This design comes from an exercise in tuning for small area and a short achievable clock period on the open sky130 flow, not from production work.
The RTL was checked by simulation tests, not by an equivalence proof against the original design.
Some runs may be left out. An edit can pass the tests and still lose a function that they never use.

Fig. 1: run 1, the routed nets
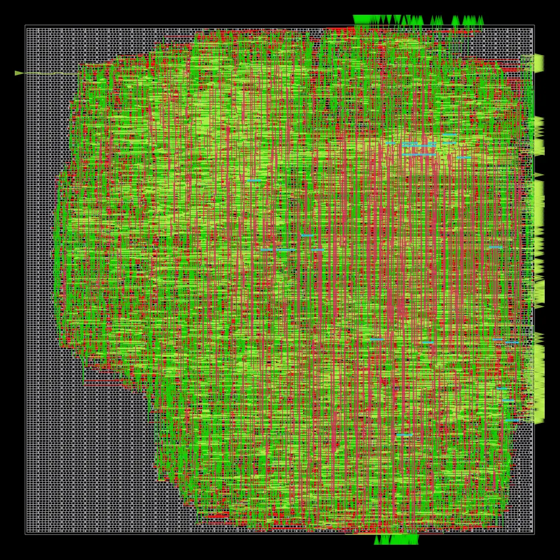
Fig. 2: run 1, I/O nets highlighted
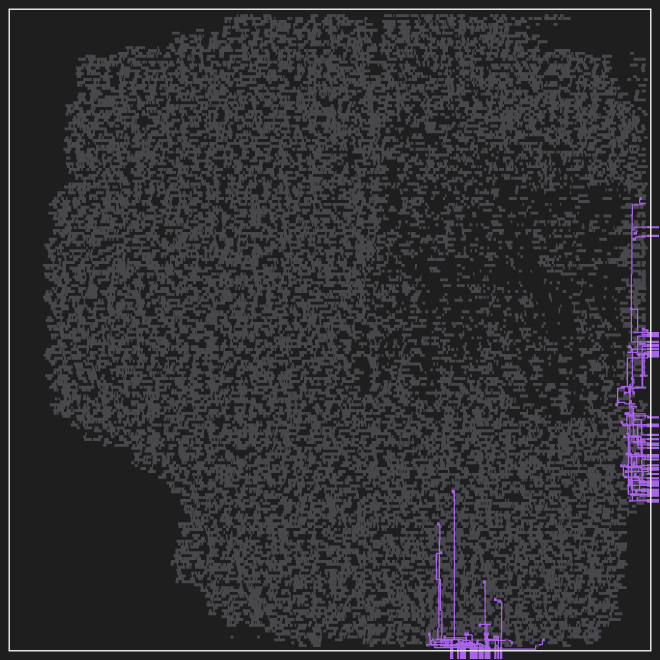
Fig. 3: run 1, cell density map
The bar under the picture is 200 um long. The die is cut into 30 by 30 equal tiles; dark purple is low, yellow is high, 0 to 100% covered.
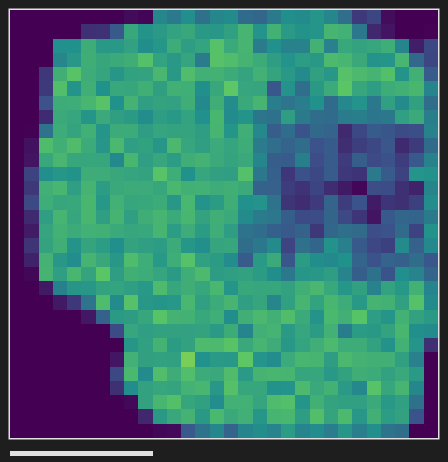
===== flow/config.mk =====
export PLATFORM = sky130hd
export DESIGN_NAME = armCPU_Pipelined
export DESIGN_NICKNAME = armCPU_Pipelined
export VERILOG_FILES = /design/flow/design.v
export SDC_FILE = /design/flow/constraint.sdc
export NUM_CORES = 8
export LEC_CHECK = 0
export CAP_MARGIN = 30
export CORE_MARGIN = 2
export CORE_UTILIZATION = 40
export SETUP_SLACK_MARGIN = 0.5
export SLEW_MARGIN = 40

===== flow/constraint.sdc =====
create_clock -name core_clock -period 30.0 [get_ports {clk}]
set_input_delay 6.0000 -clock core_clock [delete_from_list [all_inputs] [get_ports {clk}]]
set_output_delay 6.0000 -clock core_clock [all_outputs]
set_load 0.01 [all_outputs]

===== flow/design.v =====
package structures;
	typedef struct packed { 
		logic	ALU_src;
		logic [1:0] ALU_op;
		logic setFlags;
	}  struct_EX;
	typedef struct packed {
		logic branch;
		logic	mem_write;
		logic	pc_src;
		logic mem_read;
		logic unconbr;
	}	struct_MEM;
	typedef struct packed {
		logic reg_write;
		logic mem_to_reg;
	}	struct_WB;
	 typedef struct packed {
	  logic D_type;      
	  logic I_type;      
	  logic B_type;      
	  logic CB_type;     
	  logic cbz_op;
	  logic blt_op;
	} format_type;
endpackage : structures
`timescale 1ps/1ps
module mux2_1(out, i0, i1, sel);
	output logic out;
	input logic i0, i1, sel;
	logic temp1;
	logic temp2;
	logic notsel;
	not notselect (notsel, sel);
	and firstAnd  (temp1, i1, sel);
	and secondAnd  (temp2, i0, notsel);
	or outOr  (out, temp1, temp2);
	endmodule
module mux4_1(out, i00, i01, i10, i11, sel0, sel1);
	output logic out;
	input logic i00, i01, i10, i11, sel0, sel1;
	logic v0, v1;
	mux2_1 m0(.out(v0), .i0(i00), .i1(i01), .sel(sel0));
	mux2_1 m1(.out(v1), .i0(i10), .i1(i11), .sel(sel0));
	mux2_1 m (.out(out), .i0(v0), .i1(v1), .sel(sel1));
	endmodule
module mux32_1(registers, ReadRegister, out);
	input logic [31:0] registers;
	input logic [4:0] ReadRegister;
	output logic out;
	logic [7:0] muxOut1;
	logic [1:0] muxOut2;
	genvar i;
		generate
			for(i = 0; i < 32; i = i + 4) begin: firstMuxs
				mux4_1 mux4_1_8(.out(muxOut1[i/4]), .i00(registers[i]), .i01(registers[i + 1]), .i10(registers[i + 2]),
									 .i11(registers[i + 3]), .sel0(ReadRegister[0]), .sel1(ReadRegister[1]));
			end
		endgenerate
	mux4_1 mux4_1_21(.out(muxOut2[0]), .i00(muxOut1[0]), .i01(muxOut1[1]), 
						 .i10(muxOut1[2]), .i11(muxOut1[3]), .sel0(ReadRegister[2]), .sel1(ReadRegister[3]));
	mux4_1 mux4_1_22(.out(muxOut2[1]), .i00(muxOut1[4]), .i01(muxOut1[5]), 
						 .i10(muxOut1[6]), .i11(muxOut1[7]), .sel0(ReadRegister[2]), .sel1(ReadRegister[3]));
	mux2_1 muxout(.out(out), .i0(muxOut2[0]), .i1(muxOut2[1]), .sel(ReadRegister[4]));
endmodule
module mux8to1(cntrl, results, out);
	input logic [2:0] cntrl;
	input logic [7:0] results;
	logic [1:0] muxOut4_1;
	output logic out;
	mux4_1 mux4_1_1(.out(muxOut4_1[0]), .i00(results[0]), .i01(results[1]), 
						 .i10(results[2]), .i11(results[3]), .sel0(cntrl[0]), .sel1(cntrl[1]));
	mux4_1 mux4_1_2(.out(muxOut4_1[1]), .i00(results[4]), .i01(results[5]), 
						 .i10(results[6]), .i11(results[7]), .sel0(cntrl[0]), .sel1(cntrl[1]));
	mux2_1 muxout(.out(out), .i0(muxOut4_1[0]), .i1(muxOut4_1[1]), .sel(cntrl[2]));
endmodule
module D_FF (q, d, reset, clk);
output reg q;
input d, reset, clk;
always_ff @(posedge clk)
	if (reset)
		q <= 0;  
	else
		q <= d;  
endmodule
module singleReg (enable, writeData, out, reset, clk);
	input logic enable;
	input logic reset;
	input logic writeData;
	input logic clk;
	output logic out;
	logic  muxOutput;
			mux2_1 mux2_1loop(.out(muxOutput), .i0(out), .i1(writeData), .sel(enable));
			D_FF d_ff (.q(out), .d(muxOutput), .reset(reset), .clk(clk));
endmodule
`timescale 1ps/1ps
module enDecoder3_8(enable, in, out);
    input logic enable;
    input logic [2:0] in;
    output logic [7:0] out;
    and de3to8_1 (out[0], ~in[2], ~in[1], ~in[0], enable);
    and de3to8_2 (out[1], ~in[2], ~in[1], in[0], enable);
    and de3to8_3 (out[2], ~in[2], in[1], ~in[0], enable);
    and de3to8_4 (out[3], ~in[2], in[1], in[0], enable);
    and de3to8_5 (out[4], in[2], ~in[1], ~in[0], enable);
    and de3to8_6 (out[5], in[2], ~in[1], in[0], enable);
    and de3to8_7 (out[6], in[2], in[1], ~in[0], enable);
    and de3to8_8 (out[7], in[2], in[1], in[0], enable);
endmodule
`timescale 1ps/1ps
module regfile (ReadData1, ReadData2, WriteData, ReadRegister1, ReadRegister2, WriteRegister, 
					RegWrite, clk, reset);
		input logic	[4:0]		ReadRegister1, ReadRegister2, WriteRegister;
		input logic [63:0]	WriteData;
		input logic				RegWrite, clk, reset;
		output logic [63:0]	ReadData1, ReadData2;
		logic [31:0] writeEnable;
		logic [15:0] secondDecoderOut;
		logic [3:0] out2to4; 
		logic [31:0][63:0] registers;
		and de2to4_1   (out2to4[0], ~WriteRegister[3], ~WriteRegister[4], RegWrite);
		and de2to4_2   (out2to4[1], WriteRegister[3], ~WriteRegister[4], RegWrite);
		and de2to4_3   (out2to4[2], ~WriteRegister[3], WriteRegister[4], RegWrite);
		and de2to4_4   (out2to4[3], WriteRegister[3], WriteRegister[4], RegWrite);
		enDecoder3_8 dec3_8_1 (.enable(out2to4[0]), .in({WriteRegister[2], WriteRegister[1], WriteRegister[0]}), 
									.out(writeEnable[7:0]));
		enDecoder3_8 dec3_8_2 (.enable(out2to4[1]), .in({WriteRegister[2], WriteRegister[1], WriteRegister[0]}), 
									  .out(writeEnable[15:8]));
		enDecoder3_8 dec3_8_3 (.enable(out2to4[2]), .in({WriteRegister[2], WriteRegister[1], WriteRegister[0]}), 
									  .out(writeEnable[23:16]));
		enDecoder3_8 dec3_8_4 (.enable(out2to4[3]), .in({WriteRegister[2], WriteRegister[1], WriteRegister[0]}), 
									  .out(writeEnable[31:24]));
		genvar n;
		genvar m;
			generate 
				for(m = 0; m < 31; m++) begin : regs		
						for(n = 0; n < 64; n++) begin : DFFs
							singleReg writetoregister(.enable(writeEnable[m]), .writeData(WriteData[n]), .reset(reset),
												  .clk(clk), .out(registers[m][n]));
							end					  
				end
		endgenerate
		genvar c;
			generate
				for (c = 0; c < 64; c++) begin : reg31
					singleReg writetoregister(.enable(writeEnable[31]), .writeData(1'b0), .reset(reset),
						.clk(clk), .out(registers[31][c]));
				end
		endgenerate 
		logic [63:0] reg_data_1, reg_data_2;
		genvar i;
			generate
				for(i=0; i < 64; i++) begin : eachReg
					logic [31:0] temp_bits;
					genvar j;
					for(j=0; j<32; j++) begin: storetemp
						assign temp_bits[j] = registers[j][i];
					end
					mux32_1 mux32_1_1(.registers(temp_bits), .ReadRegister(ReadRegister1),
											.out(reg_data_1[i]));
					mux32_1 mux32_1_2(.registers(temp_bits), .ReadRegister(ReadRegister2),
											.out(reg_data_2[i]));
				end
		endgenerate
	logic [4:0] 			match_addr_1, match_addr_2;
	logic 					hold_1, hold_2;					
	logic 					match_1, match_2;
	genvar q;
		generate
			for(q = 0; q < 5; q++) begin: check_addr
				xnor xnor1(match_addr_1[q], WriteRegister[q], ReadRegister1[q]);
				xnor xnor2(match_addr_2[q], WriteRegister[q], ReadRegister2[q]);
		end
	endgenerate
	and  and_1			(hold_1, match_addr_1[0], match_addr_1[1], match_addr_1[2]);
	and  and_1_2		(match_1, hold_1, match_addr_1[3], match_addr_1[4], RegWrite);				
	and  and_2			(hold_2, match_addr_2[0], match_addr_2[1], match_addr_2[2]);
	and  and_2_2		(match_2, hold_2, match_addr_2[3], match_addr_2[4], RegWrite);
	genvar p;
		generate
			for (p = 0; p < 64; p++) begin: match_write_read_addr 
				mux2_1 addr_1(
				.out	(ReadData1[p]),
				.i0	(reg_data_1[p]), 
				.i1	(WriteData[p]),
				.sel	(match_1)
				);
				mux2_1 addr_2(
				.out	(ReadData2[p]),
				.i0	(reg_data_2[p]), 
				.i1	(WriteData[p]),
				.sel	(match_2)
				);
		end
	endgenerate
endmodule
`timescale 1ps/1ps
module fa1Bit (sum, carryOut, A, B, carryIn);
	input logic A, B, carryIn;
	output logic sum, carryOut;
	logic axb, ab, cxab;
	xor x1 (axb, A, B);
	xor x2 (sum, axb, carryIn);
	and a1 (ab, A, B);
	and a2 (cxab, axb, carryIn);
	or  o1 (carryOut, ab, cxab);
endmodule
`timescale 1ps/1ps
module Adder (A, B, result);
	input logic [63:0] A, B;
	output logic [63:0] result;
	logic [64:0] carry;
	assign carry[0] = 1'b0;
	genvar i;
		generate
			for (i = 0; i < 64; i++) begin: add
				fa1Bit fa(.sum(result[i]), .carryOut(carry[i + 1]), .A(A[i]), .B(B[i]), .carryIn(carry[i]));
			end
		endgenerate
endmodule
`timescale 1ps/1ps
module checkZero (result, out);
	input logic [63:0] result;
	output logic out;
	logic [31:0] firstStage;
	logic [15:0] secondStage;
	logic [7:0] thirdStage;
	logic [3:0] fourthStage;
	logic [2:0] fifthStage;
	genvar n;
		generate
			for(n = 0; n < 64; n = n + 2) begin: first
				or compareFirst(firstStage[n / 2], result[n], result[n + 1]);
			end
		endgenerate
	genvar m;
		generate 
			for(m = 0; m < 32; m = m + 2) begin: second
				or compareSecond(secondStage[m / 2], firstStage[m], firstStage[m + 1]);
			end
		endgenerate
	genvar z;
		generate 
			for(z = 0; z < 16; z = z + 2) begin: third
				or compareThird(thirdStage[z / 2], secondStage[z], secondStage[z + 1]);
			end
		endgenerate
	genvar y;
		generate
			for(y = 0; y < 8; y = y + 2)  begin: fourth
				or compareFourth(fourthStage[y / 2], thirdStage[y], thirdStage[y + 1]);
			end
		endgenerate
	logic [1:0] lastTwo;
	or compareLast_5(lastTwo[0], fourthStage[0], fourthStage[1]);
	or compareLast_6(lastTwo[1], fourthStage[2], fourthStage[3]);
	logic notOut;
	or compareLast_7(notOut, lastTwo[0], lastTwo[1]);
	not (out, notOut);
	endmodule
`timescale 1ps/1ps
module outputB(B, negative, zero, overflow, carry_out, result);
	input logic [63:0] B;
	output logic negative, zero, overflow, carry_out;
	output logic [63:0] result;
	genvar i;
		generate
			for(i = 0; i < 64; i++) begin: write
				buf writeToResult (result[i], B[i]);
			end
		endgenerate
	buf writeNegative(negative, B[63]);
	checkZero checkZeroB(result, zero);
	buf writeOverflow(overflow, 1'b0);  
	buf writeCarry(carry_out, 1'b0);
	endmodule
`timescale 1ps/1ps
module outputAdd (A, B, negative, zero, overflow, carry_out, result);
	input logic [63:0] A, B;
	output logic negative, zero, overflow, carry_out;
	output logic [63:0] result;
	logic [63:0] carryIn;
	fa1Bit fa_1(.sum(result[0]), .carryOut(carryIn[1]), .A(A[0]), .B(B[0]), .carryIn(1'b0));
	genvar i;
		generate
			for(i = 1; i < 63; i++) begin: add
				fa1Bit fa_2(.sum(result[i]), .carryOut(carryIn[i + 1]), .A(A[i]), .B(B[i]), .carryIn(carryIn[i]));
			end
		endgenerate
	logic lastCarry_Out;
	fa1Bit fa_3(.sum(result[63]), .carryOut(lastCarry_Out), .A(A[63]), .B(B[63]), .carryIn(carryIn[62]));
	buf negativeWrite(negative, result[63]); 
	xor overflowWrite(overflow, carryIn[63], lastCarry_Out);
	buf carrOutWrite(carry_out, lastCarry_Out);
	checkZero checkZeroAdd(result, zero);
	endmodule
`timescale 1ps/1ps
module outputSub (A, B, negative, zero, overflow, carry_out, result);
	input logic [63:0] A, B;
	output logic negative, zero, overflow, carry_out;
	output logic [63:0] result;
	logic [63:0] invertB;
	logic [64:0] carryIn;
	genvar n;
		generate
			for(n = 0; n < 64; n++) begin: invert
				not notb(invertB[n], B[n]);
			end
		endgenerate
	fa1Bit fa_1(.sum(result[0]), .carryOut(carryIn[1]), .A(A[0]), .B(invertB[0]), .carryIn(1'b1));
	genvar i;
		generate
			for(i = 1; i < 64; i++) begin: add
				fa1Bit fa_2(.sum(result[i]), .carryOut(carryIn[i + 1]), .A(A[i]), .B(invertB[i]), .carryIn(carryIn[i]));
			end
		endgenerate
	buf negativeWrite(negative, result[63]);  
	xor overflowWrite(overflow, carryIn[63], carryIn[64]);
	buf carryWrite(carry_out, carryIn[64]);
	checkZero checkZeroAdd(result, zero);
	endmodule
`timescale 1ps/1ps
module outputAnd(A, B, negative, zero, overflow, carry_out, result);
	input logic [63:0] A, B;
	output logic negative, zero, overflow, carry_out;
	output logic [63:0] result;
	genvar i;
		generate
			for(i = 0; i < 64; i++) begin: write
				and writeToResult (result[i], A[i], B[i]);
			end
		endgenerate
	buf writeNegative(negative, result[63]);
	checkZero checkZeroB(result, zero);
	buf writeOverflow(overflow, 1'b0);  
	buf writeCarry(carry_out, 1'b0);
	endmodule
`timescale 1ps/1ps
module outputOr(A, B, negative, zero, overflow, carry_out, result);
	input logic [63:0] A, B;
	output logic negative, zero, overflow, carry_out;
	output logic [63:0] result;
	genvar i;
		generate
			for(i = 0; i < 64; i++) begin: write
				or writeToResult (result[i], A[i], B[i]);
			end
		endgenerate
	buf writeNegative(negative, result[63]);
	checkZero checkZeroB(result, zero);
	buf writeOverflow(overflow, 1'b0);  
	buf writeCarry(carry_out, 1'b0);
	endmodule
`timescale 1ps/1ps
module outputXor(A, B, negative, zero, overflow, carry_out, result);
	input logic [63:0] A, B;
	output logic negative, zero, overflow, carry_out;
	output logic [63:0] result;
	genvar i;
		generate
			for(i = 0; i < 64; i++) begin: write
				xor writeToResult (result[i], A[i], B[i]);
			end
		endgenerate
	buf writeNegative(negative, result[63]);
	checkZero checkZeroB(result, zero);
	buf writeOverflow(overflow, 1'b0);  
	buf writeCarry(carry_out, 1'b0);
	endmodule
module alu (A, B, cntrl, result, negative, zero, overflow, carry_out);
	input logic [63:0]	A, B;
	input logic [2:0]		cntrl;
	output logic [63:0]	result;
	output logic negative, zero, overflow, carry_out;
	logic [7:0] negativeAll, zeroAll, overflowAll, carry_outAll;
	assign negativeAll[1] = 1'b0;  assign negativeAll[7] = 1'b0;
	assign zeroAll[1] = 1'b0;      assign zeroAll[7] = 1'b0;
	assign overflowAll[1] = 1'b0;  assign overflowAll[7] = 1'b0;
	assign carry_outAll[1] = 1'b0; assign carry_outAll[7] = 1'b0;
	logic [5:0][63:0] allResults;
	outputB outputB(.B(B), .negative(negativeAll[0]), .zero(zeroAll[0]), 
							.overflow(overflowAll[0]), .carry_out(carry_outAll[0]), .result(allResults[0]));
	outputAdd outputAdd(.A(A), .B(B), .negative(negativeAll[2]), .zero(zeroAll[2]), 
						.overflow(overflowAll[2]), .carry_out(carry_outAll[2]), .result(allResults[1]));
	outputSub outputSub(.A(A), .B(B), .negative(negativeAll[3]), .zero(zeroAll[3]), 
						.overflow(overflowAll[3]), .carry_out(carry_outAll[3]), .result(allResults[2]));
	outputAnd outputAnd(.A(A), .B(B), .negative(negativeAll[4]), .zero(zeroAll[4]), 
						.overflow(overflowAll[4]), .carry_out(carry_outAll[4]), .result(allResults[3]));
	outputOr outputOr(.A(A), .B(B), .negative(negativeAll[5]), .zero(zeroAll[5]), 
						.overflow(overflowAll[5]), .carry_out(carry_outAll[5]), .result(allResults[4]));
	outputXor outputXor(.A(A), .B(B), .negative(negativeAll[6]), .zero(zeroAll[6]), 
						.overflow(overflowAll[6]), .carry_out(carry_outAll[6]), .result(allResults[5]));
	genvar i;
		generate
			for(i=0; i<64; i++) begin : resultLoop
				logic [7:0] temp_results;        
				assign temp_results[0] = allResults[0][i];
				assign temp_results[1] = 1'b0;
				assign temp_results[2] = allResults[1][i];
				assign temp_results[3] = allResults[2][i];
				assign temp_results[4] = allResults[3][i];
				assign temp_results[5] = allResults[4][i];
				assign temp_results[6] = allResults[5][i];
				assign temp_results[7] = 1'b0;
				mux8to1 mux8_1_1(.results(temp_results), .cntrl(cntrl),
											.out(result[i]));
			end
		endgenerate
		mux8to1 mux8_1_2(.results(negativeAll), .cntrl(cntrl),
							.out(negative));
		mux8to1 mux8_1_3(.results(zeroAll), .cntrl(cntrl),
							.out(zero));
		mux8to1 mux8_1_4(.results(overflowAll), .cntrl(cntrl),
							.out(overflow));
		mux8to1 mux8_1_5(.results(carry_outAll), .cntrl(cntrl),
							.out(carry_out));
	endmodule
module ALU_ctrl(
	ALU_ctrl,
	ALU_op,
	instruction_ALU_ctrl
	);
	input logic [1:0]  	 ALU_op;
	input logic [10:0]	 instruction_ALU_ctrl;
	output logic [2:0]	 ALU_ctrl;
    always_comb begin
        ALU_ctrl = 3'b111;              
        case (ALU_op)
				2'b00 : begin
					 ALU_ctrl = 3'b000;        
				end
				2'b01 : begin
					 ALU_ctrl = 3'b010;        
				end
				2'b10 : begin
					 ALU_ctrl = 3'b011;       
				end
				2'b11 : begin
					 ALU_ctrl = 3'b000;       
				end
			endcase
		end
endmodule
`timescale 1ps/1ps
import structures::*; 
module Control(
					clk,
					rst,
					instruction, 
					bubble_ctrl,
					Rd,
					EX, 
					MEM, 
					WB, 
					sel_se,
					linked_br,
					reg_br
				);
	input logic 			clk;
	input logic 			rst;
	input logic 			[10:0] instruction;
	input logic 			bubble_ctrl;
	input logic 			[4:0] Rd;
	output structures::format_type 	sel_se;					
	output structures::struct_EX 	EX; 	 
	output structures::struct_MEM	MEM; 	 
	output structures::struct_WB	WB; 	 
	output logic		linked_br;	
	output logic		reg_br;	
	always_comb begin
		EX  			= '0;
		MEM 			= '0;
		WB	 			= '0;
		sel_se		= '0;
		linked_br	= '0;
		reg_br		= '0;
		if (bubble_ctrl == '1) begin
			EX  			= '0;
			MEM 			= '0;
			WB	 			= '0;
			sel_se		= '0;
			linked_br	= '0;
			reg_br		= '0;
			end
		else if 		(instruction[10:1] == 11'b1001000100) begin		 
			EX.ALU_src 		= 1'b1;
			EX.ALU_op		= 2'b01;
			WB.reg_write 	= 1'b1;
			sel_se.I_type 	= 1'b1;
			end
		else if 	(instruction[10:0] == 11'b10101011000) begin		 
			EX.ALU_op		= 2'b01;
			WB.reg_write 	= 1'b1;
			EX.setFlags = 1'b1;
			end
		else if 	(instruction[10:0] == 11'b11101011000) begin		 
			EX.ALU_op		= 2'b10;
			WB.reg_write = 1'b1;
			EX.setFlags = 1'b1;
			end
		else if 	(instruction[10:5] == 6'b000101) begin				 
			EX.ALU_op		= 2'b00;
			MEM.branch 		= 1'b1;
			sel_se.B_type 	= 1'b1;
			end
		else if 	(instruction[10:5] == 6'b100101) begin				 
			EX.ALU_op		= 2'b00;
			EX.ALU_src 		= 1'b1;
			WB.reg_write 	= 1'b1;
			MEM.branch 		= 1'b1;
			sel_se.B_type 	= 1'b1;
			linked_br		= 1'b1;
			end
		else if 	(instruction[10:0] == 11'b11010110000) begin		 
			EX.ALU_op		= 2'b00;
			sel_se.B_type 	= 1'b1;
			reg_br		= 1'b1;
			MEM.branch = 1'b1;
			end
		else if 	(instruction[10:3] == 8'b10110100) begin			 
			EX.ALU_op		= 2'b00;
			MEM.branch = 1'b1;
			sel_se.CB_type 	= 1'b1;
			sel_se.cbz_op		= 1'b1;
			end
		else if 	(instruction[10:3] == 8'b01010100) begin			 
			EX.ALU_src 			= 1'b1;
			EX.ALU_op			= 2'b10;
			MEM.branch 			= 1'b1;
			sel_se.CB_type 	= 1'b1;
			sel_se.blt_op		= 1'b1;
			end
		else if 	(instruction[10:0] == 11'b11111000010) begin		 
			EX.ALU_op		= 2'b01;
			WB.reg_write  		= 1'b1;
			WB.mem_to_reg 		= 1'b1;
			MEM.mem_read  		= 1'b1;
			sel_se.D_type 		= 1'b1;
			EX.ALU_src 			= 1'b1;
			end
		else if 	(instruction[10:0] == 11'b11111000000) begin		 
			EX.ALU_op		= 2'b01;
			MEM.mem_write	= 1'b1;
			sel_se.D_type 	= 1'b1;
			EX.ALU_src 			= 1'b1;
		end
		if (Rd == 5'b11111) begin
			WB.reg_write  		= 1'b0;
		end
	end
endmodule
import structures::*;
`timescale 1ps/1ps 
module Sign_Extender(sel_se, se_data, instruction);
	input  logic 			[31:0] instruction;
	input  structures::format_type 	sel_se;
	output logic 			[63:0] se_data;
	logic [63:0] seImmData;
	logic [63:0] seLoadStore;
	logic [63:0] seBrAddr;
	logic [63:0] seCondBrAddr;	
	genvar i;
		generate 
			for (i = 0; i < 12; i++) begin: firstbits
				buf se (seImmData[i], instruction[i+10]);
			end
		endgenerate
	genvar j;
		generate 
			for (j = 12; j < 64; j++) begin: extendedbits
				buf se2 (seImmData[j], instruction[21]);
			end
		endgenerate
	genvar k;
		generate 
			for (k = 0; k < 9; k++) begin : seLS1
				buf se (seLoadStore[k], instruction[12+k]);
			end
	genvar p;
			for (p = 9; p < 64; p++) begin : seLS2
				buf se2 (seLoadStore[p], instruction[20]);   
			end
		endgenerate
	genvar a;
		generate 
			for (a = 0; a < 26; a++) begin: seBr1
				buf se (seBrAddr[a], instruction[a]);
			end
		endgenerate
	genvar b;
		generate 
			for (b = 26; b < 64; b++) begin: seBr2
				buf se2 (seBrAddr[b], instruction[25]);
			end
		endgenerate
	genvar c;
		generate 
			for (c = 0; c < 18; c++) begin: seCondBr1
				buf se (seCondBrAddr[c], instruction[c + 5]);
			end
		endgenerate
	genvar d;
		generate 
			for (d = 18; d < 64; d++) begin: seCondBr2
				buf se2 (seCondBrAddr[d], instruction[23]);
			end
		endgenerate
	logic sel0, sel1;
   or de4to2_1 (sel0, sel_se.D_type, sel_se.CB_type);
   or de4to2_2 (sel1, sel_se.B_type, sel_se.CB_type);
	genvar e;
		generate
			for (e = 0; e < 64; e++) begin: se_data_muxs
			mux4_1 se_muxs(
				.out(se_data[e]), 
				.i00(seImmData[e]), .i01(seLoadStore[e]), .i10(seBrAddr[e]), .i11(seCondBrAddr[e]), 
				.sel0(sel0), .sel1(sel1));
		end
	endgenerate
endmodule 
`timescale 1ps/1ps
import structures::*; 
module Conditonal_Branch_Check (
		read_data_1,
		read_data_2,
		instruction,
		branch,
		cbz_op,
		blt_op,
		flags,
		b_type,
		br_taken
	);
	input logic 	[63:0]		read_data_1, read_data_2;
	input logic 	[31:0]		instruction;
	input logic 					branch;
	input logic 					cbz_op;
	input logic 					blt_op;
	input logic 	[3:0]			flags;
	input logic						b_type;
	output logic					br_taken;
	logic 			neg_xor_overflow;
	logic 			not_zero_flag;
	logic 			pass_blt;
	xor (neg_xor_overflow, flags[0], flags[2]);
	not (not_zero_flag, flags[1]);
	and (pass_blt, not_zero_flag, neg_xor_overflow, blt_op);
	logic 			rd_not_zero;
	logic [63:0]	or_bits;
	logic 			pass_cbz;
	logic 			cbz_con_met;
	or (or_bits[0], 1'b0, read_data_2[0]);
	genvar x;
		generate
			for(x = 1; x < 64; x++) begin: cbz_or_loop
				or (or_bits[x], or_bits[x-1], read_data_2[x]);
		end
	endgenerate
	not (cbz_con_met, or_bits[63]);
	and (pass_cbz, cbz_con_met, cbz_op);
	or	 (br_taken, pass_cbz, pass_blt, b_type);
endmodule 
`timescale 1ps/1ps
import structures::*; 
module Hazard_Detection_Unit(
		id_reg_Rn,
		id_reg_Rm,
		ex_reg_Rm,
		ex_mem_read,
		clk,
		rst,
		if_flush,
		br_taken,
		bubble_ctrl,
		IF_ID_write,
		pc_write
	);
	input logic [4:0]			id_reg_Rn;
	input logic [4:0]			id_reg_Rm;
	input logic [4:0]			ex_reg_Rm;
	input logic 				ex_mem_read;
	input logic					br_taken;
	input logic					clk, rst;
	output logic				if_flush;
	output logic 				bubble_ctrl;
	output logic				IF_ID_write;
	output logic				pc_write;
	logic							br_taken_dff;
	logic							br_taken_dff_2;
	D_FF br_d_ff 	(.q(br_taken_dff), .d(br_taken), .reset(rst), .clk(clk));
	D_FF br_d_ff_2 (.q(br_taken_dff_2), .d(br_taken_dff), .reset(rst), .clk(clk));
	always_comb begin
		if_flush 	= 1'b0;
		bubble_ctrl = 1'b0;
		IF_ID_write = 1'b1;
		pc_write    = 1'b1;
		if (br_taken_dff) begin
			if_flush    = 1'b1;   
			bubble_ctrl = 1'b0;  
			IF_ID_write = 1'b0;  
			pc_write    = 1'b0;   
		end
		else if (br_taken_dff_2) begin
			if_flush    = 1'b0;   
			bubble_ctrl = 1'b1;  
			IF_ID_write = 1'b1;  
			pc_write    = 1'b1;   
		end
		else if (ex_mem_read &&
			(ex_reg_Rm == id_reg_Rn || 
			 ex_reg_Rm == id_reg_Rm)) begin
			if_flush 	= 1'b0;
			bubble_ctrl = 1'b1;
			IF_ID_write = 1'b0;
			pc_write		= 1'b0;
		end
	end
endmodule 
module Forwarding_Unit (
		clk,
		rst,
		ex_Rn,
		ex_Rm,
		mem_Rd,
		wb_Rd,
		ex_mem_reg_write,
		mem_wb_reg_write,
		instruction_ex,
		forward_A,
		forward_B,
		ALU_result,
		mem_ALU_result,
		wb_write_data,
		cbz_or_br,
		id_ex_reg_write,
		ex_Rd,
		forward_id_BR_data,
		forward_idB,
		id_Rd
	);
	input logic					clk, rst;
	input logic [4:0]	 		ex_Rn, ex_Rm;
	input logic [4:0] 		mem_Rd;
	input logic	[4:0]			wb_Rd;
	input logic 				ex_mem_reg_write;
	input logic 				mem_wb_reg_write;
	input logic	[31:0]		instruction_ex;
	output logic [1:0] 		forward_A;
	output logic [1:0] 		forward_B;
	input logic [63:0]		ALU_result;
	input logic [63:0]		mem_ALU_result;
	input logic [63:0]		wb_write_data;
	input logic 				cbz_or_br;
	input logic 				id_ex_reg_write;
	input logic [4:0]			ex_Rd;
	input logic	[4:0]			id_Rd;
	output logic [63:0]		forward_id_BR_data;
	output logic				forward_idB;
	logic [5:0] 				forward_rm;
	always_comb begin
		forward_A = '0;
		forward_B = '0;
		forward_idB = '0;
		forward_id_BR_data = '0;
		if (instruction_ex[31:21] == 11'b11111000000) begin  
			forward_rm = instruction_ex[4:0];   
		end
		else begin
			forward_rm = ex_Rm;
		end
		if ( cbz_or_br & id_ex_reg_write & (ex_Rd == id_Rd)) begin
				forward_idB = 1'b1;      				 
				forward_id_BR_data =	 ALU_result;
			end
		if ( cbz_or_br & ex_mem_reg_write & (mem_Rd == id_Rd)) begin
				forward_idB = 1'b1;      					 
				forward_id_BR_data = mem_ALU_result;
			end
		if ( cbz_or_br & mem_wb_reg_write & (wb_Rd == id_Rd)) begin
				forward_idB = 1'b1;      					 
				forward_id_BR_data = wb_write_data;
			end
		if (ex_mem_reg_write & (mem_Rd != 5'd31)) begin
			if  (mem_Rd == ex_Rn) begin
				forward_A = 2'b10;			
			end
			if (mem_Rd == forward_rm) begin
				forward_B = 2'b10;   
			end
		end
		if (mem_wb_reg_write & (wb_Rd != 5'd31)) begin
			if  (wb_Rd == ex_Rn) begin
				forward_A = 2'b01;
			end
			if (wb_Rd == ex_Rm) begin
				forward_B = 2'b01;
			end
		end
		end
endmodule 
`timescale 1ps/1ps 
import structures::*;
module IF_Stage (
			pc_src, 
			instruction, 
			pc_write, 
			pc_br,
			clk, 
			rst,
			pc,
			imem_rdata
		);
	input logic 					rst, clk;
	input logic 					pc_src;
	input logic 					pc_write;
	input logic 	[63:0] 		pc_br;	
	output logic 	[31:0] 		instruction;
	logic 			[63:0] 		pc_next;
	logic 			[63:0] 		pc_add4;
	output logic 	[63:0] 		pc;
	input logic 	[31:0] 		imem_rdata;
	genvar i;
		generate
			for(i = 0; i < 64; i++) begin: pc_src_muxs
				mux2_1 pc_src_mux(.out(pc_next[i]), .i0(pc_add4[i]), .i1(pc_br[i]), .sel(pc_src));
			end
		endgenerate
	genvar z;
		generate			
			for(z = 0; z < 64; z++) begin : pc_regs
				singleReg writetoregister(.enable(pc_write), .writeData(pc_next[z]), .reset(rst),
												  .clk(clk), .out(pc[z]));
			end	
	endgenerate	
	Adder PC_Add4(.A(pc), .B(64'h0000000000000004), .result(pc_add4));
	assign instruction = imem_rdata;
endmodule 
`timescale 1ps/1ps
import structures::*; 
module IF_ID_reg(	clk, rst, IF_ID_write, if_flush,
						instruction_in, pc_in, instruction_out, pc_out);
	input logic				 clk, rst;
	input logic				 IF_ID_write;
	input logic 	[31:0] instruction_in;
	input logic 	[63:0] pc_in;
	input logic				 if_flush;
	output logic 	[31:0] instruction_out;
	output logic 	[63:0] pc_out;
	logic						 rst_or_flush;
	or (rst_or_flush, rst, if_flush);
	genvar y;
		generate			
			for(y = 0; y < 64; y++) begin : pc_reg_loop
				singleReg pc_reg(.enable(IF_ID_write), .writeData(pc_in[y]), .reset(rst_or_flush),
												  .clk(clk), .out(pc_out[y]));
			end	
	endgenerate	
	genvar z;
		generate			
			for(z = 0; z < 32; z++) begin : instruct_reg_loop
				singleReg instruct_reg(.enable(IF_ID_write), .writeData(instruction_in[z]), .reset(rst_or_flush),
												  .clk(clk), .out(instruction_out[z]));
			end	
	endgenerate	
endmodule
`timescale 1ps/1ps
import structures::*; 
module ID_Stage (
			ex_reg_Rm,
			ex_mem_read,
			bubble_ctrl,
			IF_ID_write,
			pc_write,
			pc_id,
			instruction_id, 
			clk, 
			rst, 
			reg_to_loc, 
			write_data, 
			reg_write,  
			wr_reg_addr,
			flags,
			tempFlags,
			ex_setFlags,
			read_data_1,
			read_data_2, 
			se_data,
			id_EX, 
			id_MEM, 
			id_WB,
			if_flush,
			linked_or_Rd,
			pc_out,
			br_taken,
			cbz_or_br,
			forward_id_BR_data,
			forward_idB
			);
	input logic [4:0]			ex_reg_Rm;
	input logic 				ex_mem_read;
	output logic 				bubble_ctrl;	 
	output logic 				IF_ID_write;
	output logic				pc_write;
	input logic 				clk, rst;
	input logic [31:0] 		instruction_id;
	input logic [63:0] 		write_data;
	input logic [4:0] 		wr_reg_addr;
	input logic 				reg_to_loc;
	input logic					reg_write;
	input logic	[63:0]		pc_id;
	input logic [3:0]			flags, tempFlags;
	input logic 				ex_setFlags;
	output structures::struct_EX 			id_EX; 	
	output structures::struct_MEM			id_MEM; 	
	output structures::struct_WB			id_WB; 	
	output logic [63:0] 		se_data; 
	output logic [63:0] 		read_data_1, read_data_2;
	output logic [4:0]		linked_or_Rd;
	output logic [63:0]		pc_out;
	logic  [4:0] 				read_reg_2;	
	structures::format_type					sel_se;
	logic							linked_br;
	output logic				br_taken;
	logic 						reg_br;
	output logic				cbz_or_br;
	input  logic [63:0]		forward_id_BR_data;
	input  logic				forward_idB;
	output logic if_flush;
	Hazard_Detection_Unit hazard_detect(
			.id_reg_Rn					(instruction_id[9:5]),
			.id_reg_Rm					(instruction_id[4:0]),
			.ex_reg_Rm					(ex_reg_Rm),
			.ex_mem_read				(ex_mem_read),
			.if_flush					(if_flush),
			.br_taken					(br_taken),
			.clk							(clk),
			.rst							(rst),
			.bubble_ctrl				(bubble_ctrl),
			.IF_ID_write				(IF_ID_write),
			.pc_write					(pc_write)
		);
	logic	r2l_or_BR;
	or (r2l_or_BR, reg_to_loc, reg_br);
	genvar i;
		generate
			for (i = 0; i < 5; i++) begin: sel_reg2_loc  
				mux2_1 reg2logic(
				.out	(read_reg_2[i]),
				.i0	(instruction_id[i+16]), 
				.i1	(instruction_id[i]),
				.sel	(r2l_or_BR)
				);
		end
	endgenerate
	regfile regfilerun(
				.ReadData1			(read_data_1),
				.ReadData2			(read_data_2),
				.WriteData			(write_data),
				.ReadRegister1		(instruction_id[9:5]),
				.ReadRegister2		(read_reg_2),
				.WriteRegister		(wr_reg_addr),
				.RegWrite			(reg_write),
				.clk					(clk),
				.reset				(rst)
			);
	Control ctrl_unit(
					.clk				(clk),
					.rst				(rst),
					.instruction	(instruction_id[31:21]),	
					.bubble_ctrl	(bubble_ctrl),
					.Rd				(instruction_id[4:0]),
					.EX				(id_EX),
					.MEM				(id_MEM),
					.WB				(id_WB),
					.sel_se			(sel_se),
					.linked_br		(linked_br),
					.reg_br			(reg_br)
				); 
	logic [63:0] 					se_data_temp;
	Sign_Extender se (
			.sel_se					(sel_se),
			.se_data					(se_data_temp),
			.instruction			(instruction_id)
			);
	logic [63:0] 					br_shifted;
	logic [63:0]					br_link_data;
	buf (br_shifted[0], 1'b0);
	buf (br_shifted[1], 1'b0);
	genvar o;
		generate
			for (o = 2; o < 64; o++) begin: branchShift  
					buf (br_shifted[o], se_data_temp[o-2]);
		end
	endgenerate	
	Adder PC_Add4(.A(pc_id), .B(64'h0000000000000004), .result(br_link_data));
	genvar f;
		generate
			for (f = 0; f < 64; f++) begin: se_data_shift_mux
			mux2_1 se_shift_muxs(
				.out(se_data[f]), 
				.i0(se_data_temp[f]), .i1(br_link_data[f]),
				.sel(linked_br));
			end
		endgenerate
	logic [63:0]		br_add_pc;
	Adder addPCandBr(.A(pc_id), .B(br_shifted), .result(br_add_pc));
	logic [63:0] 					reg_br_data;
	genvar j;
		generate
			for (j = 0; j < 64; j++) begin: fwd_br_loop
			mux2_1 fwd_br_muxs(
				.out(reg_br_data[j]), 
				.i0(read_data_2[j]), .i1(forward_id_BR_data[j]),
				.sel(forward_idB));
			end
		endgenerate
	genvar h;
		generate
			for (h = 0; h < 64; h++) begin: reg_br_or_addPCandBr
			mux2_1 reg_br_or_addPCandBr_muxs(
				.out(pc_out[h]), 
				.i0(br_add_pc[h]), .i1(reg_br_data[h]),
				.sel(reg_br));
			end
		endgenerate
	logic [3:0]			flags_for_check;
	or (cbz_or_br, sel_se.cbz_op, reg_br);
	genvar k;
		generate
			for (k = 0; k < 4; k++) begin: flag_mux_loop
				mux2_1 flagMux (
					.out (flags_for_check[k]),
					.i0  (flags[k]),
					.i1  (tempFlags[k]),
					.sel (ex_setFlags)
					);
			end
		endgenerate
	 Conditonal_Branch_Check conBrCheck(
			.read_data_1					(read_data_1),
			.read_data_2					(reg_br_data),
			.instruction					(instruction_id),
			.branch							(id_MEM.branch),
			.cbz_op							(sel_se.cbz_op),
			.blt_op							(sel_se.blt_op),
			.b_type							(sel_se.B_type),
			.flags							(flags_for_check),
			.br_taken						(br_taken)
		);
	genvar t;
		generate
			for (t = 0; t < 4; t++) begin: wrRegMux 
				mux2_1 reg2logic_2(
				.out	(linked_or_Rd[t + 1]),
				.i0	(instruction_id[t + 1]),
				.i1	(1'b1),
				.sel	(linked_br)
				);	
		end
	endgenerate
	mux2_1 reg2logic(
				.out					(linked_or_Rd[0]),
				.i0					(instruction_id[0]),
				.i1					(1'b0),
				.sel					(linked_br)
			);	
endmodule 
import structures::*; 
module ID_EX_reg(
			read_data_1,						
			read_data_2,			
			pc_id,						
			instruction_id,			
			id_EX,						
			id_MEM,					
			id_WB,						
			se_data,					
			Rm_if_id,					
			Rn_if_id,					
			clk,
			rst,
			linked_or_Rd,
			pc_ex,						
			instruction_ALU_ctrl,		
			read_data_1_ex,			
			read_data_2_ex,			
			ex_Rm, ex_Rn,
			ex_Rd,
			ex_EX,						
			ex_MEM,						
			ex_WB,
			instruction_ex,
			se_data_ex
		);
	input logic [63:0] 	read_data_1, read_data_2, pc_id;
	input logic [31:0] 	instruction_id;
	input structures::struct_EX	 	id_EX;	
	input structures::struct_MEM	 	id_MEM;		
	input structures::struct_WB		id_WB;
	input logic [63:0]	se_data;
	input logic [4:0]		Rm_if_id;
	input logic [4:0]		Rn_if_id;
	input logic [4:0]		linked_or_Rd;
	input logic 			clk,rst;
	output logic [63:0] 	read_data_1_ex, read_data_2_ex, pc_ex, se_data_ex;
	output logic [10:0]	instruction_ALU_ctrl;
	output logic [31:0] 	instruction_ex;
	output structures::struct_EX	 	ex_EX;	
	output structures::struct_MEM	 	ex_MEM;		
	output structures::struct_WB		ex_WB;
	output logic [4:0]  ex_Rm, ex_Rn;
	output logic [4:0]  ex_Rd;
	genvar s;
		generate			
			for(s = 0; s < 11; s++) begin : alu_ctrl_loop
				singleReg alu_ctrl_reg(.enable(1'b1), .writeData(instruction_id[s+21]), .reset(rst),
												  .clk(clk), .out(instruction_ALU_ctrl[s]));
			end	
	endgenerate		
	genvar h;
		generate			
			for(h = 0; h < 5; h++) begin : rd_reg_loop
				singleReg rd_reg(.enable(1'b1), .writeData(linked_or_Rd[h]), .reset(rst),
												  .clk(clk), .out(ex_Rd[h]));
			end	
	endgenerate		
	genvar g;
		generate			
			for(g = 0; g < 5; g++) begin : rn_reg_loop
				singleReg rn_reg(.enable(1'b1), .writeData(Rn_if_id[g]), .reset(rst),
												  .clk(clk), .out(ex_Rn[g]));
			end	
	endgenerate		
	genvar f;
		generate			
			for(f = 0; f < 5; f++) begin : Rm_reg_loop
				singleReg Rm_reg(.enable(1'b1), .writeData(Rm_if_id[f]), .reset(rst),
												  .clk(clk), .out(ex_Rm[f]));
			end	
	endgenerate		
	genvar e;
		generate			
			for(e = 0; e < 32; e++) begin : instruction_reg_loop
				singleReg instruction_reg(.enable(1'b1), .writeData(instruction_id[e]), .reset(rst),
												  .clk(clk), .out(instruction_ex[e]));
			end	
	endgenerate	
	genvar d;
		generate			
			for(d = 0; d < 64; d++) begin : se_data_reg_loop
				singleReg read_data_1_reg(.enable(1'b1), .writeData(se_data[d]), .reset(rst),
												  .clk(clk), .out(se_data_ex[d]));
			end	
	endgenerate	
	genvar c;
		generate			
			for(c = 0; c < 2; c++) begin : wb_reg_loop
				singleReg wb_reg(.enable(1'b1), .writeData(id_WB[c]), .reset(rst),
												  .clk(clk), .out(ex_WB[c]));
			end	
	endgenerate	
	genvar b;
		generate			
			for(b = 0; b < 5; b++) begin : mem_reg_loop
				singleReg mem_reg(.enable(1'b1), .writeData(id_MEM[b]), .reset(rst),
												  .clk(clk), .out(ex_MEM[b]));
			end	
	endgenerate	
	genvar a;
		generate			
			for(a = 0; a < 4; a++) begin : ex_reg_loop
				singleReg ex_reg(.enable(1'b1), .writeData(id_EX[a]), .reset(rst),
												  .clk(clk), .out(ex_EX[a]));
			end	
	endgenerate	
	genvar y;
		generate			
			for(y = 0; y < 64; y++) begin : read_data_1_reg
				singleReg read_data_1_reg(.enable(1'b1), .writeData(read_data_1[y]), .reset(rst),
												  .clk(clk), .out(read_data_1_ex[y]));
			end	
	endgenerate	
	genvar x;
		generate			
			for(x = 0; x < 64; x++) begin : read_data_2_reg
				singleReg read_data_2_reg(.enable(1'b1), .writeData(read_data_2[x]), .reset(rst),
												  .clk(clk), .out(read_data_2_ex[x]));
			end	
	endgenerate	
	genvar u;
		generate			
			for(u = 0; u < 64; u++) begin : pc_reg_loop
				singleReg pc_reg(.enable(1'b1), .writeData(pc_id[u]), .reset(rst),
												  .clk(clk), .out(pc_ex[u]));
			end	
	endgenerate	
endmodule
import structures::*; 
`timescale 1ps/1ps 
module EX_Stage(
		instruction_ALU_ctrl,		
		read_data_1_ex,			
		read_data_2_ex,			
		ex_Rm,
		ex_Rn,
		ex_EX,						
		ex_MEM,						
		ex_WB,
		instruction_ex,
		se_data_ex,
		clk,
		rst,
		mem_Rd,
		wb_Rd,
		ex_mem_reg_write,
		mem_wb_reg_write,
		id_write_data,				
		mem_ALU_result,	
		ALU_result,
		ALU_B,
		flags,
		tempFlags,
		cbz_or_br,				
		forward_id_BR_data,	
		forward_idB,			
		id_Rd,					
		ex_Rd					
	);
	input logic [63:0] 		se_data_ex;
	input logic [63:0] 		read_data_1_ex, read_data_2_ex;
	input logic [10:0] 		instruction_ALU_ctrl;	
	input logic					clk, rst;
	input structures::struct_EX	 		ex_EX;	
	input structures::struct_MEM	 		ex_MEM;		
	input structures::struct_WB	 		ex_WB;
	input logic [63:0] 		id_write_data;
	input logic [63:0] 		mem_ALU_result;			
	output logic [3:0]		flags;
	output logic [63:0] 		ALU_result;
	input logic [4:0]	 		ex_Rn, ex_Rm, ex_Rd;
	input logic [4:0] 		mem_Rd;
	input logic	[4:0]			wb_Rd;
	input logic 				ex_mem_reg_write;
	input logic 				mem_wb_reg_write;
	logic [1:0] 				forward_A;
	logic [1:0] 				forward_B;
	input logic 				cbz_or_br;
	input logic	 [4:0]		id_Rd;
	output logic [63:0]		forward_id_BR_data;
	output logic				forward_idB;
	input logic [31:0]		instruction_ex;
	Forwarding_Unit ForwardUnit (
		.clk						(clk),
		.rst						(rst),
		.ex_Rn					(ex_Rn),
		.ex_Rm					(ex_Rm),
		.mem_Rd					(mem_Rd),
		.wb_Rd					(wb_Rd),
		.ex_mem_reg_write		(ex_mem_reg_write),			 
		.mem_wb_reg_write		(mem_wb_reg_write),
		.instruction_ex		(instruction_ex),
		.forward_A				(forward_A),
		.forward_B				(forward_B),
		.forward_id_BR_data	(forward_id_BR_data),
		.forward_idB			(forward_idB),
		.ALU_result				(ALU_result),
		.mem_ALU_result		(mem_ALU_result),
		.wb_write_data			(id_write_data),
		.cbz_or_br				(cbz_or_br),
		.id_ex_reg_write		(ex_WB.reg_write),
		.ex_Rd					(ex_Rd),
		.id_Rd					(id_Rd)
	);
	logic [2:0]	 ALU_ctrl;
	ALU_ctrl alu_control_unit(
		.instruction_ALU_ctrl			(instruction_ALU_ctrl), 
		.ALU_op								(ex_EX.ALU_op),
		.ALU_ctrl							(ALU_ctrl)
		);
	logic [63:0] 				ALU_A;
	output logic [63:0]		ALU_B;	 
	genvar z;
		generate 
			for (z = 0; z < 64; z++) begin: ALU_A_loop
				mux4_1 ALU_A_mux(
				.out(ALU_A[z]), 
				.i00(read_data_1_ex[z]), 
				.i01(id_write_data[z]),
				.i10(mem_ALU_result[z]),
				.i11(1'b0),
				.sel0(forward_A[0]),
				.sel1(forward_A[1])
				);
		end
	endgenerate
	genvar y;
		generate 
			for (y = 0; y < 64; y++) begin: ALU_B_loop
				mux4_1 ALU_B_mux(
				.out(ALU_B[y]), 
				.i00(read_data_2_ex[y]), 
				.i01(id_write_data[y]),
				.i10(mem_ALU_result[y]),
				.i11(1'b0),
				.sel0(forward_B[0]),
				.sel1(forward_B[1])
				);
		end
	endgenerate
	logic [63:0] se_or_B;
	genvar n;
		generate 
			for (n = 0; n < 64; n++) begin: SignE_readData2_muxs 
				mux2_1 se_or_read2_mux(
				.out(se_or_B[n]), 
				.i0(ALU_B[n]), 
				.i1(se_data_ex[n]), 
				.sel(ex_EX.ALU_src)
				);
		end
	endgenerate
	output logic  [3:0] tempFlags;				
	alu runALU(.A(ALU_A), .B(se_or_B), .cntrl(ALU_ctrl), .result(ALU_result),
			  .negative(tempFlags[0]), .zero(tempFlags[1]),
			  .overflow(tempFlags[2]), .carry_out(tempFlags[3]));
	singleReg negativeReg(.enable(ex_EX.setFlags), .writeData(tempFlags[0]), .reset(rst),
									.clk(clk), .out(flags[0]));
	singleReg zeroReg(.enable(ex_EX.setFlags), .writeData(tempFlags[1]), .reset(rst),
									.clk(clk), .out(flags[1]));
	singleReg overflowReg(.enable(ex_EX.setFlags), .writeData(tempFlags[2]), .reset(rst),
									.clk(clk), .out(flags[2]));
	singleReg carryReg(.enable(ex_EX.setFlags), .writeData(tempFlags[3]), .reset(rst),
									.clk(clk), .out(flags[3]));
endmodule 
import structures::*;
`timescale 1ps/1ps 
module EX_MEM_reg(
		ALU_result,
		flags,
		ex_MEM,
		ex_WB,
		ex_Rd,
		ALU_B,
		clk, rst,
		mem_MEM,
		mem_WB,
		mem_flags,
		mem_ALU_result,
		mem_ALU_B,
		mem_Rd
	);
	input logic [63:0] 		ALU_result; 
	input logic [3:0] 		flags; 
	input structures::struct_MEM			ex_MEM; 
	input structures::struct_WB			ex_WB;
	input logic [4:0]			ex_Rd; 
	input logic [63:0]		ALU_B; 
	input logic 				clk, rst;
	output logic [3:0]		mem_flags;
	output logic [63:0]		mem_ALU_result;
	output logic [63:0]		mem_ALU_B;
	output logic [4:0]		mem_Rd;
	output structures::struct_MEM			mem_MEM;
	output structures::struct_WB			mem_WB;
	genvar a;
		generate			
			for(a = 0; a < 5; a++) begin : mem_MEM_reg_loop
				singleReg ex_reg(.enable(1'b1), .writeData(ex_MEM[a]), .reset(rst),
												  .clk(clk), .out(mem_MEM[a]));
			end	
	endgenerate	
	genvar c;
		generate			
			for(c = 0; c < 2; c++) begin : mem_WB_reg_loop
				singleReg wb_reg(.enable(1'b1), .writeData(ex_WB[c]), .reset(rst),
												  .clk(clk), .out(mem_WB[c]));
			end	
	endgenerate	
	genvar y;
		generate			
			for(y = 0; y < 64; y++) begin : ALU_result_reg_loop
				singleReg ALU_result_reg(.enable(1'b1), .writeData(ALU_result[y]), .reset(rst),
												  .clk(clk), .out(mem_ALU_result[y]));
			end	
	endgenerate	
	genvar x;
		generate			
			for(x = 0; x < 64; x++) begin : mem_read_data_2_reg
				singleReg mem_read_data_2_reg(.enable(1'b1), .writeData(ALU_B[x]), .reset(rst),
												  .clk(clk), .out(mem_ALU_B[x]));
			end	
	endgenerate	
	genvar h;
		generate			
			for(h = 0; h < 5; h++) begin : mem_Rd_reg_loop
				singleReg mem_Rd_reg(.enable(1'b1), .writeData(ex_Rd[h]), .reset(rst),
												  .clk(clk), .out(mem_Rd[h]));
			end	
	endgenerate		
	genvar b;
		generate			
			for(b = 0; b < 4; b++) begin : flags_reg_loop
				singleReg flags_reg(.enable(1'b1), .writeData(flags[b]), .reset(rst),
												  .clk(clk), .out(mem_flags[b]));
			end	
	endgenerate	
endmodule 
import structures::*;
`timescale 1ps/1ps 
module MEM_Stage(
		mem_MEM,					
		mem_WB,					
		mem_flags,				
		mem_ALU_result,	
		mem_ALU_B,		
		mem_Rd,	
		clk,
		rst,
		mem_read_data,
		dmem_addr, dmem_we, dmem_re, dmem_wdata, dmem_rdata
	);
	input logic [3:0]			mem_flags;
	input logic [63:0]		mem_ALU_result;
	input logic [63:0]		mem_ALU_B;
	input logic [4:0]			mem_Rd;
	input logic 				clk, rst;
	input structures::struct_MEM			mem_MEM;
	input structures::struct_WB			mem_WB;
	output logic [63:0]		mem_read_data;
	output logic [63:0]		dmem_addr, dmem_wdata;
	output logic 				dmem_we, dmem_re;
	input logic [63:0]		dmem_rdata;
	assign dmem_addr      = mem_ALU_result;
	assign dmem_we        = mem_MEM.mem_write;
	assign dmem_re        = mem_MEM.mem_read;
	assign dmem_wdata     = mem_ALU_B;
	assign mem_read_data  = dmem_rdata;
endmodule 
import structures::*;
`timescale 1ps/1ps 
module MEM_WB_reg	(
		mem_read_data,		
		mem_ALU_result,		
		mem_WB,				
		mem_Rd,
		clk,
		rst,
		wb_read_data,			
		wb_ALU_result,		
		wb_Rd,					
		wb_WB					
	);
	input logic [63:0]		mem_read_data;
	input logic [63:0]		mem_ALU_result;
	input logic [4:0]			mem_Rd;
	input logic 				clk, rst;
	input structures::struct_WB 			mem_WB;
	output logic [63:0]		wb_read_data;
	output logic [63:0]		wb_ALU_result;
	output logic [4:0]		wb_Rd;
	output structures::struct_WB 			wb_WB;
	genvar x;
		generate			
			for(x = 0; x < 5; x++) begin : wb_mem_Rd_reg_loop
				singleReg wb_mem_Rd_reg(.enable(1'b1), .writeData(mem_Rd[x]), .reset(rst),
												  .clk(clk), .out(wb_Rd[x]));
			end	
	endgenerate	
	genvar a;
		generate			
			for(a = 0; a < 2; a++) begin : wb_WB_reg_loop
				singleReg wb_WB_reg(.enable(1'b1), .writeData(mem_WB[a]), .reset(rst),
												  .clk(clk), .out(wb_WB[a]));
			end	
	endgenerate	
	genvar c;
		generate			
			for(c = 0; c < 64; c++) begin : wb_read_data_reg_loop
				singleReg wb_read_data_reg_(.enable(1'b1), .writeData(mem_read_data[c]), .reset(rst),
												  .clk(clk), .out(wb_read_data[c]));
			end	
	endgenerate	
	genvar y;
		generate			
			for(y = 0; y < 64; y++) begin : wb_ALU_result_reg_loop
				singleReg wb_ALU_result_reg(.enable(1'b1), .writeData(mem_ALU_result[y]), .reset(rst),
												  .clk(clk), .out(wb_ALU_result[y]));
			end	
	endgenerate	
endmodule 
import structures::*;
`timescale 1ps/1ps 
module WB_Stage (
		wb_read_data,			
		wb_ALU_result,		
		wb_WB,
		wb_Rd,
		clk,
		rst,
		id_write_data,	 
		id_write_reg,			
		id_reg_write			
	);
	input logic [63:0]		wb_read_data;
	input logic [63:0]		wb_ALU_result;
	input logic [4:0]			wb_Rd;
	input logic 				clk, rst;
	input structures::struct_WB			wb_WB;
	output logic [63:0]		id_write_data;
	output logic [4:0]		id_write_reg;
	output logic 				id_reg_write;
	genvar n;
		generate 
			for (n = 0; n < 64; n++) begin: ALU_read_data_mux 
				mux2_1 ALU_B_mux(
				.out(id_write_data[n]), 
				.i0(wb_ALU_result[n]), 
				.i1(wb_read_data[n]), 
				.sel(wb_WB.mem_to_reg)
				);
		end
	endgenerate
	genvar x;
		generate 
			for (x = 0; x < 5; x++) begin: write_reg_addr
				buf write_reg_addr(id_write_reg[x], wb_Rd[x]);
		end
	endgenerate
	buf reg_write_set(id_reg_write, wb_WB.reg_write);
endmodule 
`timescale 1ps/1ps
import structures::*;
module armCPU_Pipelined (clk, rst, imem_addr, imem_rdata, dmem_addr, dmem_wdata, dmem_we, dmem_re, dmem_rdata);
	input logic clk, rst;
	output logic [63:0]	imem_addr;
	input  logic [31:0]	imem_rdata;
	output logic [63:0]	dmem_addr;
	output logic [63:0]	dmem_wdata;
	output logic 			dmem_we;
	output logic 			dmem_re;
	input  logic [63:0]	dmem_rdata;
	logic 		 			if_pc_src;
	logic [63:0]			pc_br;
	logic [63:0]			IF_ID_pc; 
	logic						pc_write;
	logic 					if_flush;
	logic [31:0] 			instruction_if; 		 
	logic [31:0] 			instruction_id; 		 
	logic 					bubble_ctrl;
	logic						IF_ID_write;			 
	logic						PC_write;
	logic						br_taken;
	logic [63:0] 			read_data_1, read_data_2;
	logic [63:0] 			id_write_data;
	logic [63:0] 			se_data;
	logic [4:0] 			id_write_reg;
	logic						id_reg_wr;	
	logic [4:0]				linked_or_Rd;
	logic [63:0]			pc_out;
	logic [63:0]			pc_id;
	structures::struct_EX 	 			id_EX;  
	structures::struct_MEM 	 			id_MEM; 
	structures::struct_WB	 			id_WB; 	
	logic [63:0]			pc_ex;
	logic [10:0] 			instruction_ALU_ctrl;
	logic [63:0] 			read_data_1_ex, read_data_2_ex;
	logic [63:0]			se_data_ex;
	logic [31:0]			instruction_ex;
	logic [4:0]	 			ex_Rd, ex_Rn, ex_Rm;
	structures::struct_EX 				ex_EX;  						 
	structures::struct_MEM 				ex_MEM; 						 
	structures::struct_WB				ex_WB;  						 
	logic [3:0]				flags;
	logic [63:0] 			ALU_result;
	logic [63:0]			ALU_B;
	logic [3:0]				tempFlags;
	logic [3:0] 			mem_flags;	
	logic	[63:0]			mem_ALU_result;
	logic [4:0]				mem_Rd;
	logic [63:0]			mem_ALU_B;
	structures::struct_MEM 				mem_MEM; 
	structures::struct_WB				mem_WB; 	
	logic	[63:0]			mem_read_data;
	logic	[63:0]			wb_read_data;
	logic	[63:0]			wb_ALU_result;
	logic [4:0]				wb_Rd;
	structures::struct_WB				wb_WB;
	IF_Stage  if_Stage(
					 .pc_src							(br_taken), 
					 .pc_br							(pc_br),
					 .pc_write						(pc_write), 
					 .clk								(clk), 
					 .rst								(rst), 
					 .pc								(IF_ID_pc),
					 .instruction					(instruction_if),
					 .imem_rdata					(imem_rdata)
			); 
	assign imem_addr = IF_ID_pc;
	IF_ID_reg if_id_register (
					 .instruction_in			(instruction_if), 
					 .pc_in						(IF_ID_pc),
					 .IF_ID_write				(IF_ID_write), 
					 .if_flush					(if_flush),
					 .clk							(clk),
					 .rst							(rst),
					 .pc_out						(pc_id),
					 .instruction_out			(instruction_id) 
			); 
	logic 				cbz_or_br;
	logic [63:0]		forward_id_BR_data;
	logic					forward_idB;
	ID_Stage  id_stage (
					.ex_reg_Rm					(ex_Rm),
					.ex_mem_read				(ex_MEM.mem_read),
					.bubble_ctrl				(bubble_ctrl),
					.IF_ID_write				(IF_ID_write),
					.pc_write					(pc_write),
					.clk							(clk), 
					.rst							(rst),
					.instruction_id			(instruction_id), 
					.reg_to_loc					(instruction_id[28]),
					.write_data					(id_write_data),
					.wr_reg_addr				(id_write_reg),
					.reg_write					(id_reg_wr),
					.pc_id						(pc_id),
					.flags						(flags),
					.tempFlags					(tempFlags),
					.ex_setFlags				(ex_EX.setFlags),
					.se_data						(se_data),
					.read_data_1				(read_data_1), 
					.read_data_2				(read_data_2),
					.id_EX						(id_EX), 
					.id_MEM						(id_MEM), 
					.id_WB						(id_WB),
					.linked_or_Rd				(linked_or_Rd),
					.pc_out						(pc_br),
					.br_taken					(br_taken),
					.if_flush					(if_flush),
					.cbz_or_br					(cbz_or_br), 
					.forward_id_BR_data		(forward_id_BR_data),  
					.forward_idB				(forward_idB)			  
			 );
	ID_EX_reg id_ex_reg (
				.read_data_1				(read_data_1), 		
				.read_data_2				(read_data_2), 
				.pc_id						(pc_id), 										 
				.instruction_id			(instruction_id),
				.id_EX						(id_EX), 
				.id_MEM						(id_MEM), 
				.id_WB						(id_WB), 
				.se_data						(se_data),
				.Rm_if_id					(instruction_id[20:16]), 		
				.Rn_if_id					(instruction_id[9:5]), 		
				.linked_or_Rd				(linked_or_Rd), 
				.clk							(clk),
				.rst							(rst),
				.pc_ex						(pc_ex), 							 
				.instruction_ALU_ctrl	(instruction_ALU_ctrl), 				
				.read_data_1_ex			(read_data_1_ex), 
				.read_data_2_ex			(read_data_2_ex),
				.se_data_ex					(se_data_ex),	
				.ex_Rm						(ex_Rm),
				.ex_Rn						(ex_Rn),
				.ex_Rd						(ex_Rd),
				.ex_EX						(ex_EX), 
				.ex_MEM						(ex_MEM), 
				.ex_WB						(ex_WB),
				.instruction_ex			(instruction_ex)
			);
	EX_Stage ex_stage(
				.ex_EX						(ex_EX),
				.ex_MEM						(ex_MEM),
				.ex_WB						(ex_WB),
				.read_data_1_ex			(read_data_1_ex),
				.read_data_2_ex			(read_data_2_ex),
				.se_data_ex					(se_data_ex),
				.instruction_ALU_ctrl	(instruction_ALU_ctrl),
				.clk							(clk),
				.rst							(rst),
				.ex_Rm						(ex_Rm),
				.ex_Rn						(ex_Rn),
				.mem_Rd						(mem_Rd),
				.wb_Rd						(wb_Rd),
				.ex_mem_reg_write			(mem_WB.reg_write),
				.mem_wb_reg_write			(wb_WB.reg_write),
				.id_write_data				(id_write_data),
				.mem_ALU_result			(mem_ALU_result),
				.instruction_ex			(instruction_ex),
				.flags						(flags),
				.tempFlags					(tempFlags),
				.ALU_B						(ALU_B),
				.ALU_result					(ALU_result),
				.cbz_or_br					(cbz_or_br),
				.forward_id_BR_data		(forward_id_BR_data),
				.forward_idB				(forward_idB),
				.id_Rd						(instruction_id[4:0]),
				.ex_Rd						(ex_Rd)
	); 
	EX_MEM_reg ex_mem_reg(
			.ALU_result				(ALU_result),
			.flags					(flags),
			.ex_MEM					(ex_MEM),
			.ex_WB					(ex_WB),
			.ex_Rd					(ex_Rd),
			.ALU_B					(ALU_B),
			.clk						(clk),
			.rst						(rst),
			.mem_MEM					(mem_MEM),
			.mem_WB					(mem_WB),
			.mem_flags				(mem_flags),
			.mem_ALU_result		(mem_ALU_result),
			.mem_ALU_B				(mem_ALU_B),
			.mem_Rd					(mem_Rd)
		);
	MEM_Stage mem_stage(
			.mem_MEM					(mem_MEM),
			.mem_WB					(mem_WB),
			.mem_flags				(mem_flags),
			.mem_ALU_result		(mem_ALU_result),
			.mem_ALU_B				(mem_ALU_B),
			.mem_Rd					(mem_Rd),
			.clk						(clk),
			.rst						(rst),
			.mem_read_data			(mem_read_data),
			.dmem_addr				(dmem_addr),
			.dmem_we					(dmem_we),
			.dmem_re					(dmem_re),
			.dmem_wdata				(dmem_wdata),
			.dmem_rdata				(dmem_rdata)
	);
	MEM_WB_reg mem_wb_register(
			.mem_read_data			(mem_read_data),
			.mem_ALU_result		(mem_ALU_result),
			.mem_WB					(mem_WB),
			.mem_Rd					(mem_Rd),
			.clk						(clk),
			.rst						(rst),
			.wb_read_data			(wb_read_data),
			.wb_ALU_result			(wb_ALU_result),
			.wb_Rd					(wb_Rd),					 
			.wb_WB					(wb_WB)
	);
	WB_Stage write_back_stage(
			.wb_read_data			(wb_read_data),
			.wb_ALU_result			(wb_ALU_result),
			.wb_Rd					(wb_Rd),
			.wb_WB					(wb_WB),
			.clk						(clk),
			.rst						(rst),			
			.id_write_data			(id_write_data),			 
			.id_write_reg			(id_write_reg),			
			.id_reg_write			(id_reg_wr)
		);
endmodule

===== flow/run.sh =====
#!/bin/bash
# synth_recipe.tcl (not shown) runs the flow's synth.tcl, then flattens the netlist and writes it again
# the make line also repeats each setting of config.mk as NAME=value (left out here)
make -C /OpenROAD-flow-scripts/flow DESIGN_CONFIG=/design/flow/config.mk WORK_HOME=/design/flow/orfs CLKGATE_MAP_FILE= SYNTH_SCRIPT=/design/flow/synth_recipe.tcl finish

==> results.ini, run 1 <==
[worst_setup_path]
path_class=flop to flop
arrival_ns=29.72
crit_family=adder cells
worst-path-max-fanout=38
r2r_slack_ns=1.11
cp.required_ns=30.83
slowest_delay_ns=0.51
critPathBufInv=9
crit_path_start_kind=flop
end_kind=flop
r2r_cells=94
cpMaxStageDelayCell=fa_1
path_depth=94
cp_common_cell=fa_1

[routing]
dr.first_iter.drc_count=18600
ant_nets=0
routedWlPerCell_um=35.0
dr_wl_met2_um=293000
firstDrtPassIters=12
drc=0
drt_wl_total_um=702000
vias=129000
viasPerCell=6.45

[clock_network]
clockRootBuffer=clkbuf_16
tritoncts=done
clkSinkCount=2714
cts_buffer_depth=4
cts_buffers=310
clk_transition_reported_paths_ns=0.06
ctsHoldBuffers=0
post_cts_buffers=0
clock_latency_ns=0.96
cts_resized=2
htreeDepth=5

[placement]
hpwl_um=466000
pre_cts_ws_ns=0.272
placed_cell_area_mm2=0.149
gp_congestion=1.09
dp.cells=19400

[synth]
synthAdderAreaFrac=0.0372
synth_top_area_share=0.383
yosys.area_share.xor_xnor=0.00364
yosys.area_share.simple=0.160
synth_ff_type=dfxtp_1
ys_seq_area_frac=0.383
netlist_area_mm2=0.142
synth-compound-area-share=0.192
syn_inst=15700
ys_types=102
synth_common_cells=2714 x dfxtp_1, 2582 x nor2_1, 2147 x a211oi_1, 1550 x nand2_1, 1253 x clkbuf_1
synth_most_common_cell=dfxtp_1
ys_async_sr_fraction=0
avgSynthCellArea_um2=9.02
synth_top_area_cell=dfxtp_1
muxShareOfSynthArea=0.163
synth_edf_count=0
synth_top_family_by_area=compound AO/OA/AOI/OAI gates
synth_warnings=5
ys_ff_latch=2714
yosys-top-cells-area=dfxtp_1 38%, mux4_2 11%, a211oi_1 11%

[timing]
fmax_mhz=34.6
relSlewSlack=0.244
fin_ws_ns=1.11
finalSetupTns_ns=0
layout_worst_path_cycle_share=0.963
post-route-min-period_ns=28.89
hold_viol=0
rsz0062_at_grt=false
tightest_slew_ns=1.13
holdWs_ns=0.460
finalSetupViolations=0
fin_skew_ns=0.0580
slew_viol_final=0

[global_route]
grt_use_met2=0.551
busiest_layer=met2
met1_usage=0.489
grt_pass1_wl_um=968000
grt_start_max_net_pins=193
grt_pass1_vias=118000
antenna_found_initial=77
grtUsageMet3=0.103
overflow=0

[floorplanning]
initial_core_util=0.402
dieWidth_um=600
die_y_um=600
coreArea_mm2=0.353
dieArea_mm2=0.360
num_rows=218
nWellTaps=4730

[finish]
multi_input_area_share=0.503
largestClassByArea=multi-input combinational cells
n_sequential_cell=2714
n_all_buffers=836
final_util=0.455
final_cells=20000
final-nonclk-buf-share=0.0505
multiInputGateArea_mm2=0.0808
final_cell_mix=2694 x dfxtp_1, 2531 x nor2_1, 2143 x a211oi_1
seq_share=0.339
final_common_cell=dfxtp_1
fin_nets=15400
antenna_cells=88
drive_gt1_frac=0.144
synthToLayoutAreaGrowth_pct=13.2
comb.multi_input.count=11000
clk_share=0.0660
fillers=33700
inverters_excl_clock=151
num-clock-buffers=447
regArea_mm2=0.0544
final_area_mm2=0.161

[worst_hold_path]
hold_path.class=flop to flop
min_to=ex_mem_reg.mem_MEM_reg_loop[3].ex_reg.d_ff.q
whs_path_depth=1
min_from=id_ex_reg.mem_reg_loop[3].mem_reg.d_ff.q

[outcome]
status=finished clean

[job]
drv_cap=0

Notes on Fig. 1 above:
uppermost layer routed: met5
GRT Overall Usage: 0.378
M1 WL: 270000 um
metal3 WL: 82300 um

Notes on Fig. 2 above:
dmem_rdata -> purple  # direction input, end cells 64, wire 2860 um
Buffers on Ports: 291
I/O pin cnt: 292

Notes on Fig. 3 above:
mean over tiles = 43%
nearly empty tiles = 14%
fullest tile = 79%

## Run 2: files that changed since run 1, shown whole
removed: flow/run.sh
==> flow/design.v <==
`timescale 1ps/1ps
module armCPU_Pipelined (clk, rst, imem_addr, imem_rdata, dmem_addr, dmem_wdata, dmem_we, dmem_re, dmem_rdata);
	input  logic        clk, rst;
	output logic [63:0] imem_addr;
	input  logic [31:0] imem_rdata;
	output logic [63:0] dmem_addr;
	output logic [63:0] dmem_wdata;
	output logic        dmem_we;
	output logic        dmem_re;
	input  logic [63:0] dmem_rdata;
	logic [63:0] pc;
	logic [31:0] id_ins;
	logic        id_valid;           
	logic [30:0] id_s1, id_s2;       
	logic [63:0] id_pc;              
	logic        br_d1, br_d2;
	logic [63:0] ex_a;               
	logic [63:0] ex_b;               
	logic [11:0] ex_imm;             
	logic [4:0]  ex_rd, ex_rm;
	logic        ex_a_reg, ex_a_wb, ex_a_mem, ex_bl;
	logic        ex_b_reg, ex_b_wb, ex_b_mem;
	logic        ex_imm_sel;
	logic        ex_rw, ex_m2r, ex_mr, ex_mw, ex_sf, ex_sub;
	logic        fl_lt;
	logic [63:0] mem_res, mem_sd;
	logic [4:0]  mem_rd;
	logic        mem_rw, mem_m2r, mem_mr, mem_mw, mem_z;
	logic [63:0] wb_data;
	logic [4:0]  wb_rd;
	logic        wb_rw;
	logic [30:0][63:0] X;
	logic        rst_q;
	wire [10:0] op = id_ins[31:21];
	wire [4:0]  f_rd = id_ins[4:0];
	wire [4:0]  f_rn = id_ins[9:5];
	wire [4:0]  f_rm = id_ins[20:16];
	wire d_addi = (op[10:1] == 10'b1001000100);
	wire d_adds = (op == 11'b10101011000);
	wire d_subs = (op == 11'b11101011000);
	wire d_b    = (op[10:5] == 6'b000101);
	wire d_bl   = (op[10:5] == 6'b100101);
	wire d_br   = (op == 11'b11010110000);
	wire d_cbz  = (op[10:3] == 8'b10110100);
	wire d_blt  = (op[10:3] == 8'b01010100);
	wire d_ldur = (op == 11'b11111000010);
	wire d_stur = (op == 11'b11111000000);
	wire lu_hit = ex_mr & ((ex_rm == f_rn) | (ex_rm == f_rd));
	wire bubble = ~br_d1 & (br_d2 | lu_hit);
	wire kill   = bubble | ~id_valid;      
	wire ifid_we = ~br_d1 & (br_d2 | ~lu_hit);
	wire pc_we   = ~br_d1 & (br_d2 | ~lu_hit);
	wire flush   = br_d1;
	wire rd_ok = (f_rd != 5'd31);
	wire c_rw  = ~kill & rd_ok & (d_addi | d_adds | d_subs | d_bl | d_ldur);
	wire c_mr  = ~kill & d_ldur;
	wire c_mw  = ~kill & d_stur;
	wire c_sf  = ~kill & (d_adds | d_subs);
	wire [4:0] ra2 = id_ins[28] ? f_rd : f_rm;
	wire byp1 = wb_rw & (wb_rd == f_rn);
	wire byp2 = wb_rw & (wb_rd == ra2);
	wire [30:0] s1 = id_s1 & {31{~byp1}};
	wire [30:0] s2 = id_s2 & {31{~byp2 & ~d_bl}};
	logic [63:0] rd1, rd2;
	always_comb begin
		rd1 = wb_data & {64{byp1}};
		rd2 = (wb_data & {64{byp2 & ~d_bl}}) | (id_pc & {64{d_bl}});
		for (int r = 0; r < 31; r++) begin
			rd1 = rd1 | (X[r] & {64{s1[r]}});
			rd2 = rd2 | (X[r] & {64{s2[r]}});
		end
	end
	wire [4:0] nra1 = ifid_we ? imem_rdata[9:5] : f_rn;
	wire [4:0] nra2 = ifid_we ? (imem_rdata[28] ? imem_rdata[4:0] : imem_rdata[20:16]) : ra2;
	logic [30:0] ns1, ns2;
	always_comb
		for (int r = 0; r < 31; r++) begin
			ns1[r] = (nra1 == r);
			ns2[r] = (nra2 == r);
		end
	wire [63:0] opa = ({64{ex_a_reg}} & ex_a) | ({64{ex_a_wb}} & wb_data) | ({64{ex_a_mem}} & mem_res)
	                | {61'd0, ex_bl, 2'd0};
	wire [63:0] fwdb = ({64{ex_b_reg}} & ex_b) | ({64{ex_b_wb}} & wb_data) | ({64{ex_b_mem}} & mem_res);
	wire [63:0] opb = ex_imm_sel ? {{52{ex_imm[11]}}, ex_imm} : fwdb;
	wire [63:0] bb  = opb ^ {64{ex_sub}};
	logic [63:0] sum, sum_lo;
	logic        c62, c63, cq, cout, n_t, z_t, v_t, lt_t;
	always_comb begin
		sum_lo = {1'b0, opa[62:0]} + {1'b0, bb[62:0]} + {63'b0, ex_sub};
		c63 = sum_lo[63];
		c62 = sum_lo[62] ^ opa[62] ^ bb[62];
		cq = (ex_sub | ex_bl) ? c63 : c62;
		sum = {opa[63] ^ bb[63] ^ cq, sum_lo[62:0]};
		cout = (opa[63] & bb[63]) | (cq & (opa[63] ^ bb[63]));
		n_t = sum[63];
		v_t = c63 ^ cout;
	end
	logic [63:0] zk;
	always_comb begin
		zk[0] = ex_sub;
		for (int i = 1; i < 63; i++) zk[i] = opa[i-1] | bb[i-1];
		zk[63] = (ex_sub | ex_bl) ? (opa[62] | bb[62]) : (opa[61] | bb[61]);
	end
	assign z_t = &(~(opa ^ bb ^ zk));
	assign lt_t = ~z_t & (n_t ^ v_t);
	wire m_wb  = wb_rw & (wb_rd == f_rd);
	wire m_mem = mem_rw & (mem_rd == f_rd);
	wire m_ex  = ex_rw & (ex_rd == f_rd);
	wire s_mem = ~m_wb & m_mem;
	wire s_ex  = ~m_wb & ~m_mem & m_ex;
	wire s_rd2 = ~s_mem & ~s_ex;
	wire rt_zero = s_mem ? mem_z : (s_ex ? z_t : ~|rd2);
	wire blt_ok  = ex_sf ? lt_t : fl_lt;
	wire cond    = (d_cbz & rt_zero) | (d_blt & blt_ok);
	wire br_taken = ~kill & (d_b | d_bl | d_br | cond);
	wire [25:0] off  = (id_ins[30] | id_ins[29]) ? {{7{id_ins[23]}}, id_ins[23:5]} : id_ins[25:0];
	wire [63:0] target = id_pc + {{36{off[25]}}, off, 2'b00};
	wire [63:0] pc4 = pc + 64'd4;
	wire pc_go   = ~rst & pc_we;
	wire go      = pc_go & ~kill;
	wire p_hold  = ~rst & ~pc_we;
	wire p_sum   = go & d_br & s_ex;
	wire p_mem   = go & d_br & s_mem;
	wire p_rd2   = go & d_br & s_rd2;
	wire p_tgt   = go & (d_b | d_bl | cond);
	wire p_pc4   = pc_go & ~(~kill & (d_b | d_bl | d_br | cond));
	wire [63:0] pc_next = ({64{p_sum}} & sum) | ({64{p_mem}} & mem_res) | ({64{p_rd2}} & rd2)
	                    | ({64{p_tgt}} & target) | ({64{p_pc4}} & pc4) | ({64{p_hold}} & pc);
	wire [4:0] rm_f = d_stur ? f_rd : f_rm;
	wire na_wb  = mem_rw & (mem_rd == f_rn);
	wire na_mem = ex_rw & (ex_rd == f_rn);
	wire nb_wb  = mem_rw & (mem_rd == f_rm);
	wire nb_mem = ex_rw & (ex_rd == rm_f);
	always_ff @(posedge clk) begin
		pc <= pc_next;
		if (ifid_we) begin
			id_ins <= imem_rdata;
			id_pc  <= pc;
		end
		if (rst | flush)  id_valid <= 1'b0;
		else if (ifid_we) id_valid <= 1'b1;
		rst_q <= rst;
		id_s1 <= ns1;
		id_s2 <= ns2;
		if (rst) begin
			br_d1 <= 1'b0;
			br_d2 <= 1'b0;
		end else begin
			br_d1 <= br_taken;
			br_d2 <= br_d1;
		end
		ex_a     <= rd1;
		ex_b     <= rd2;
		ex_bl    <= d_bl;
		ex_imm   <= id_ins[30] ? {{3{id_ins[20]}}, id_ins[20:12]} : id_ins[21:10];
		ex_rd    <= d_bl ? 5'd30 : f_rd;
		ex_rm    <= f_rm;
		ex_a_wb  <= ~d_bl & na_wb;
		ex_a_mem <= ~d_bl & ~na_wb & na_mem;
		ex_a_reg <= ~d_bl & ~na_wb & ~na_mem;
		ex_b_wb  <= ~d_bl & nb_wb;
		ex_b_mem <= ~d_bl & ~nb_wb & nb_mem;
		ex_b_reg <= d_bl | (~nb_wb & ~nb_mem);
		ex_m2r   <= d_ldur;
		ex_sub   <= d_subs;
		ex_imm_sel <= d_addi | d_ldur | d_stur;
		if (rst) begin
			ex_rw <= 1'b0;
			ex_mr <= 1'b0;
			ex_mw <= 1'b0;
			ex_sf <= 1'b0;
		end else begin
			ex_rw <= c_rw;
			ex_mr <= c_mr;
			ex_mw <= c_mw;
			ex_sf <= c_sf;
		end
		if (rst)        fl_lt <= 1'b0;
		else if (ex_sf) fl_lt <= lt_t;
		mem_res <= sum;
		mem_sd  <= fwdb;
		mem_rd  <= ex_rd;
		mem_m2r <= ex_m2r;
		mem_z   <= z_t;
		if (rst) begin
			mem_rw <= 1'b0;
			mem_mr <= 1'b0;
			mem_mw <= 1'b0;
		end else begin
			mem_rw <= ex_rw;
			mem_mr <= ex_mr;
			mem_mw <= ex_mw;
		end
		wb_data <= rst ? 64'd0 : (mem_m2r ? dmem_rdata : mem_res);
		wb_rd   <= mem_rd;
		wb_rw   <= mem_rw;
	end
	wire [63:0] wr_data = wb_data;
	genvar r;
	generate
		for (r = 0; r < 31; r++) begin : rf
			wire wen = rst_q | (wb_rw & (wb_rd == r));
			always_ff @(posedge clk)
				if (wen) X[r] <= wr_data;
		end
	endgenerate
	assign imem_addr  = pc;
	assign dmem_addr  = mem_res;
	assign dmem_wdata = mem_sd;
	assign dmem_we    = mem_mw;
	assign dmem_re    = mem_mr;
endmodule
==> flow/flow/run.sh <==
#!/bin/bash
# Layout flow: the standard ORFS flow (standard.sh, synthesis unchanged) with
#  - input/output port buffers of sky130_fd_sc_hd__buf_4,
#  - timing repair aiming at a setup slack of 22.7 ns instead of 0.5 ns (the clock
#    period and the constraints are unchanged),
#  - clock-tree sink clusters of up to 25 sinks within 80 um,
#  - one site of padding around cells in placement, for easier detailed routing.
# make's output goes to flow.log; ORFS keeps each step's log under orfs/logs/.
set -uo pipefail
bash standard.sh \
  SETUP_SLACK_MARGIN=22.7 \
  "BUFFER_PORTS_ARGS=-buffer_cell sky130_fd_sc_hd__buf_4" \
  CTS_CLUSTER_SIZE=25 CTS_CLUSTER_DIAMETER=80 \
  CELL_PAD_IN_SITES_GLOBAL_PLACEMENT=1 CELL_PAD_IN_SITES_DETAIL_PLACEMENT=1 \
  finish > flow.log 2>&1
==> flow/standard.sh <==
#!/bin/bash
# synth_recipe.tcl (not shown) runs the flow's synth.tcl, then flattens the netlist and writes it again
# the make line also repeats each setting of config.mk as NAME=value (left out here)
make -C /OpenROAD-flow-scripts/flow DESIGN_CONFIG=/design/flow/config.mk WORK_HOME=/design/flow/orfs CLKGATE_MAP_FILE= SYNTH_SCRIPT=/design/flow/synth_recipe.tcl "${@:-finish}"
Fig. 4: run 2, I/O nets highlighted
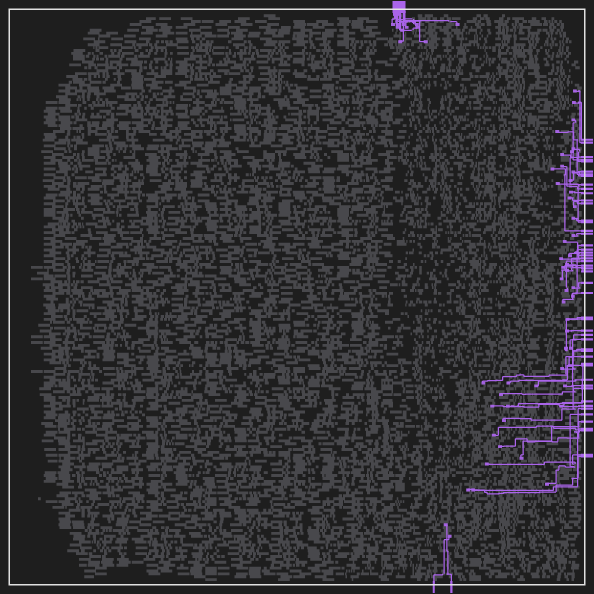
dmem_rdata -> purple  # direction input, end cells 64, wire 3210 um

Fig. 5: run 2, cell density map
The bar under the picture is 200 um long. The die is cut into 27 by 27 equal tiles; dark purple is low, yellow is high, 0 to 100% covered.
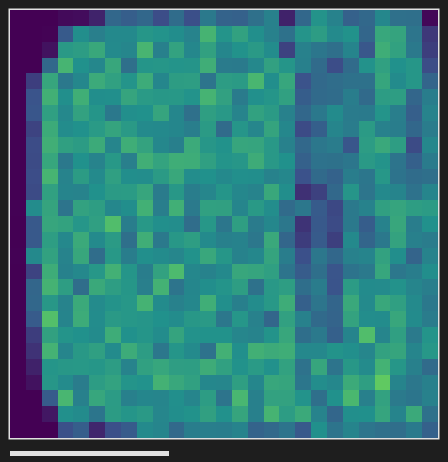
mean over tiles = 44%
nearly empty tiles = 5.2%
fullest tile = 75%
tiles over 75% full = 0.10%

Fig. 6: run 2, the routed nets
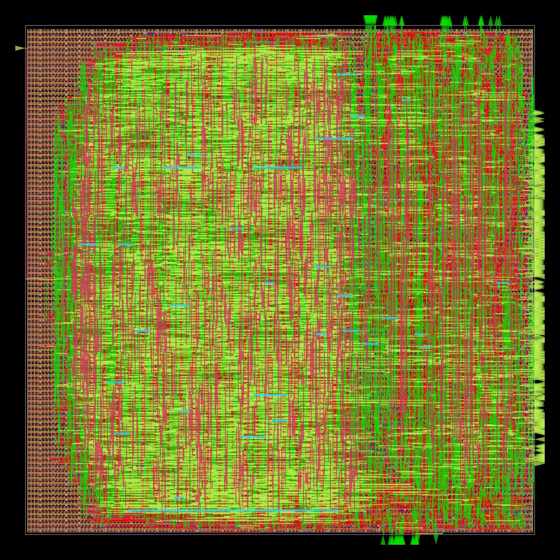
via count: 104000
Routed WL: 707000 um

==> results.ini, run 2 <==
[outcome]
status=finished clean

[floorplanning]
dieArea_mm2=0.291  ; -19%
io_pins=292  ; unchanged
coreArea_mm2=0.285  ; -19%
num_rows=196  ; -10%
die_y_um=540  ; -10%
dieWidth_um=540  ; -10%
nWellTaps=3762  ; -20%
initial_core_util=0.402  ; about the same

[synth]
synthAdderAreaFrac=0.0210  ; -0.0162
synth_warnings=1  ; -4
avgSynthCellArea_um2=12.9  ; +43%
synth-compound-area-share=0.201  ; +0.00888
syn_inst=8884  ; -44%
synth_edf_count=2080  ; +2080
synth_top_family_by_area=compound AO/OA/AOI/OAI gates
ys_ff_latch=2582  ; -4.9%
synth_most_common_cell=edfxtp_1
yosys-top-cells-area=edfxtp_1 54%, dfxtp_1 8.7%, a22oi_1 7.2%
ys_async_sr_fraction=0  ; unchanged
synth_top_area_share=0.544  ; +0.161
netlist_area_mm2=0.115  ; -19%
synth_common_cells=2080 x edfxtp_1, 1098 x a22oi_1, 502 x dfxtp_1, 481 x clkbuf_1, 436 x nand2_1
ys_types=87  ; -15%
yosys.area_share.xor_xnor=0.0274  ; +0.0237
muxShareOfSynthArea=0.0157  ; -0.147
ys_seq_area_frac=0.631  ; +0.248
synth_ff_type=edfxtp_1
synth_top_area_cell=edfxtp_1
yosys.area_share.simple=0.0749  ; -0.0850

[global_route]
antenna_found_initial=92  ; +19%
busiest_layer=met2
grt_start_max_net_pins=65  ; -66%
overflow=0  ; unchanged
grtUsageMet3=0.191  ; +0.0885
grt_use_total=0.464  ; +0.0853
grt_pass1_wl_um=910000  ; -5.9%
grt_pass1_vias=95400  ; -19%
grt_use_met2=0.642  ; +0.0905
met1_usage=0.583  ; +0.0937

[routing]
highest_layer=met5
routedLengthMet1_um=244000  ; -9.8%
routedWlPerCell_um=53.5  ; +53%
ant_nets=0  ; unchanged
drc=0  ; unchanged
dr_wl_met2_um=282000  ; -3.7%
wl_met3_um=116000  ; +41%
firstDrtPassIters=13  ; +1
dr.first_iter.drc_count=23500  ; +26%
viasPerCell=7.87  ; +22%

[worst_hold_path]
min_from=ex_m2r
min_to=mem_m2r
whs_path_depth=0  ; -1
hold_path.class=flop to flop

[finish]
n_all_buffers=879  ; +5.1%
antenna_cells=104  ; +18%
final_area_mm2=0.133  ; -17%
final_cell_mix=2080 x edfxtp_1, 1094 x a22oi_1, 563 x buf_4
largestClassByArea=registers
comb.multi_input.count=5436  ; -50%
final_common_cell=edfxtp_1
num-clock-buffers=188  ; -58%
drive_gt1_frac=0.179  ; +0.0351
fillers=28600  ; -15%
n_sequential_cell=2582  ; -4.9%
final-nonclk-buf-share=0.0642  ; +0.0138
clk_share=0.0403  ; -0.0258
fin_nets=9530  ; -38%
largest_register_ffs=1984
inverters_excl_clock=182  ; +21%
regArea_mm2=0.0733  ; +35%
multiInputGateArea_mm2=0.0402  ; -50%
multi_input_area_share=0.302  ; -0.201
seq_share=0.551  ; +0.212
synthToLayoutAreaGrowth_pct=15.9
final_util=0.466  ; +0.0113
final_cells=13200  ; -34%

[clock_network]
cts_resized=612  ; +610
ctsHoldBuffers=0  ; unchanged
post_cts_buffers=154  ; +154
clockRootBuffer=clkbuf_16
tritoncts=done
cts_buffer_depth=4  ; unchanged
clkSinkCount=2582  ; -4.9%
htreeDepth=4  ; -1
clk_transition_reported_paths_ns=0.09  ; +0.03 ns
clock_latency_ns=0.93  ; -0.03 ns
cts_buffers=160  ; -48%

[timing]
fin_skew_ns=0.0962  ; +0.0382 ns
finalSetupViolations=0  ; unchanged
relSlewSlack=0.311  ; +0.0671
finalSetupTns_ns=0  ; unchanged
hold_viol=0  ; unchanged
holdWs_ns=0.328  ; -0.132 ns
fmax_mhz=134  ; +290%
post-route-min-period_ns=7.49  ; -21.40 ns
layout_worst_path_cycle_share=0.250  ; -0.713
rsz0062_at_grt=true
fin_ws_ns=22.51  ; +21.40 ns
tightest_slew_ns=1.03  ; -0.108 ns
slew_viol_final=0  ; unchanged

[worst_setup_path]
crit_end=dmem_addr[29]
rr_startpoint=wb_data[1]
worst-path-max-fanout=2  ; -95%
arrival_ns=1.49  ; -28.23 ns
crit_path_start_kind=flop
critPathBufInv=2  ; -7
cp.required_ns=24.00  ; -6.83 ns
path_class=flop to output port
r2r_end=pc[53]
startpoint=mem_res[29]
path_depth=2  ; -98%
crit_family=flip-flops
cp_common_cell=buf_6
cpMaxStageDelayCell=dfxtp_2
slowest_delay_ns=0.32  ; -0.19 ns
r2r_cells=34  ; -64%
r2r_slack_ns=22.65  ; +21.54 ns
crit_chain=buf_6 > buf_6
end_kind=output port

[placement]
placed_cell_area_mm2=0.123  ; -18%
hpwl_um=434000  ; -7.0%
gp_congestion=0.973  ; -11%
pre_cts_ws_ns=20.33  ; +20.06 ns
io_buffers=291  ; unchanged
dp.cells=12600  ; -35%

[job]
drv_cap=0  ; unchanged

==> run 3, diff against run 2 <==
--- a/flow/flow/run.sh
+++ b/flow/flow/run.sh
@@ -5,5 +5,7 @@
 #    period and the constraints are unchanged),
 #  - clock-tree sink clusters of up to 25 sinks within 80 um,
-#  - one site of padding around cells in placement, for easier detailed routing.
+#  - one site of padding around cells in placement, for easier detailed routing,
+#  - 55% core utilization, synthesis buffers removed before placement, and
+#    15% slew and capacitance margins for repair.
 # make's output goes to flow.log; ORFS keeps each step's log under orfs/logs/.
 set -uo pipefail
@@ -13,3 +15,4 @@
   CTS_CLUSTER_SIZE=25 CTS_CLUSTER_DIAMETER=80 \
   CELL_PAD_IN_SITES_GLOBAL_PLACEMENT=1 CELL_PAD_IN_SITES_DETAIL_PLACEMENT=1 \
+  CORE_UTILIZATION=55 REMOVE_ABC_BUFFERS=1 SLEW_MARGIN=15 CAP_MARGIN=15 \
   finish > flow.log 2>&1
Fig. 7: run 3, the routed nets
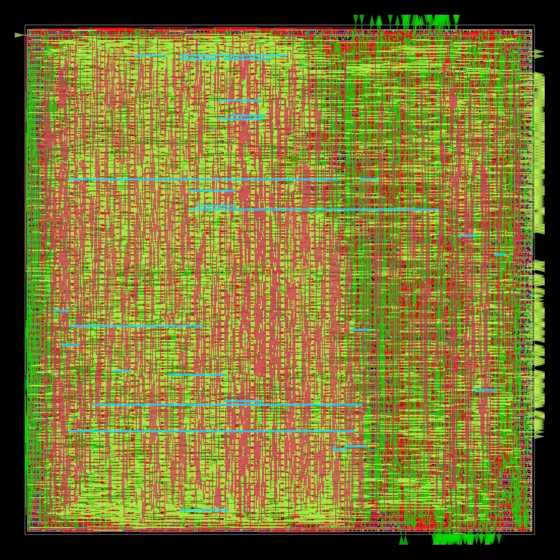
GRT Overall Usage: 0.594
metal3 WL: 130000 um

Fig. 8: run 3, I/O nets highlighted
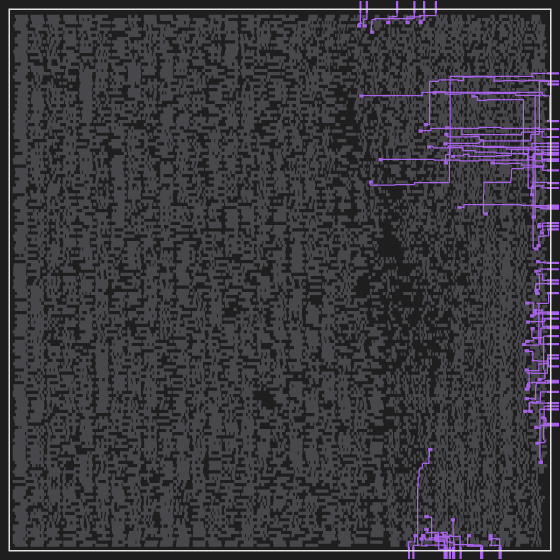
dmem_rdata -> purple  # direction input, end cells 64, wire 3770 um

Fig. 9: run 3, cells by drive strength
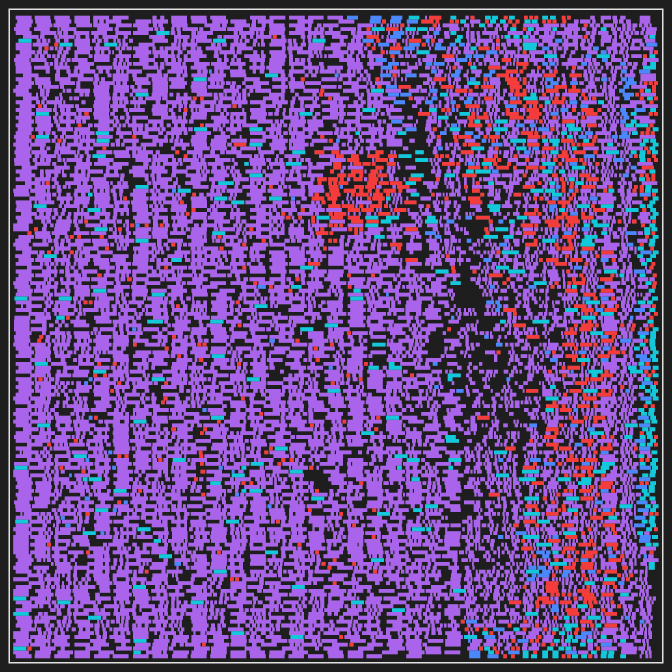
_6 and larger -> cyan  # cells 453, most used buf_6
_0 and _1 cells -> purple  # cells 7711, most used edfxtp_1
_3 and _4 cells -> red  # cells 850, most used buf_4
_2 cells -> blue  # cells 269, most used dfxtp_2
Area growth syn-to-layout: 13.8%
PnR worst setup slack: 22.46 ns
design area: 0.131 mm2
Non-clock buffers: 838

Fig. 10: run 3, cell density map
The bar under the picture is 100 um long. The die is cut into 23 by 23 equal tiles; dark purple is low, yellow is high, 0 to 100% covered.
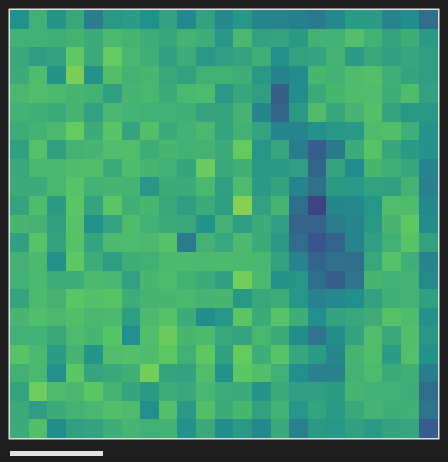
mean over tiles = 60%
fullest tile = 81%
tiles over 75% full = 2.1%
Core Util, Final: 0.630
Initial Utilization: 0.554
Core ar.: 0.207 mm2

==> results.ini, run 3 <==
[outcome]
status=finished clean

[routing]
ant_nets=0  ; unchanged
firstDrtPassIters=13  ; unchanged
drc=0  ; unchanged
dr_wl_met2_um=248000  ; -12%
highest_layer=met5
viasPerCell=8.91  ; +13%
vias=109000  ; +4.8%
dr.first_iter.drc_count=27100  ; +16%
routedWlPerCell_um=53.5  ; about the same

[synth]
ys_types=87  ; unchanged
ys_async_sr_fraction=0  ; unchanged
synth_common_cells=2080 x edfxtp_1, 1098 x a22oi_1, 502 x dfxtp_1, 481 x clkbuf_1, 436 x nand2_1
synth-compound-area-share=0.201  ; unchanged
synth_edf_count=2080  ; unchanged
muxShareOfSynthArea=0.0157  ; unchanged
yosys.area_share.simple=0.0749  ; unchanged
yosys.area_share.xor_xnor=0.0274  ; unchanged
synth_top_family_by_area=compound AO/OA/AOI/OAI gates
ys_seq_area_frac=0.631  ; unchanged
yosys-top-cells-area=edfxtp_1 54%, dfxtp_1 8.7%, a22oi_1 7.2%
synthAdderAreaFrac=0.0210  ; unchanged

[finish]
antenna_cells=172  ; +65%
multi_input_area_share=0.308  ; +0.00550
num-clock-buffers=186  ; -1.1%
final_cell_mix=2080 x edfxtp_1, 1090 x a22oi_1, 580 x buf_4
multiInputGateArea_mm2=0.0402  ; about the same
fillers=19600  ; -31%
fin_nets=9469  ; -0.64%
comb.multi_input.count=5437  ; +0.018%
largest_register_ffs=1984  ; unchanged
final_cells=12200  ; -7.4%
inverters_excl_clock=181  ; -0.55%
seq_share=0.561  ; +0.00996
drive_gt1_frac=0.169  ; -0.0101
n_sequential_cell=2582  ; unchanged

[timing]
slew_viol_final=0  ; unchanged
layout_worst_path_cycle_share=0.251  ; +0.00172
tightest_slew_ns=1.45  ; +0.423 ns
rsz0062_at_grt=true
finalSetupTns_ns=0  ; unchanged
hold_viol=0  ; unchanged
post-route-min-period_ns=7.54  ; +0.0516 ns

[worst_setup_path]
slowest_delay_ns=0.55  ; +0.23 ns
cpMaxStageDelayCell=fa_2
crit_end=pc[12]
startpoint=ex_a_wb
crit_path_start_kind=flop
arrival_ns=8.32  ; +6.83 ns
cp_common_cell=buf_6
crit_family=compound AO/OA/AOI/OAI gates
r2r_end=pc[12]
cp.required_ns=30.78  ; +6.78 ns
rr_startpoint=ex_a_wb
end_kind=flop
critPathBufInv=9  ; +7

[placement]
dp.cells=11600  ; -8.2%
pre_cts_ws_ns=20.02  ; -0.312 ns
placed_cell_area_mm2=0.121  ; -1.8%
gp_congestion=1.02  ; +4.8%
hpwl_um=385000  ; -11%

[global_route]
overflow=0  ; unchanged
grt_pass1_vias=98500  ; +3.3%
grt_start_max_net_pins=77  ; +18%
grtUsageMet3=0.343  ; +0.151

[job]
drv_cap=0  ; unchanged

[floorplanning]
num_rows=167  ; -15%
io_pins=292  ; unchanged
dieWidth_um=461  ; -15%
die_y_um=461  ; -15%

[worst_hold_path]
hold_path.class=flop to flop
min_to=mem_m2r
whs_path_depth=0  ; unchanged
min_from=ex_m2r

[clock_network]
cts_buffers=140  ; -13%
ctsHoldBuffers=0  ; unchanged
clkSinkCount=2582  ; unchanged
cts_buffer_depth=3  ; -1
cts_resized=587  ; -4.1%
tritoncts=done

==> run 4, diff against run 3 <==
==> flow/flow/run.sh (replaced) <==
#!/bin/bash
# Layout flow: the standard ORFS flow (standard.sh, synthesis unchanged) with
#  - input/output port buffers of sky130_fd_sc_hd__buf_4,
#  - timing repair aiming at a setup slack of 22.8 ns instead of 0.5 ns (the clock
#    period and the constraints are unchanged),
#  - clock-tree sink clusters of up to 25 sinks within 80 um,
#  - one site of padding around cells in placement, for easier detailed routing,
#  - synthesis buffers removed before placement, and 15% slew and capacitance
#    margins for repair.
# make's output goes to flow.log; ORFS keeps each step's log under orfs/logs/.
set -uo pipefail
bash standard.sh \
  SETUP_SLACK_MARGIN=22.8 \
  "BUFFER_PORTS_ARGS=-buffer_cell sky130_fd_sc_hd__buf_4" \
  CTS_CLUSTER_SIZE=25 CTS_CLUSTER_DIAMETER=80 \
  CELL_PAD_IN_SITES_GLOBAL_PLACEMENT=1 CELL_PAD_IN_SITES_DETAIL_PLACEMENT=1 \
  REMOVE_ABC_BUFFERS=1 SLEW_MARGIN=15 CAP_MARGIN=15 \
  finish > flow.log 2>&1
Fig. 11: run 4, I/O nets highlighted
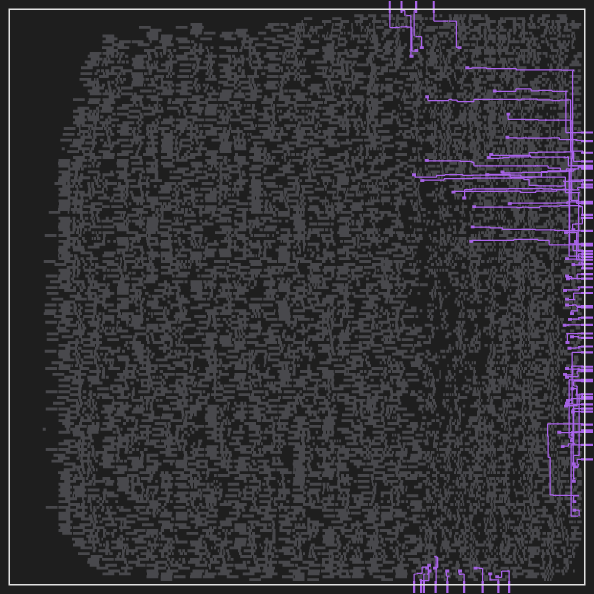
dmem_rdata -> purple  # direction input, end cells 64, wire 4190 um

Fig. 12: run 4, the routed nets
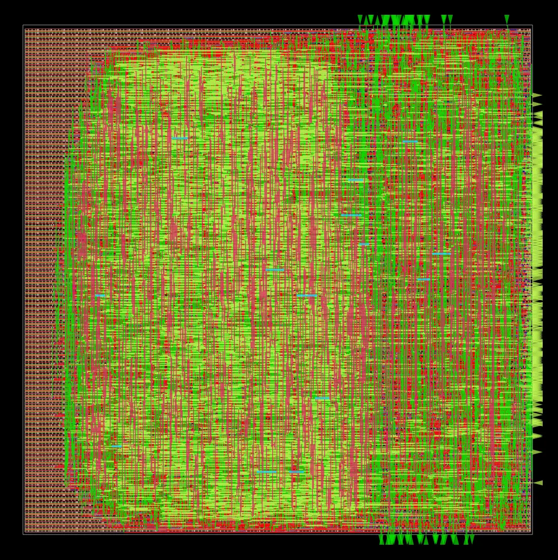
M1 WL: 238000 um
metal3 WL: 114000 um
drt wl/cell: 53.2 um

Fig. 13: run 4, cell density map
The bar under the picture is 200 um long. The die is cut into 27 by 27 equal tiles; dark purple is low, yellow is high, 0 to 100% covered.
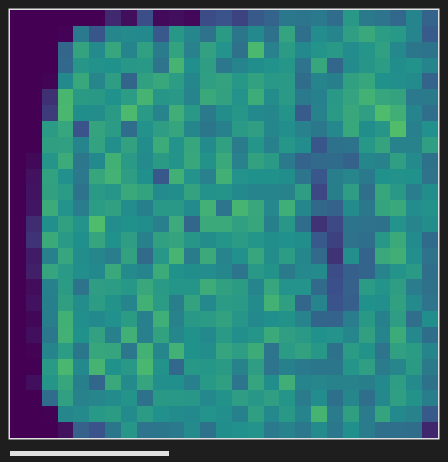
emptiest ninth of the die = north-west
nearly empty tiles = 7.3%
fullest tile = 70%
Core Util, Final: 0.464
Initial Utilization: 0.402

==> results.ini, run 4 <==
[outcome]
status=finished clean

[synth]
netlist_area_mm2=0.115
synth_common_cells=2080 x edfxtp_1, 1098 x a22oi_1, 502 x dfxtp_1, 481 x clkbuf_1, 436 x nand2_1
synth_top_area_share=0.544
avgSynthCellArea_um2=12.9
synth_most_common_cell=edfxtp_1
ys_async_sr_fraction=0  ; unchanged
synth_top_area_cell=edfxtp_1
ys_types=87  ; unchanged
synth_top_family_by_area=compound AO/OA/AOI/OAI gates
synthAdderAreaFrac=0.0210  ; unchanged
synth_warnings=1
ys_seq_area_frac=0.631  ; unchanged
syn_inst=8884
synth_ff_type=edfxtp_1
muxShareOfSynthArea=0.0157  ; unchanged
yosys-top-cells-area=edfxtp_1 54%, dfxtp_1 8.7%, a22oi_1 7.2%
synth-compound-area-share=0.201  ; unchanged
synth_edf_count=2080  ; unchanged
yosys.area_share.simple=0.0749  ; unchanged
yosys.area_share.xor_xnor=0.0274  ; unchanged
ys_ff_latch=2582

[placement]
gp_congestion=0.991  ; -2.8%
io_buffers=291
dp.cells=12600  ; +8.5%
placed_cell_area_mm2=0.123  ; +1.3%
hpwl_um=412000  ; +7.0%
pre_cts_ws_ns=18.58  ; -1.44 ns

[finish]
final_area_mm2=0.132  ; +1.3%
seq_share=0.554  ; -0.00714
antenna_cells=95  ; -45%
largest_register_ffs=1984  ; unchanged
drive_gt1_frac=0.174  ; +0.00449
comb.multi_input.count=5443  ; +0.11%
n_sequential_cell=2582  ; unchanged
fin_nets=9493  ; +0.25%
regArea_mm2=0.0733
inverters_excl_clock=181  ; unchanged
largestClassByArea=registers
final_cell_mix=2080 x edfxtp_1, 1093 x a22oi_1, 559 x buf_4
final-nonclk-buf-share=0.0629
synthToLayoutAreaGrowth_pct=15.3
clk_share=0.0360
fillers=28700  ; +46%
final_common_cell=edfxtp_1
final_cells=13200  ; +7.5%
num-clock-buffers=197  ; +5.9%
multiInputGateArea_mm2=0.0403  ; +0.40%
multi_input_area_share=0.305  ; -0.00283
n_all_buffers=845  ; +0.84%

[worst_setup_path]
r2r_cells=16
end_kind=flop
arrival_ns=8.26  ; -0.06 ns
slowest_delay_ns=0.93  ; +0.38 ns
worst-path-max-fanout=21
crit_family=compound AO/OA/AOI/OAI gates
critPathBufInv=5  ; -4
path_depth=16
crit_chain=buf_4 > buf_4 > a221oi_1 > nand3_1 > or4_1 > mux2i_1 > o21ai_0 > o21ai_0 > o2111ai_1 > nor4_2 > o21ai_4 > buf_6 > buf_12 > buf_6 > a21oi_2 > o211ai_1
startpoint=id_s2[11]
cpMaxStageDelayCell=o21ai_0
crit_path_start_kind=flop
r2r_end=pc[57]
path_class=flop to flop
crit_end=pc[57]
r2r_slack_ns=22.54
cp.required_ns=30.80  ; +0.02 ns
rr_startpoint=id_s2[11]

[worst_hold_path]
hold_path.class=flop to flop
whs_path_depth=0  ; unchanged
min_from=ex_m2r
min_to=mem_m2r

[routing]
drc=0  ; unchanged
dr_wl_met2_um=282000  ; +14%
viasPerCell=7.89  ; -11%
ant_nets=0  ; unchanged
highest_layer=met5
dr.first_iter.drc_count=22900  ; -16%
vias=104000  ; -4.8%
firstDrtPassIters=19  ; +6
drt_wl_total_um=700000

[global_route]
antenna_found_initial=73
grt_start_max_net_pins=124  ; +61%
busiest_layer=met2
grt_pass1_vias=96000  ; -2.5%
overflow=0  ; unchanged
grt_use_met2=0.646
grtUsageMet3=0.170  ; -0.173
met1_usage=0.576
grt_pass1_wl_um=905000
grt_use_total=0.459  ; -0.135

[floorplanning]
coreArea_mm2=0.285  ; +38%
num_rows=196  ; +17%
io_pins=292  ; unchanged
die_y_um=540  ; +17%
dieWidth_um=540  ; +17%
nWellTaps=3762
dieArea_mm2=0.291

[clock_network]
clockRootBuffer=clkbuf_16
ctsHoldBuffers=0  ; unchanged
tritoncts=done
cts_buffer_depth=4  ; +1
cts_buffers=151  ; +7.9%
clk_transition_reported_paths_ns=0.10
post_cts_buffers=183
cts_resized=682  ; +16%
clkSinkCount=2582  ; unchanged
htreeDepth=4
clock_latency_ns=0.95

[timing]
rsz0062_at_grt=true
slew_viol_final=0  ; unchanged
fmax_mhz=134
hold_viol=0  ; unchanged
holdWs_ns=0.341
post-route-min-period_ns=7.46  ; -0.0782 ns
tightest_slew_ns=1.44  ; -0.0122 ns
fin_ws_ns=22.54  ; +0.0782 ns
fin_skew_ns=0.0740
relSlewSlack=0.0351
finalSetupTns_ns=0  ; unchanged
finalSetupViolations=0
layout_worst_path_cycle_share=0.249  ; -0.00261

[job]
drv_cap=0  ; unchanged

==> run 5, diff against run 4 <==
--- a/flow/flow/run.sh
+++ b/flow/flow/run.sh
@@ -2,5 +2,5 @@
 # Layout flow: the standard ORFS flow (standard.sh, synthesis unchanged) with
 #  - input/output port buffers of sky130_fd_sc_hd__buf_4,
-#  - timing repair aiming at a setup slack of 22.8 ns instead of 0.5 ns (the clock
+#  - timing repair aiming at a setup slack of 23.0 ns instead of 0.5 ns (the clock
 #    period and the constraints are unchanged),
 #  - clock-tree sink clusters of up to 25 sinks within 80 um,
@@ -11,5 +11,5 @@
 set -uo pipefail
 bash standard.sh \
-  SETUP_SLACK_MARGIN=22.8 \
+  SETUP_SLACK_MARGIN=23.0 \
   "BUFFER_PORTS_ARGS=-buffer_cell sky130_fd_sc_hd__buf_4" \
   CTS_CLUSTER_SIZE=25 CTS_CLUSTER_DIAMETER=80 \
Fig. 14: run 5, the routed nets
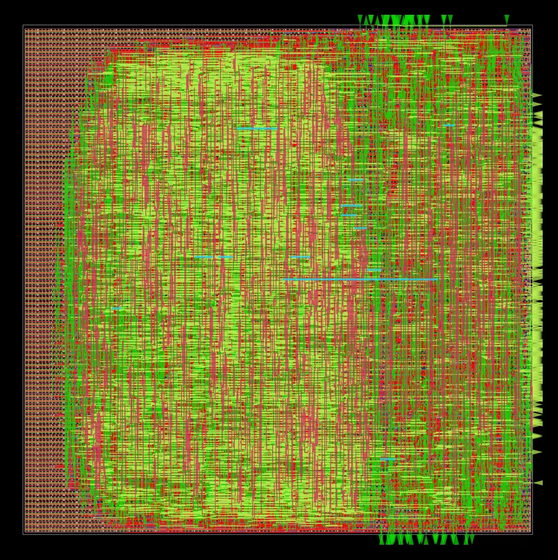
WL met2: 285000 um
M1 WL: 239000 um
metal3 WL: 114000 um
via count: 104000
Routed WL: 706000 um

Fig. 15: run 5, I/O nets highlighted
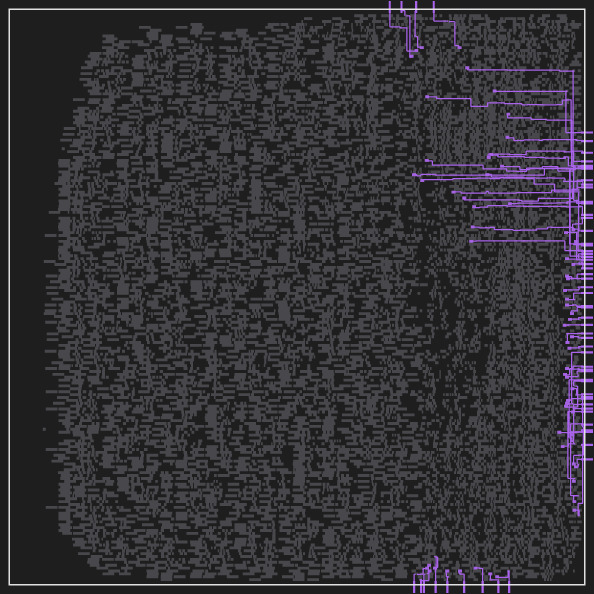
dmem_rdata -> purple  # direction input, end cells 64, wire 4150 um

Fig. 16: run 5, cell density map
The bar under the picture is 200 um long. The die is cut into 27 by 27 equal tiles; dark purple is low, yellow is high, 0 to 100% covered.
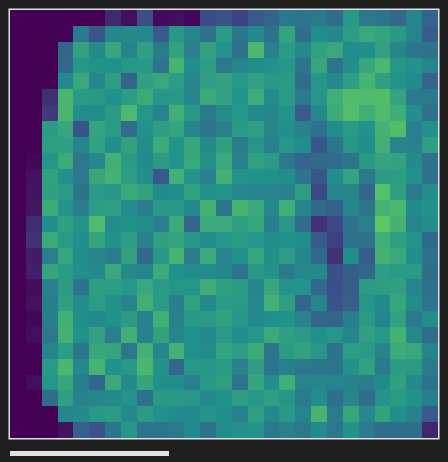
emptiest ninth of the die = north-west
fullest tile = 74%
mean over tiles = 44%
nearly empty tiles = 7.3%

==> results.ini, run 5 <==
[finish]
num-clock-buffers=197  ; unchanged
final_cell_mix=2080 x edfxtp_1, 1090 x a22oi_1, 584 x buf_4
final_cells=13200  ; +0.32%
largest_register_ffs=1984  ; unchanged
n_sequential_cell=2582  ; unchanged
final_common_cell=edfxtp_1
largestClassByArea=registers
fin_nets=9551  ; +0.61%
final-nonclk-buf-share=0.0688  ; +0.00592
regArea_mm2=0.0733  ; about the same
inverters_excl_clock=181  ; unchanged
multiInputGateArea_mm2=0.0410  ; +1.6%
final_util=0.469  ; +0.00530
fillers=28600  ; -0.44%
comb.multi_input.count=5443  ; unchanged
drive_gt1_frac=0.192  ; +0.0177
synthToLayoutAreaGrowth_pct=16.6
multi_input_area_share=0.306  ; +0.00153
clk_share=0.0356  ; -0.000406

[global_route]
grt_use_met2=0.655  ; +0.00946
overflow=0  ; unchanged
grt_pass1_vias=96600  ; +0.64%
met1_usage=0.576  ; about the same
grt_pass1_wl_um=914000  ; +0.98%
grtUsageMet3=0.173  ; +0.00360
grt_start_max_net_pins=124  ; unchanged
busiest_layer=met2

[routing]
ant_nets=0  ; unchanged
routedWlPerCell_um=53.4  ; +0.50%
dr.first_iter.drc_count=22600  ; -1.2%
viasPerCell=7.91  ; +0.22%
firstDrtPassIters=13  ; -6
highest_layer=met5

[synth]
yosys.area_share.simple=0.0749  ; unchanged
ys_seq_area_frac=0.631  ; unchanged
synth_warnings=1  ; unchanged
synthAdderAreaFrac=0.0210  ; unchanged
avgSynthCellArea_um2=12.9  ; unchanged
synth_top_family_by_area=compound AO/OA/AOI/OAI gates
syn_inst=8884  ; unchanged
muxShareOfSynthArea=0.0157  ; unchanged
synth-compound-area-share=0.201  ; unchanged
synth_edf_count=2080  ; unchanged
synth_common_cells=2080 x edfxtp_1, 1098 x a22oi_1, 502 x dfxtp_1, 481 x clkbuf_1, 436 x nand2_1
synth_ff_type=edfxtp_1
ys_ff_latch=2582  ; unchanged
yosys-top-cells-area=edfxtp_1 54%, dfxtp_1 8.7%, a22oi_1 7.2%
ys_async_sr_fraction=0  ; unchanged
synth_top_area_share=0.544  ; unchanged

[worst_setup_path]
path_depth=1  ; -15
r2r_end=pc[15]
slowest_delay_ns=0.41  ; -0.52 ns
end_kind=output port
cp.required_ns=24.00  ; -6.80 ns
path_class=flop to output port
crit_path_start_kind=flop
critPathBufInv=1  ; -4
r2r_cells=14  ; -2
rr_startpoint=id_s2[11]
crit_end=dmem_addr[61]
startpoint=mem_res[61]

[clock_network]
htreeDepth=4  ; unchanged
cts_buffer_depth=4  ; unchanged
clk_transition_reported_paths_ns=0.10  ; about the same
tritoncts=done
cts_buffers=151  ; unchanged
clkSinkCount=2582  ; unchanged
post_cts_buffers=222  ; +21%
clock_latency_ns=0.93  ; -0.02 ns

[timing]
post-route-min-period_ns=7.43  ; -0.0315 ns
tightest_slew_ns=1.42  ; -0.0194 ns
fmax_mhz=135  ; +0.42%
fin_ws_ns=22.57  ; +0.0315 ns
fin_skew_ns=0.0680  ; -0.00599 ns
hold_viol=0  ; unchanged
finalSetupViolations=0  ; unchanged
relSlewSlack=0.0476  ; +0.0125
holdWs_ns=0.341  ; +0.000632 ns
rsz0062_at_grt=true
finalSetupTns_ns=0  ; unchanged
slew_viol_final=0  ; unchanged

[floorplanning]
io_pins=292  ; unchanged
die_y_um=540  ; unchanged

[placement]
dp.cells=12600  ; unchanged
pre_cts_ws_ns=18.58  ; unchanged
io_buffers=291  ; unchanged
hpwl_um=412000  ; unchanged

[worst_hold_path]
min_to=mem_m2r
hold_path.class=flop to flop
whs_path_depth=0  ; unchanged

[outcome]
status=finished clean

[afterwards: timing with drivers on the ports]
Ports are ideal in the flow. The routed layouts listed here were re-timed in OpenROAD.
Step 1: set_driving_cell puts a clkbuf_16 on clk and a buf_2 on each other input, an assumption about the parent block.
Step 2, shift: input delay + t, output delay - t, t = (earliest + latest rising clock arrival at the registers) / 2. This alone moves slack from input paths to output paths.
Three values: ideal ports, drivers, drivers and shift; two values: the first two.
run | t, ns | slack for setup (ns) | latest minus earliest clock arrival (ns) | worst data-port slew with drivers (ns) | cell pins on the clock port's net
run 1 | 1.059 | 1.109 / 1.109 / 1.109 | 0.069 / 0.069 | 0.13 | 1
run 2 | 0.985 | 22.513 / 22.412 / 21.605 | 0.098 / 0.099 | 0.21 | 1
run 3 | 0.974 | 22.461 / 22.461 / 21.589 | 0.067 / 0.067 | 0.16 | 1
run 4 | 1.020 | 22.539 / 22.440 / 21.658 | 0.074 / 0.075 | 0.12 | 1
run 5 | 1.009 | 22.571 / 22.458 / 21.657 | 0.069 / 0.070 | 0.11 | 1
After both steps every run listed still meets setup and hold. The setup slack of run 5, which loses most, moves by -0.113 ns with the drivers and by -0.914 ns with both steps.
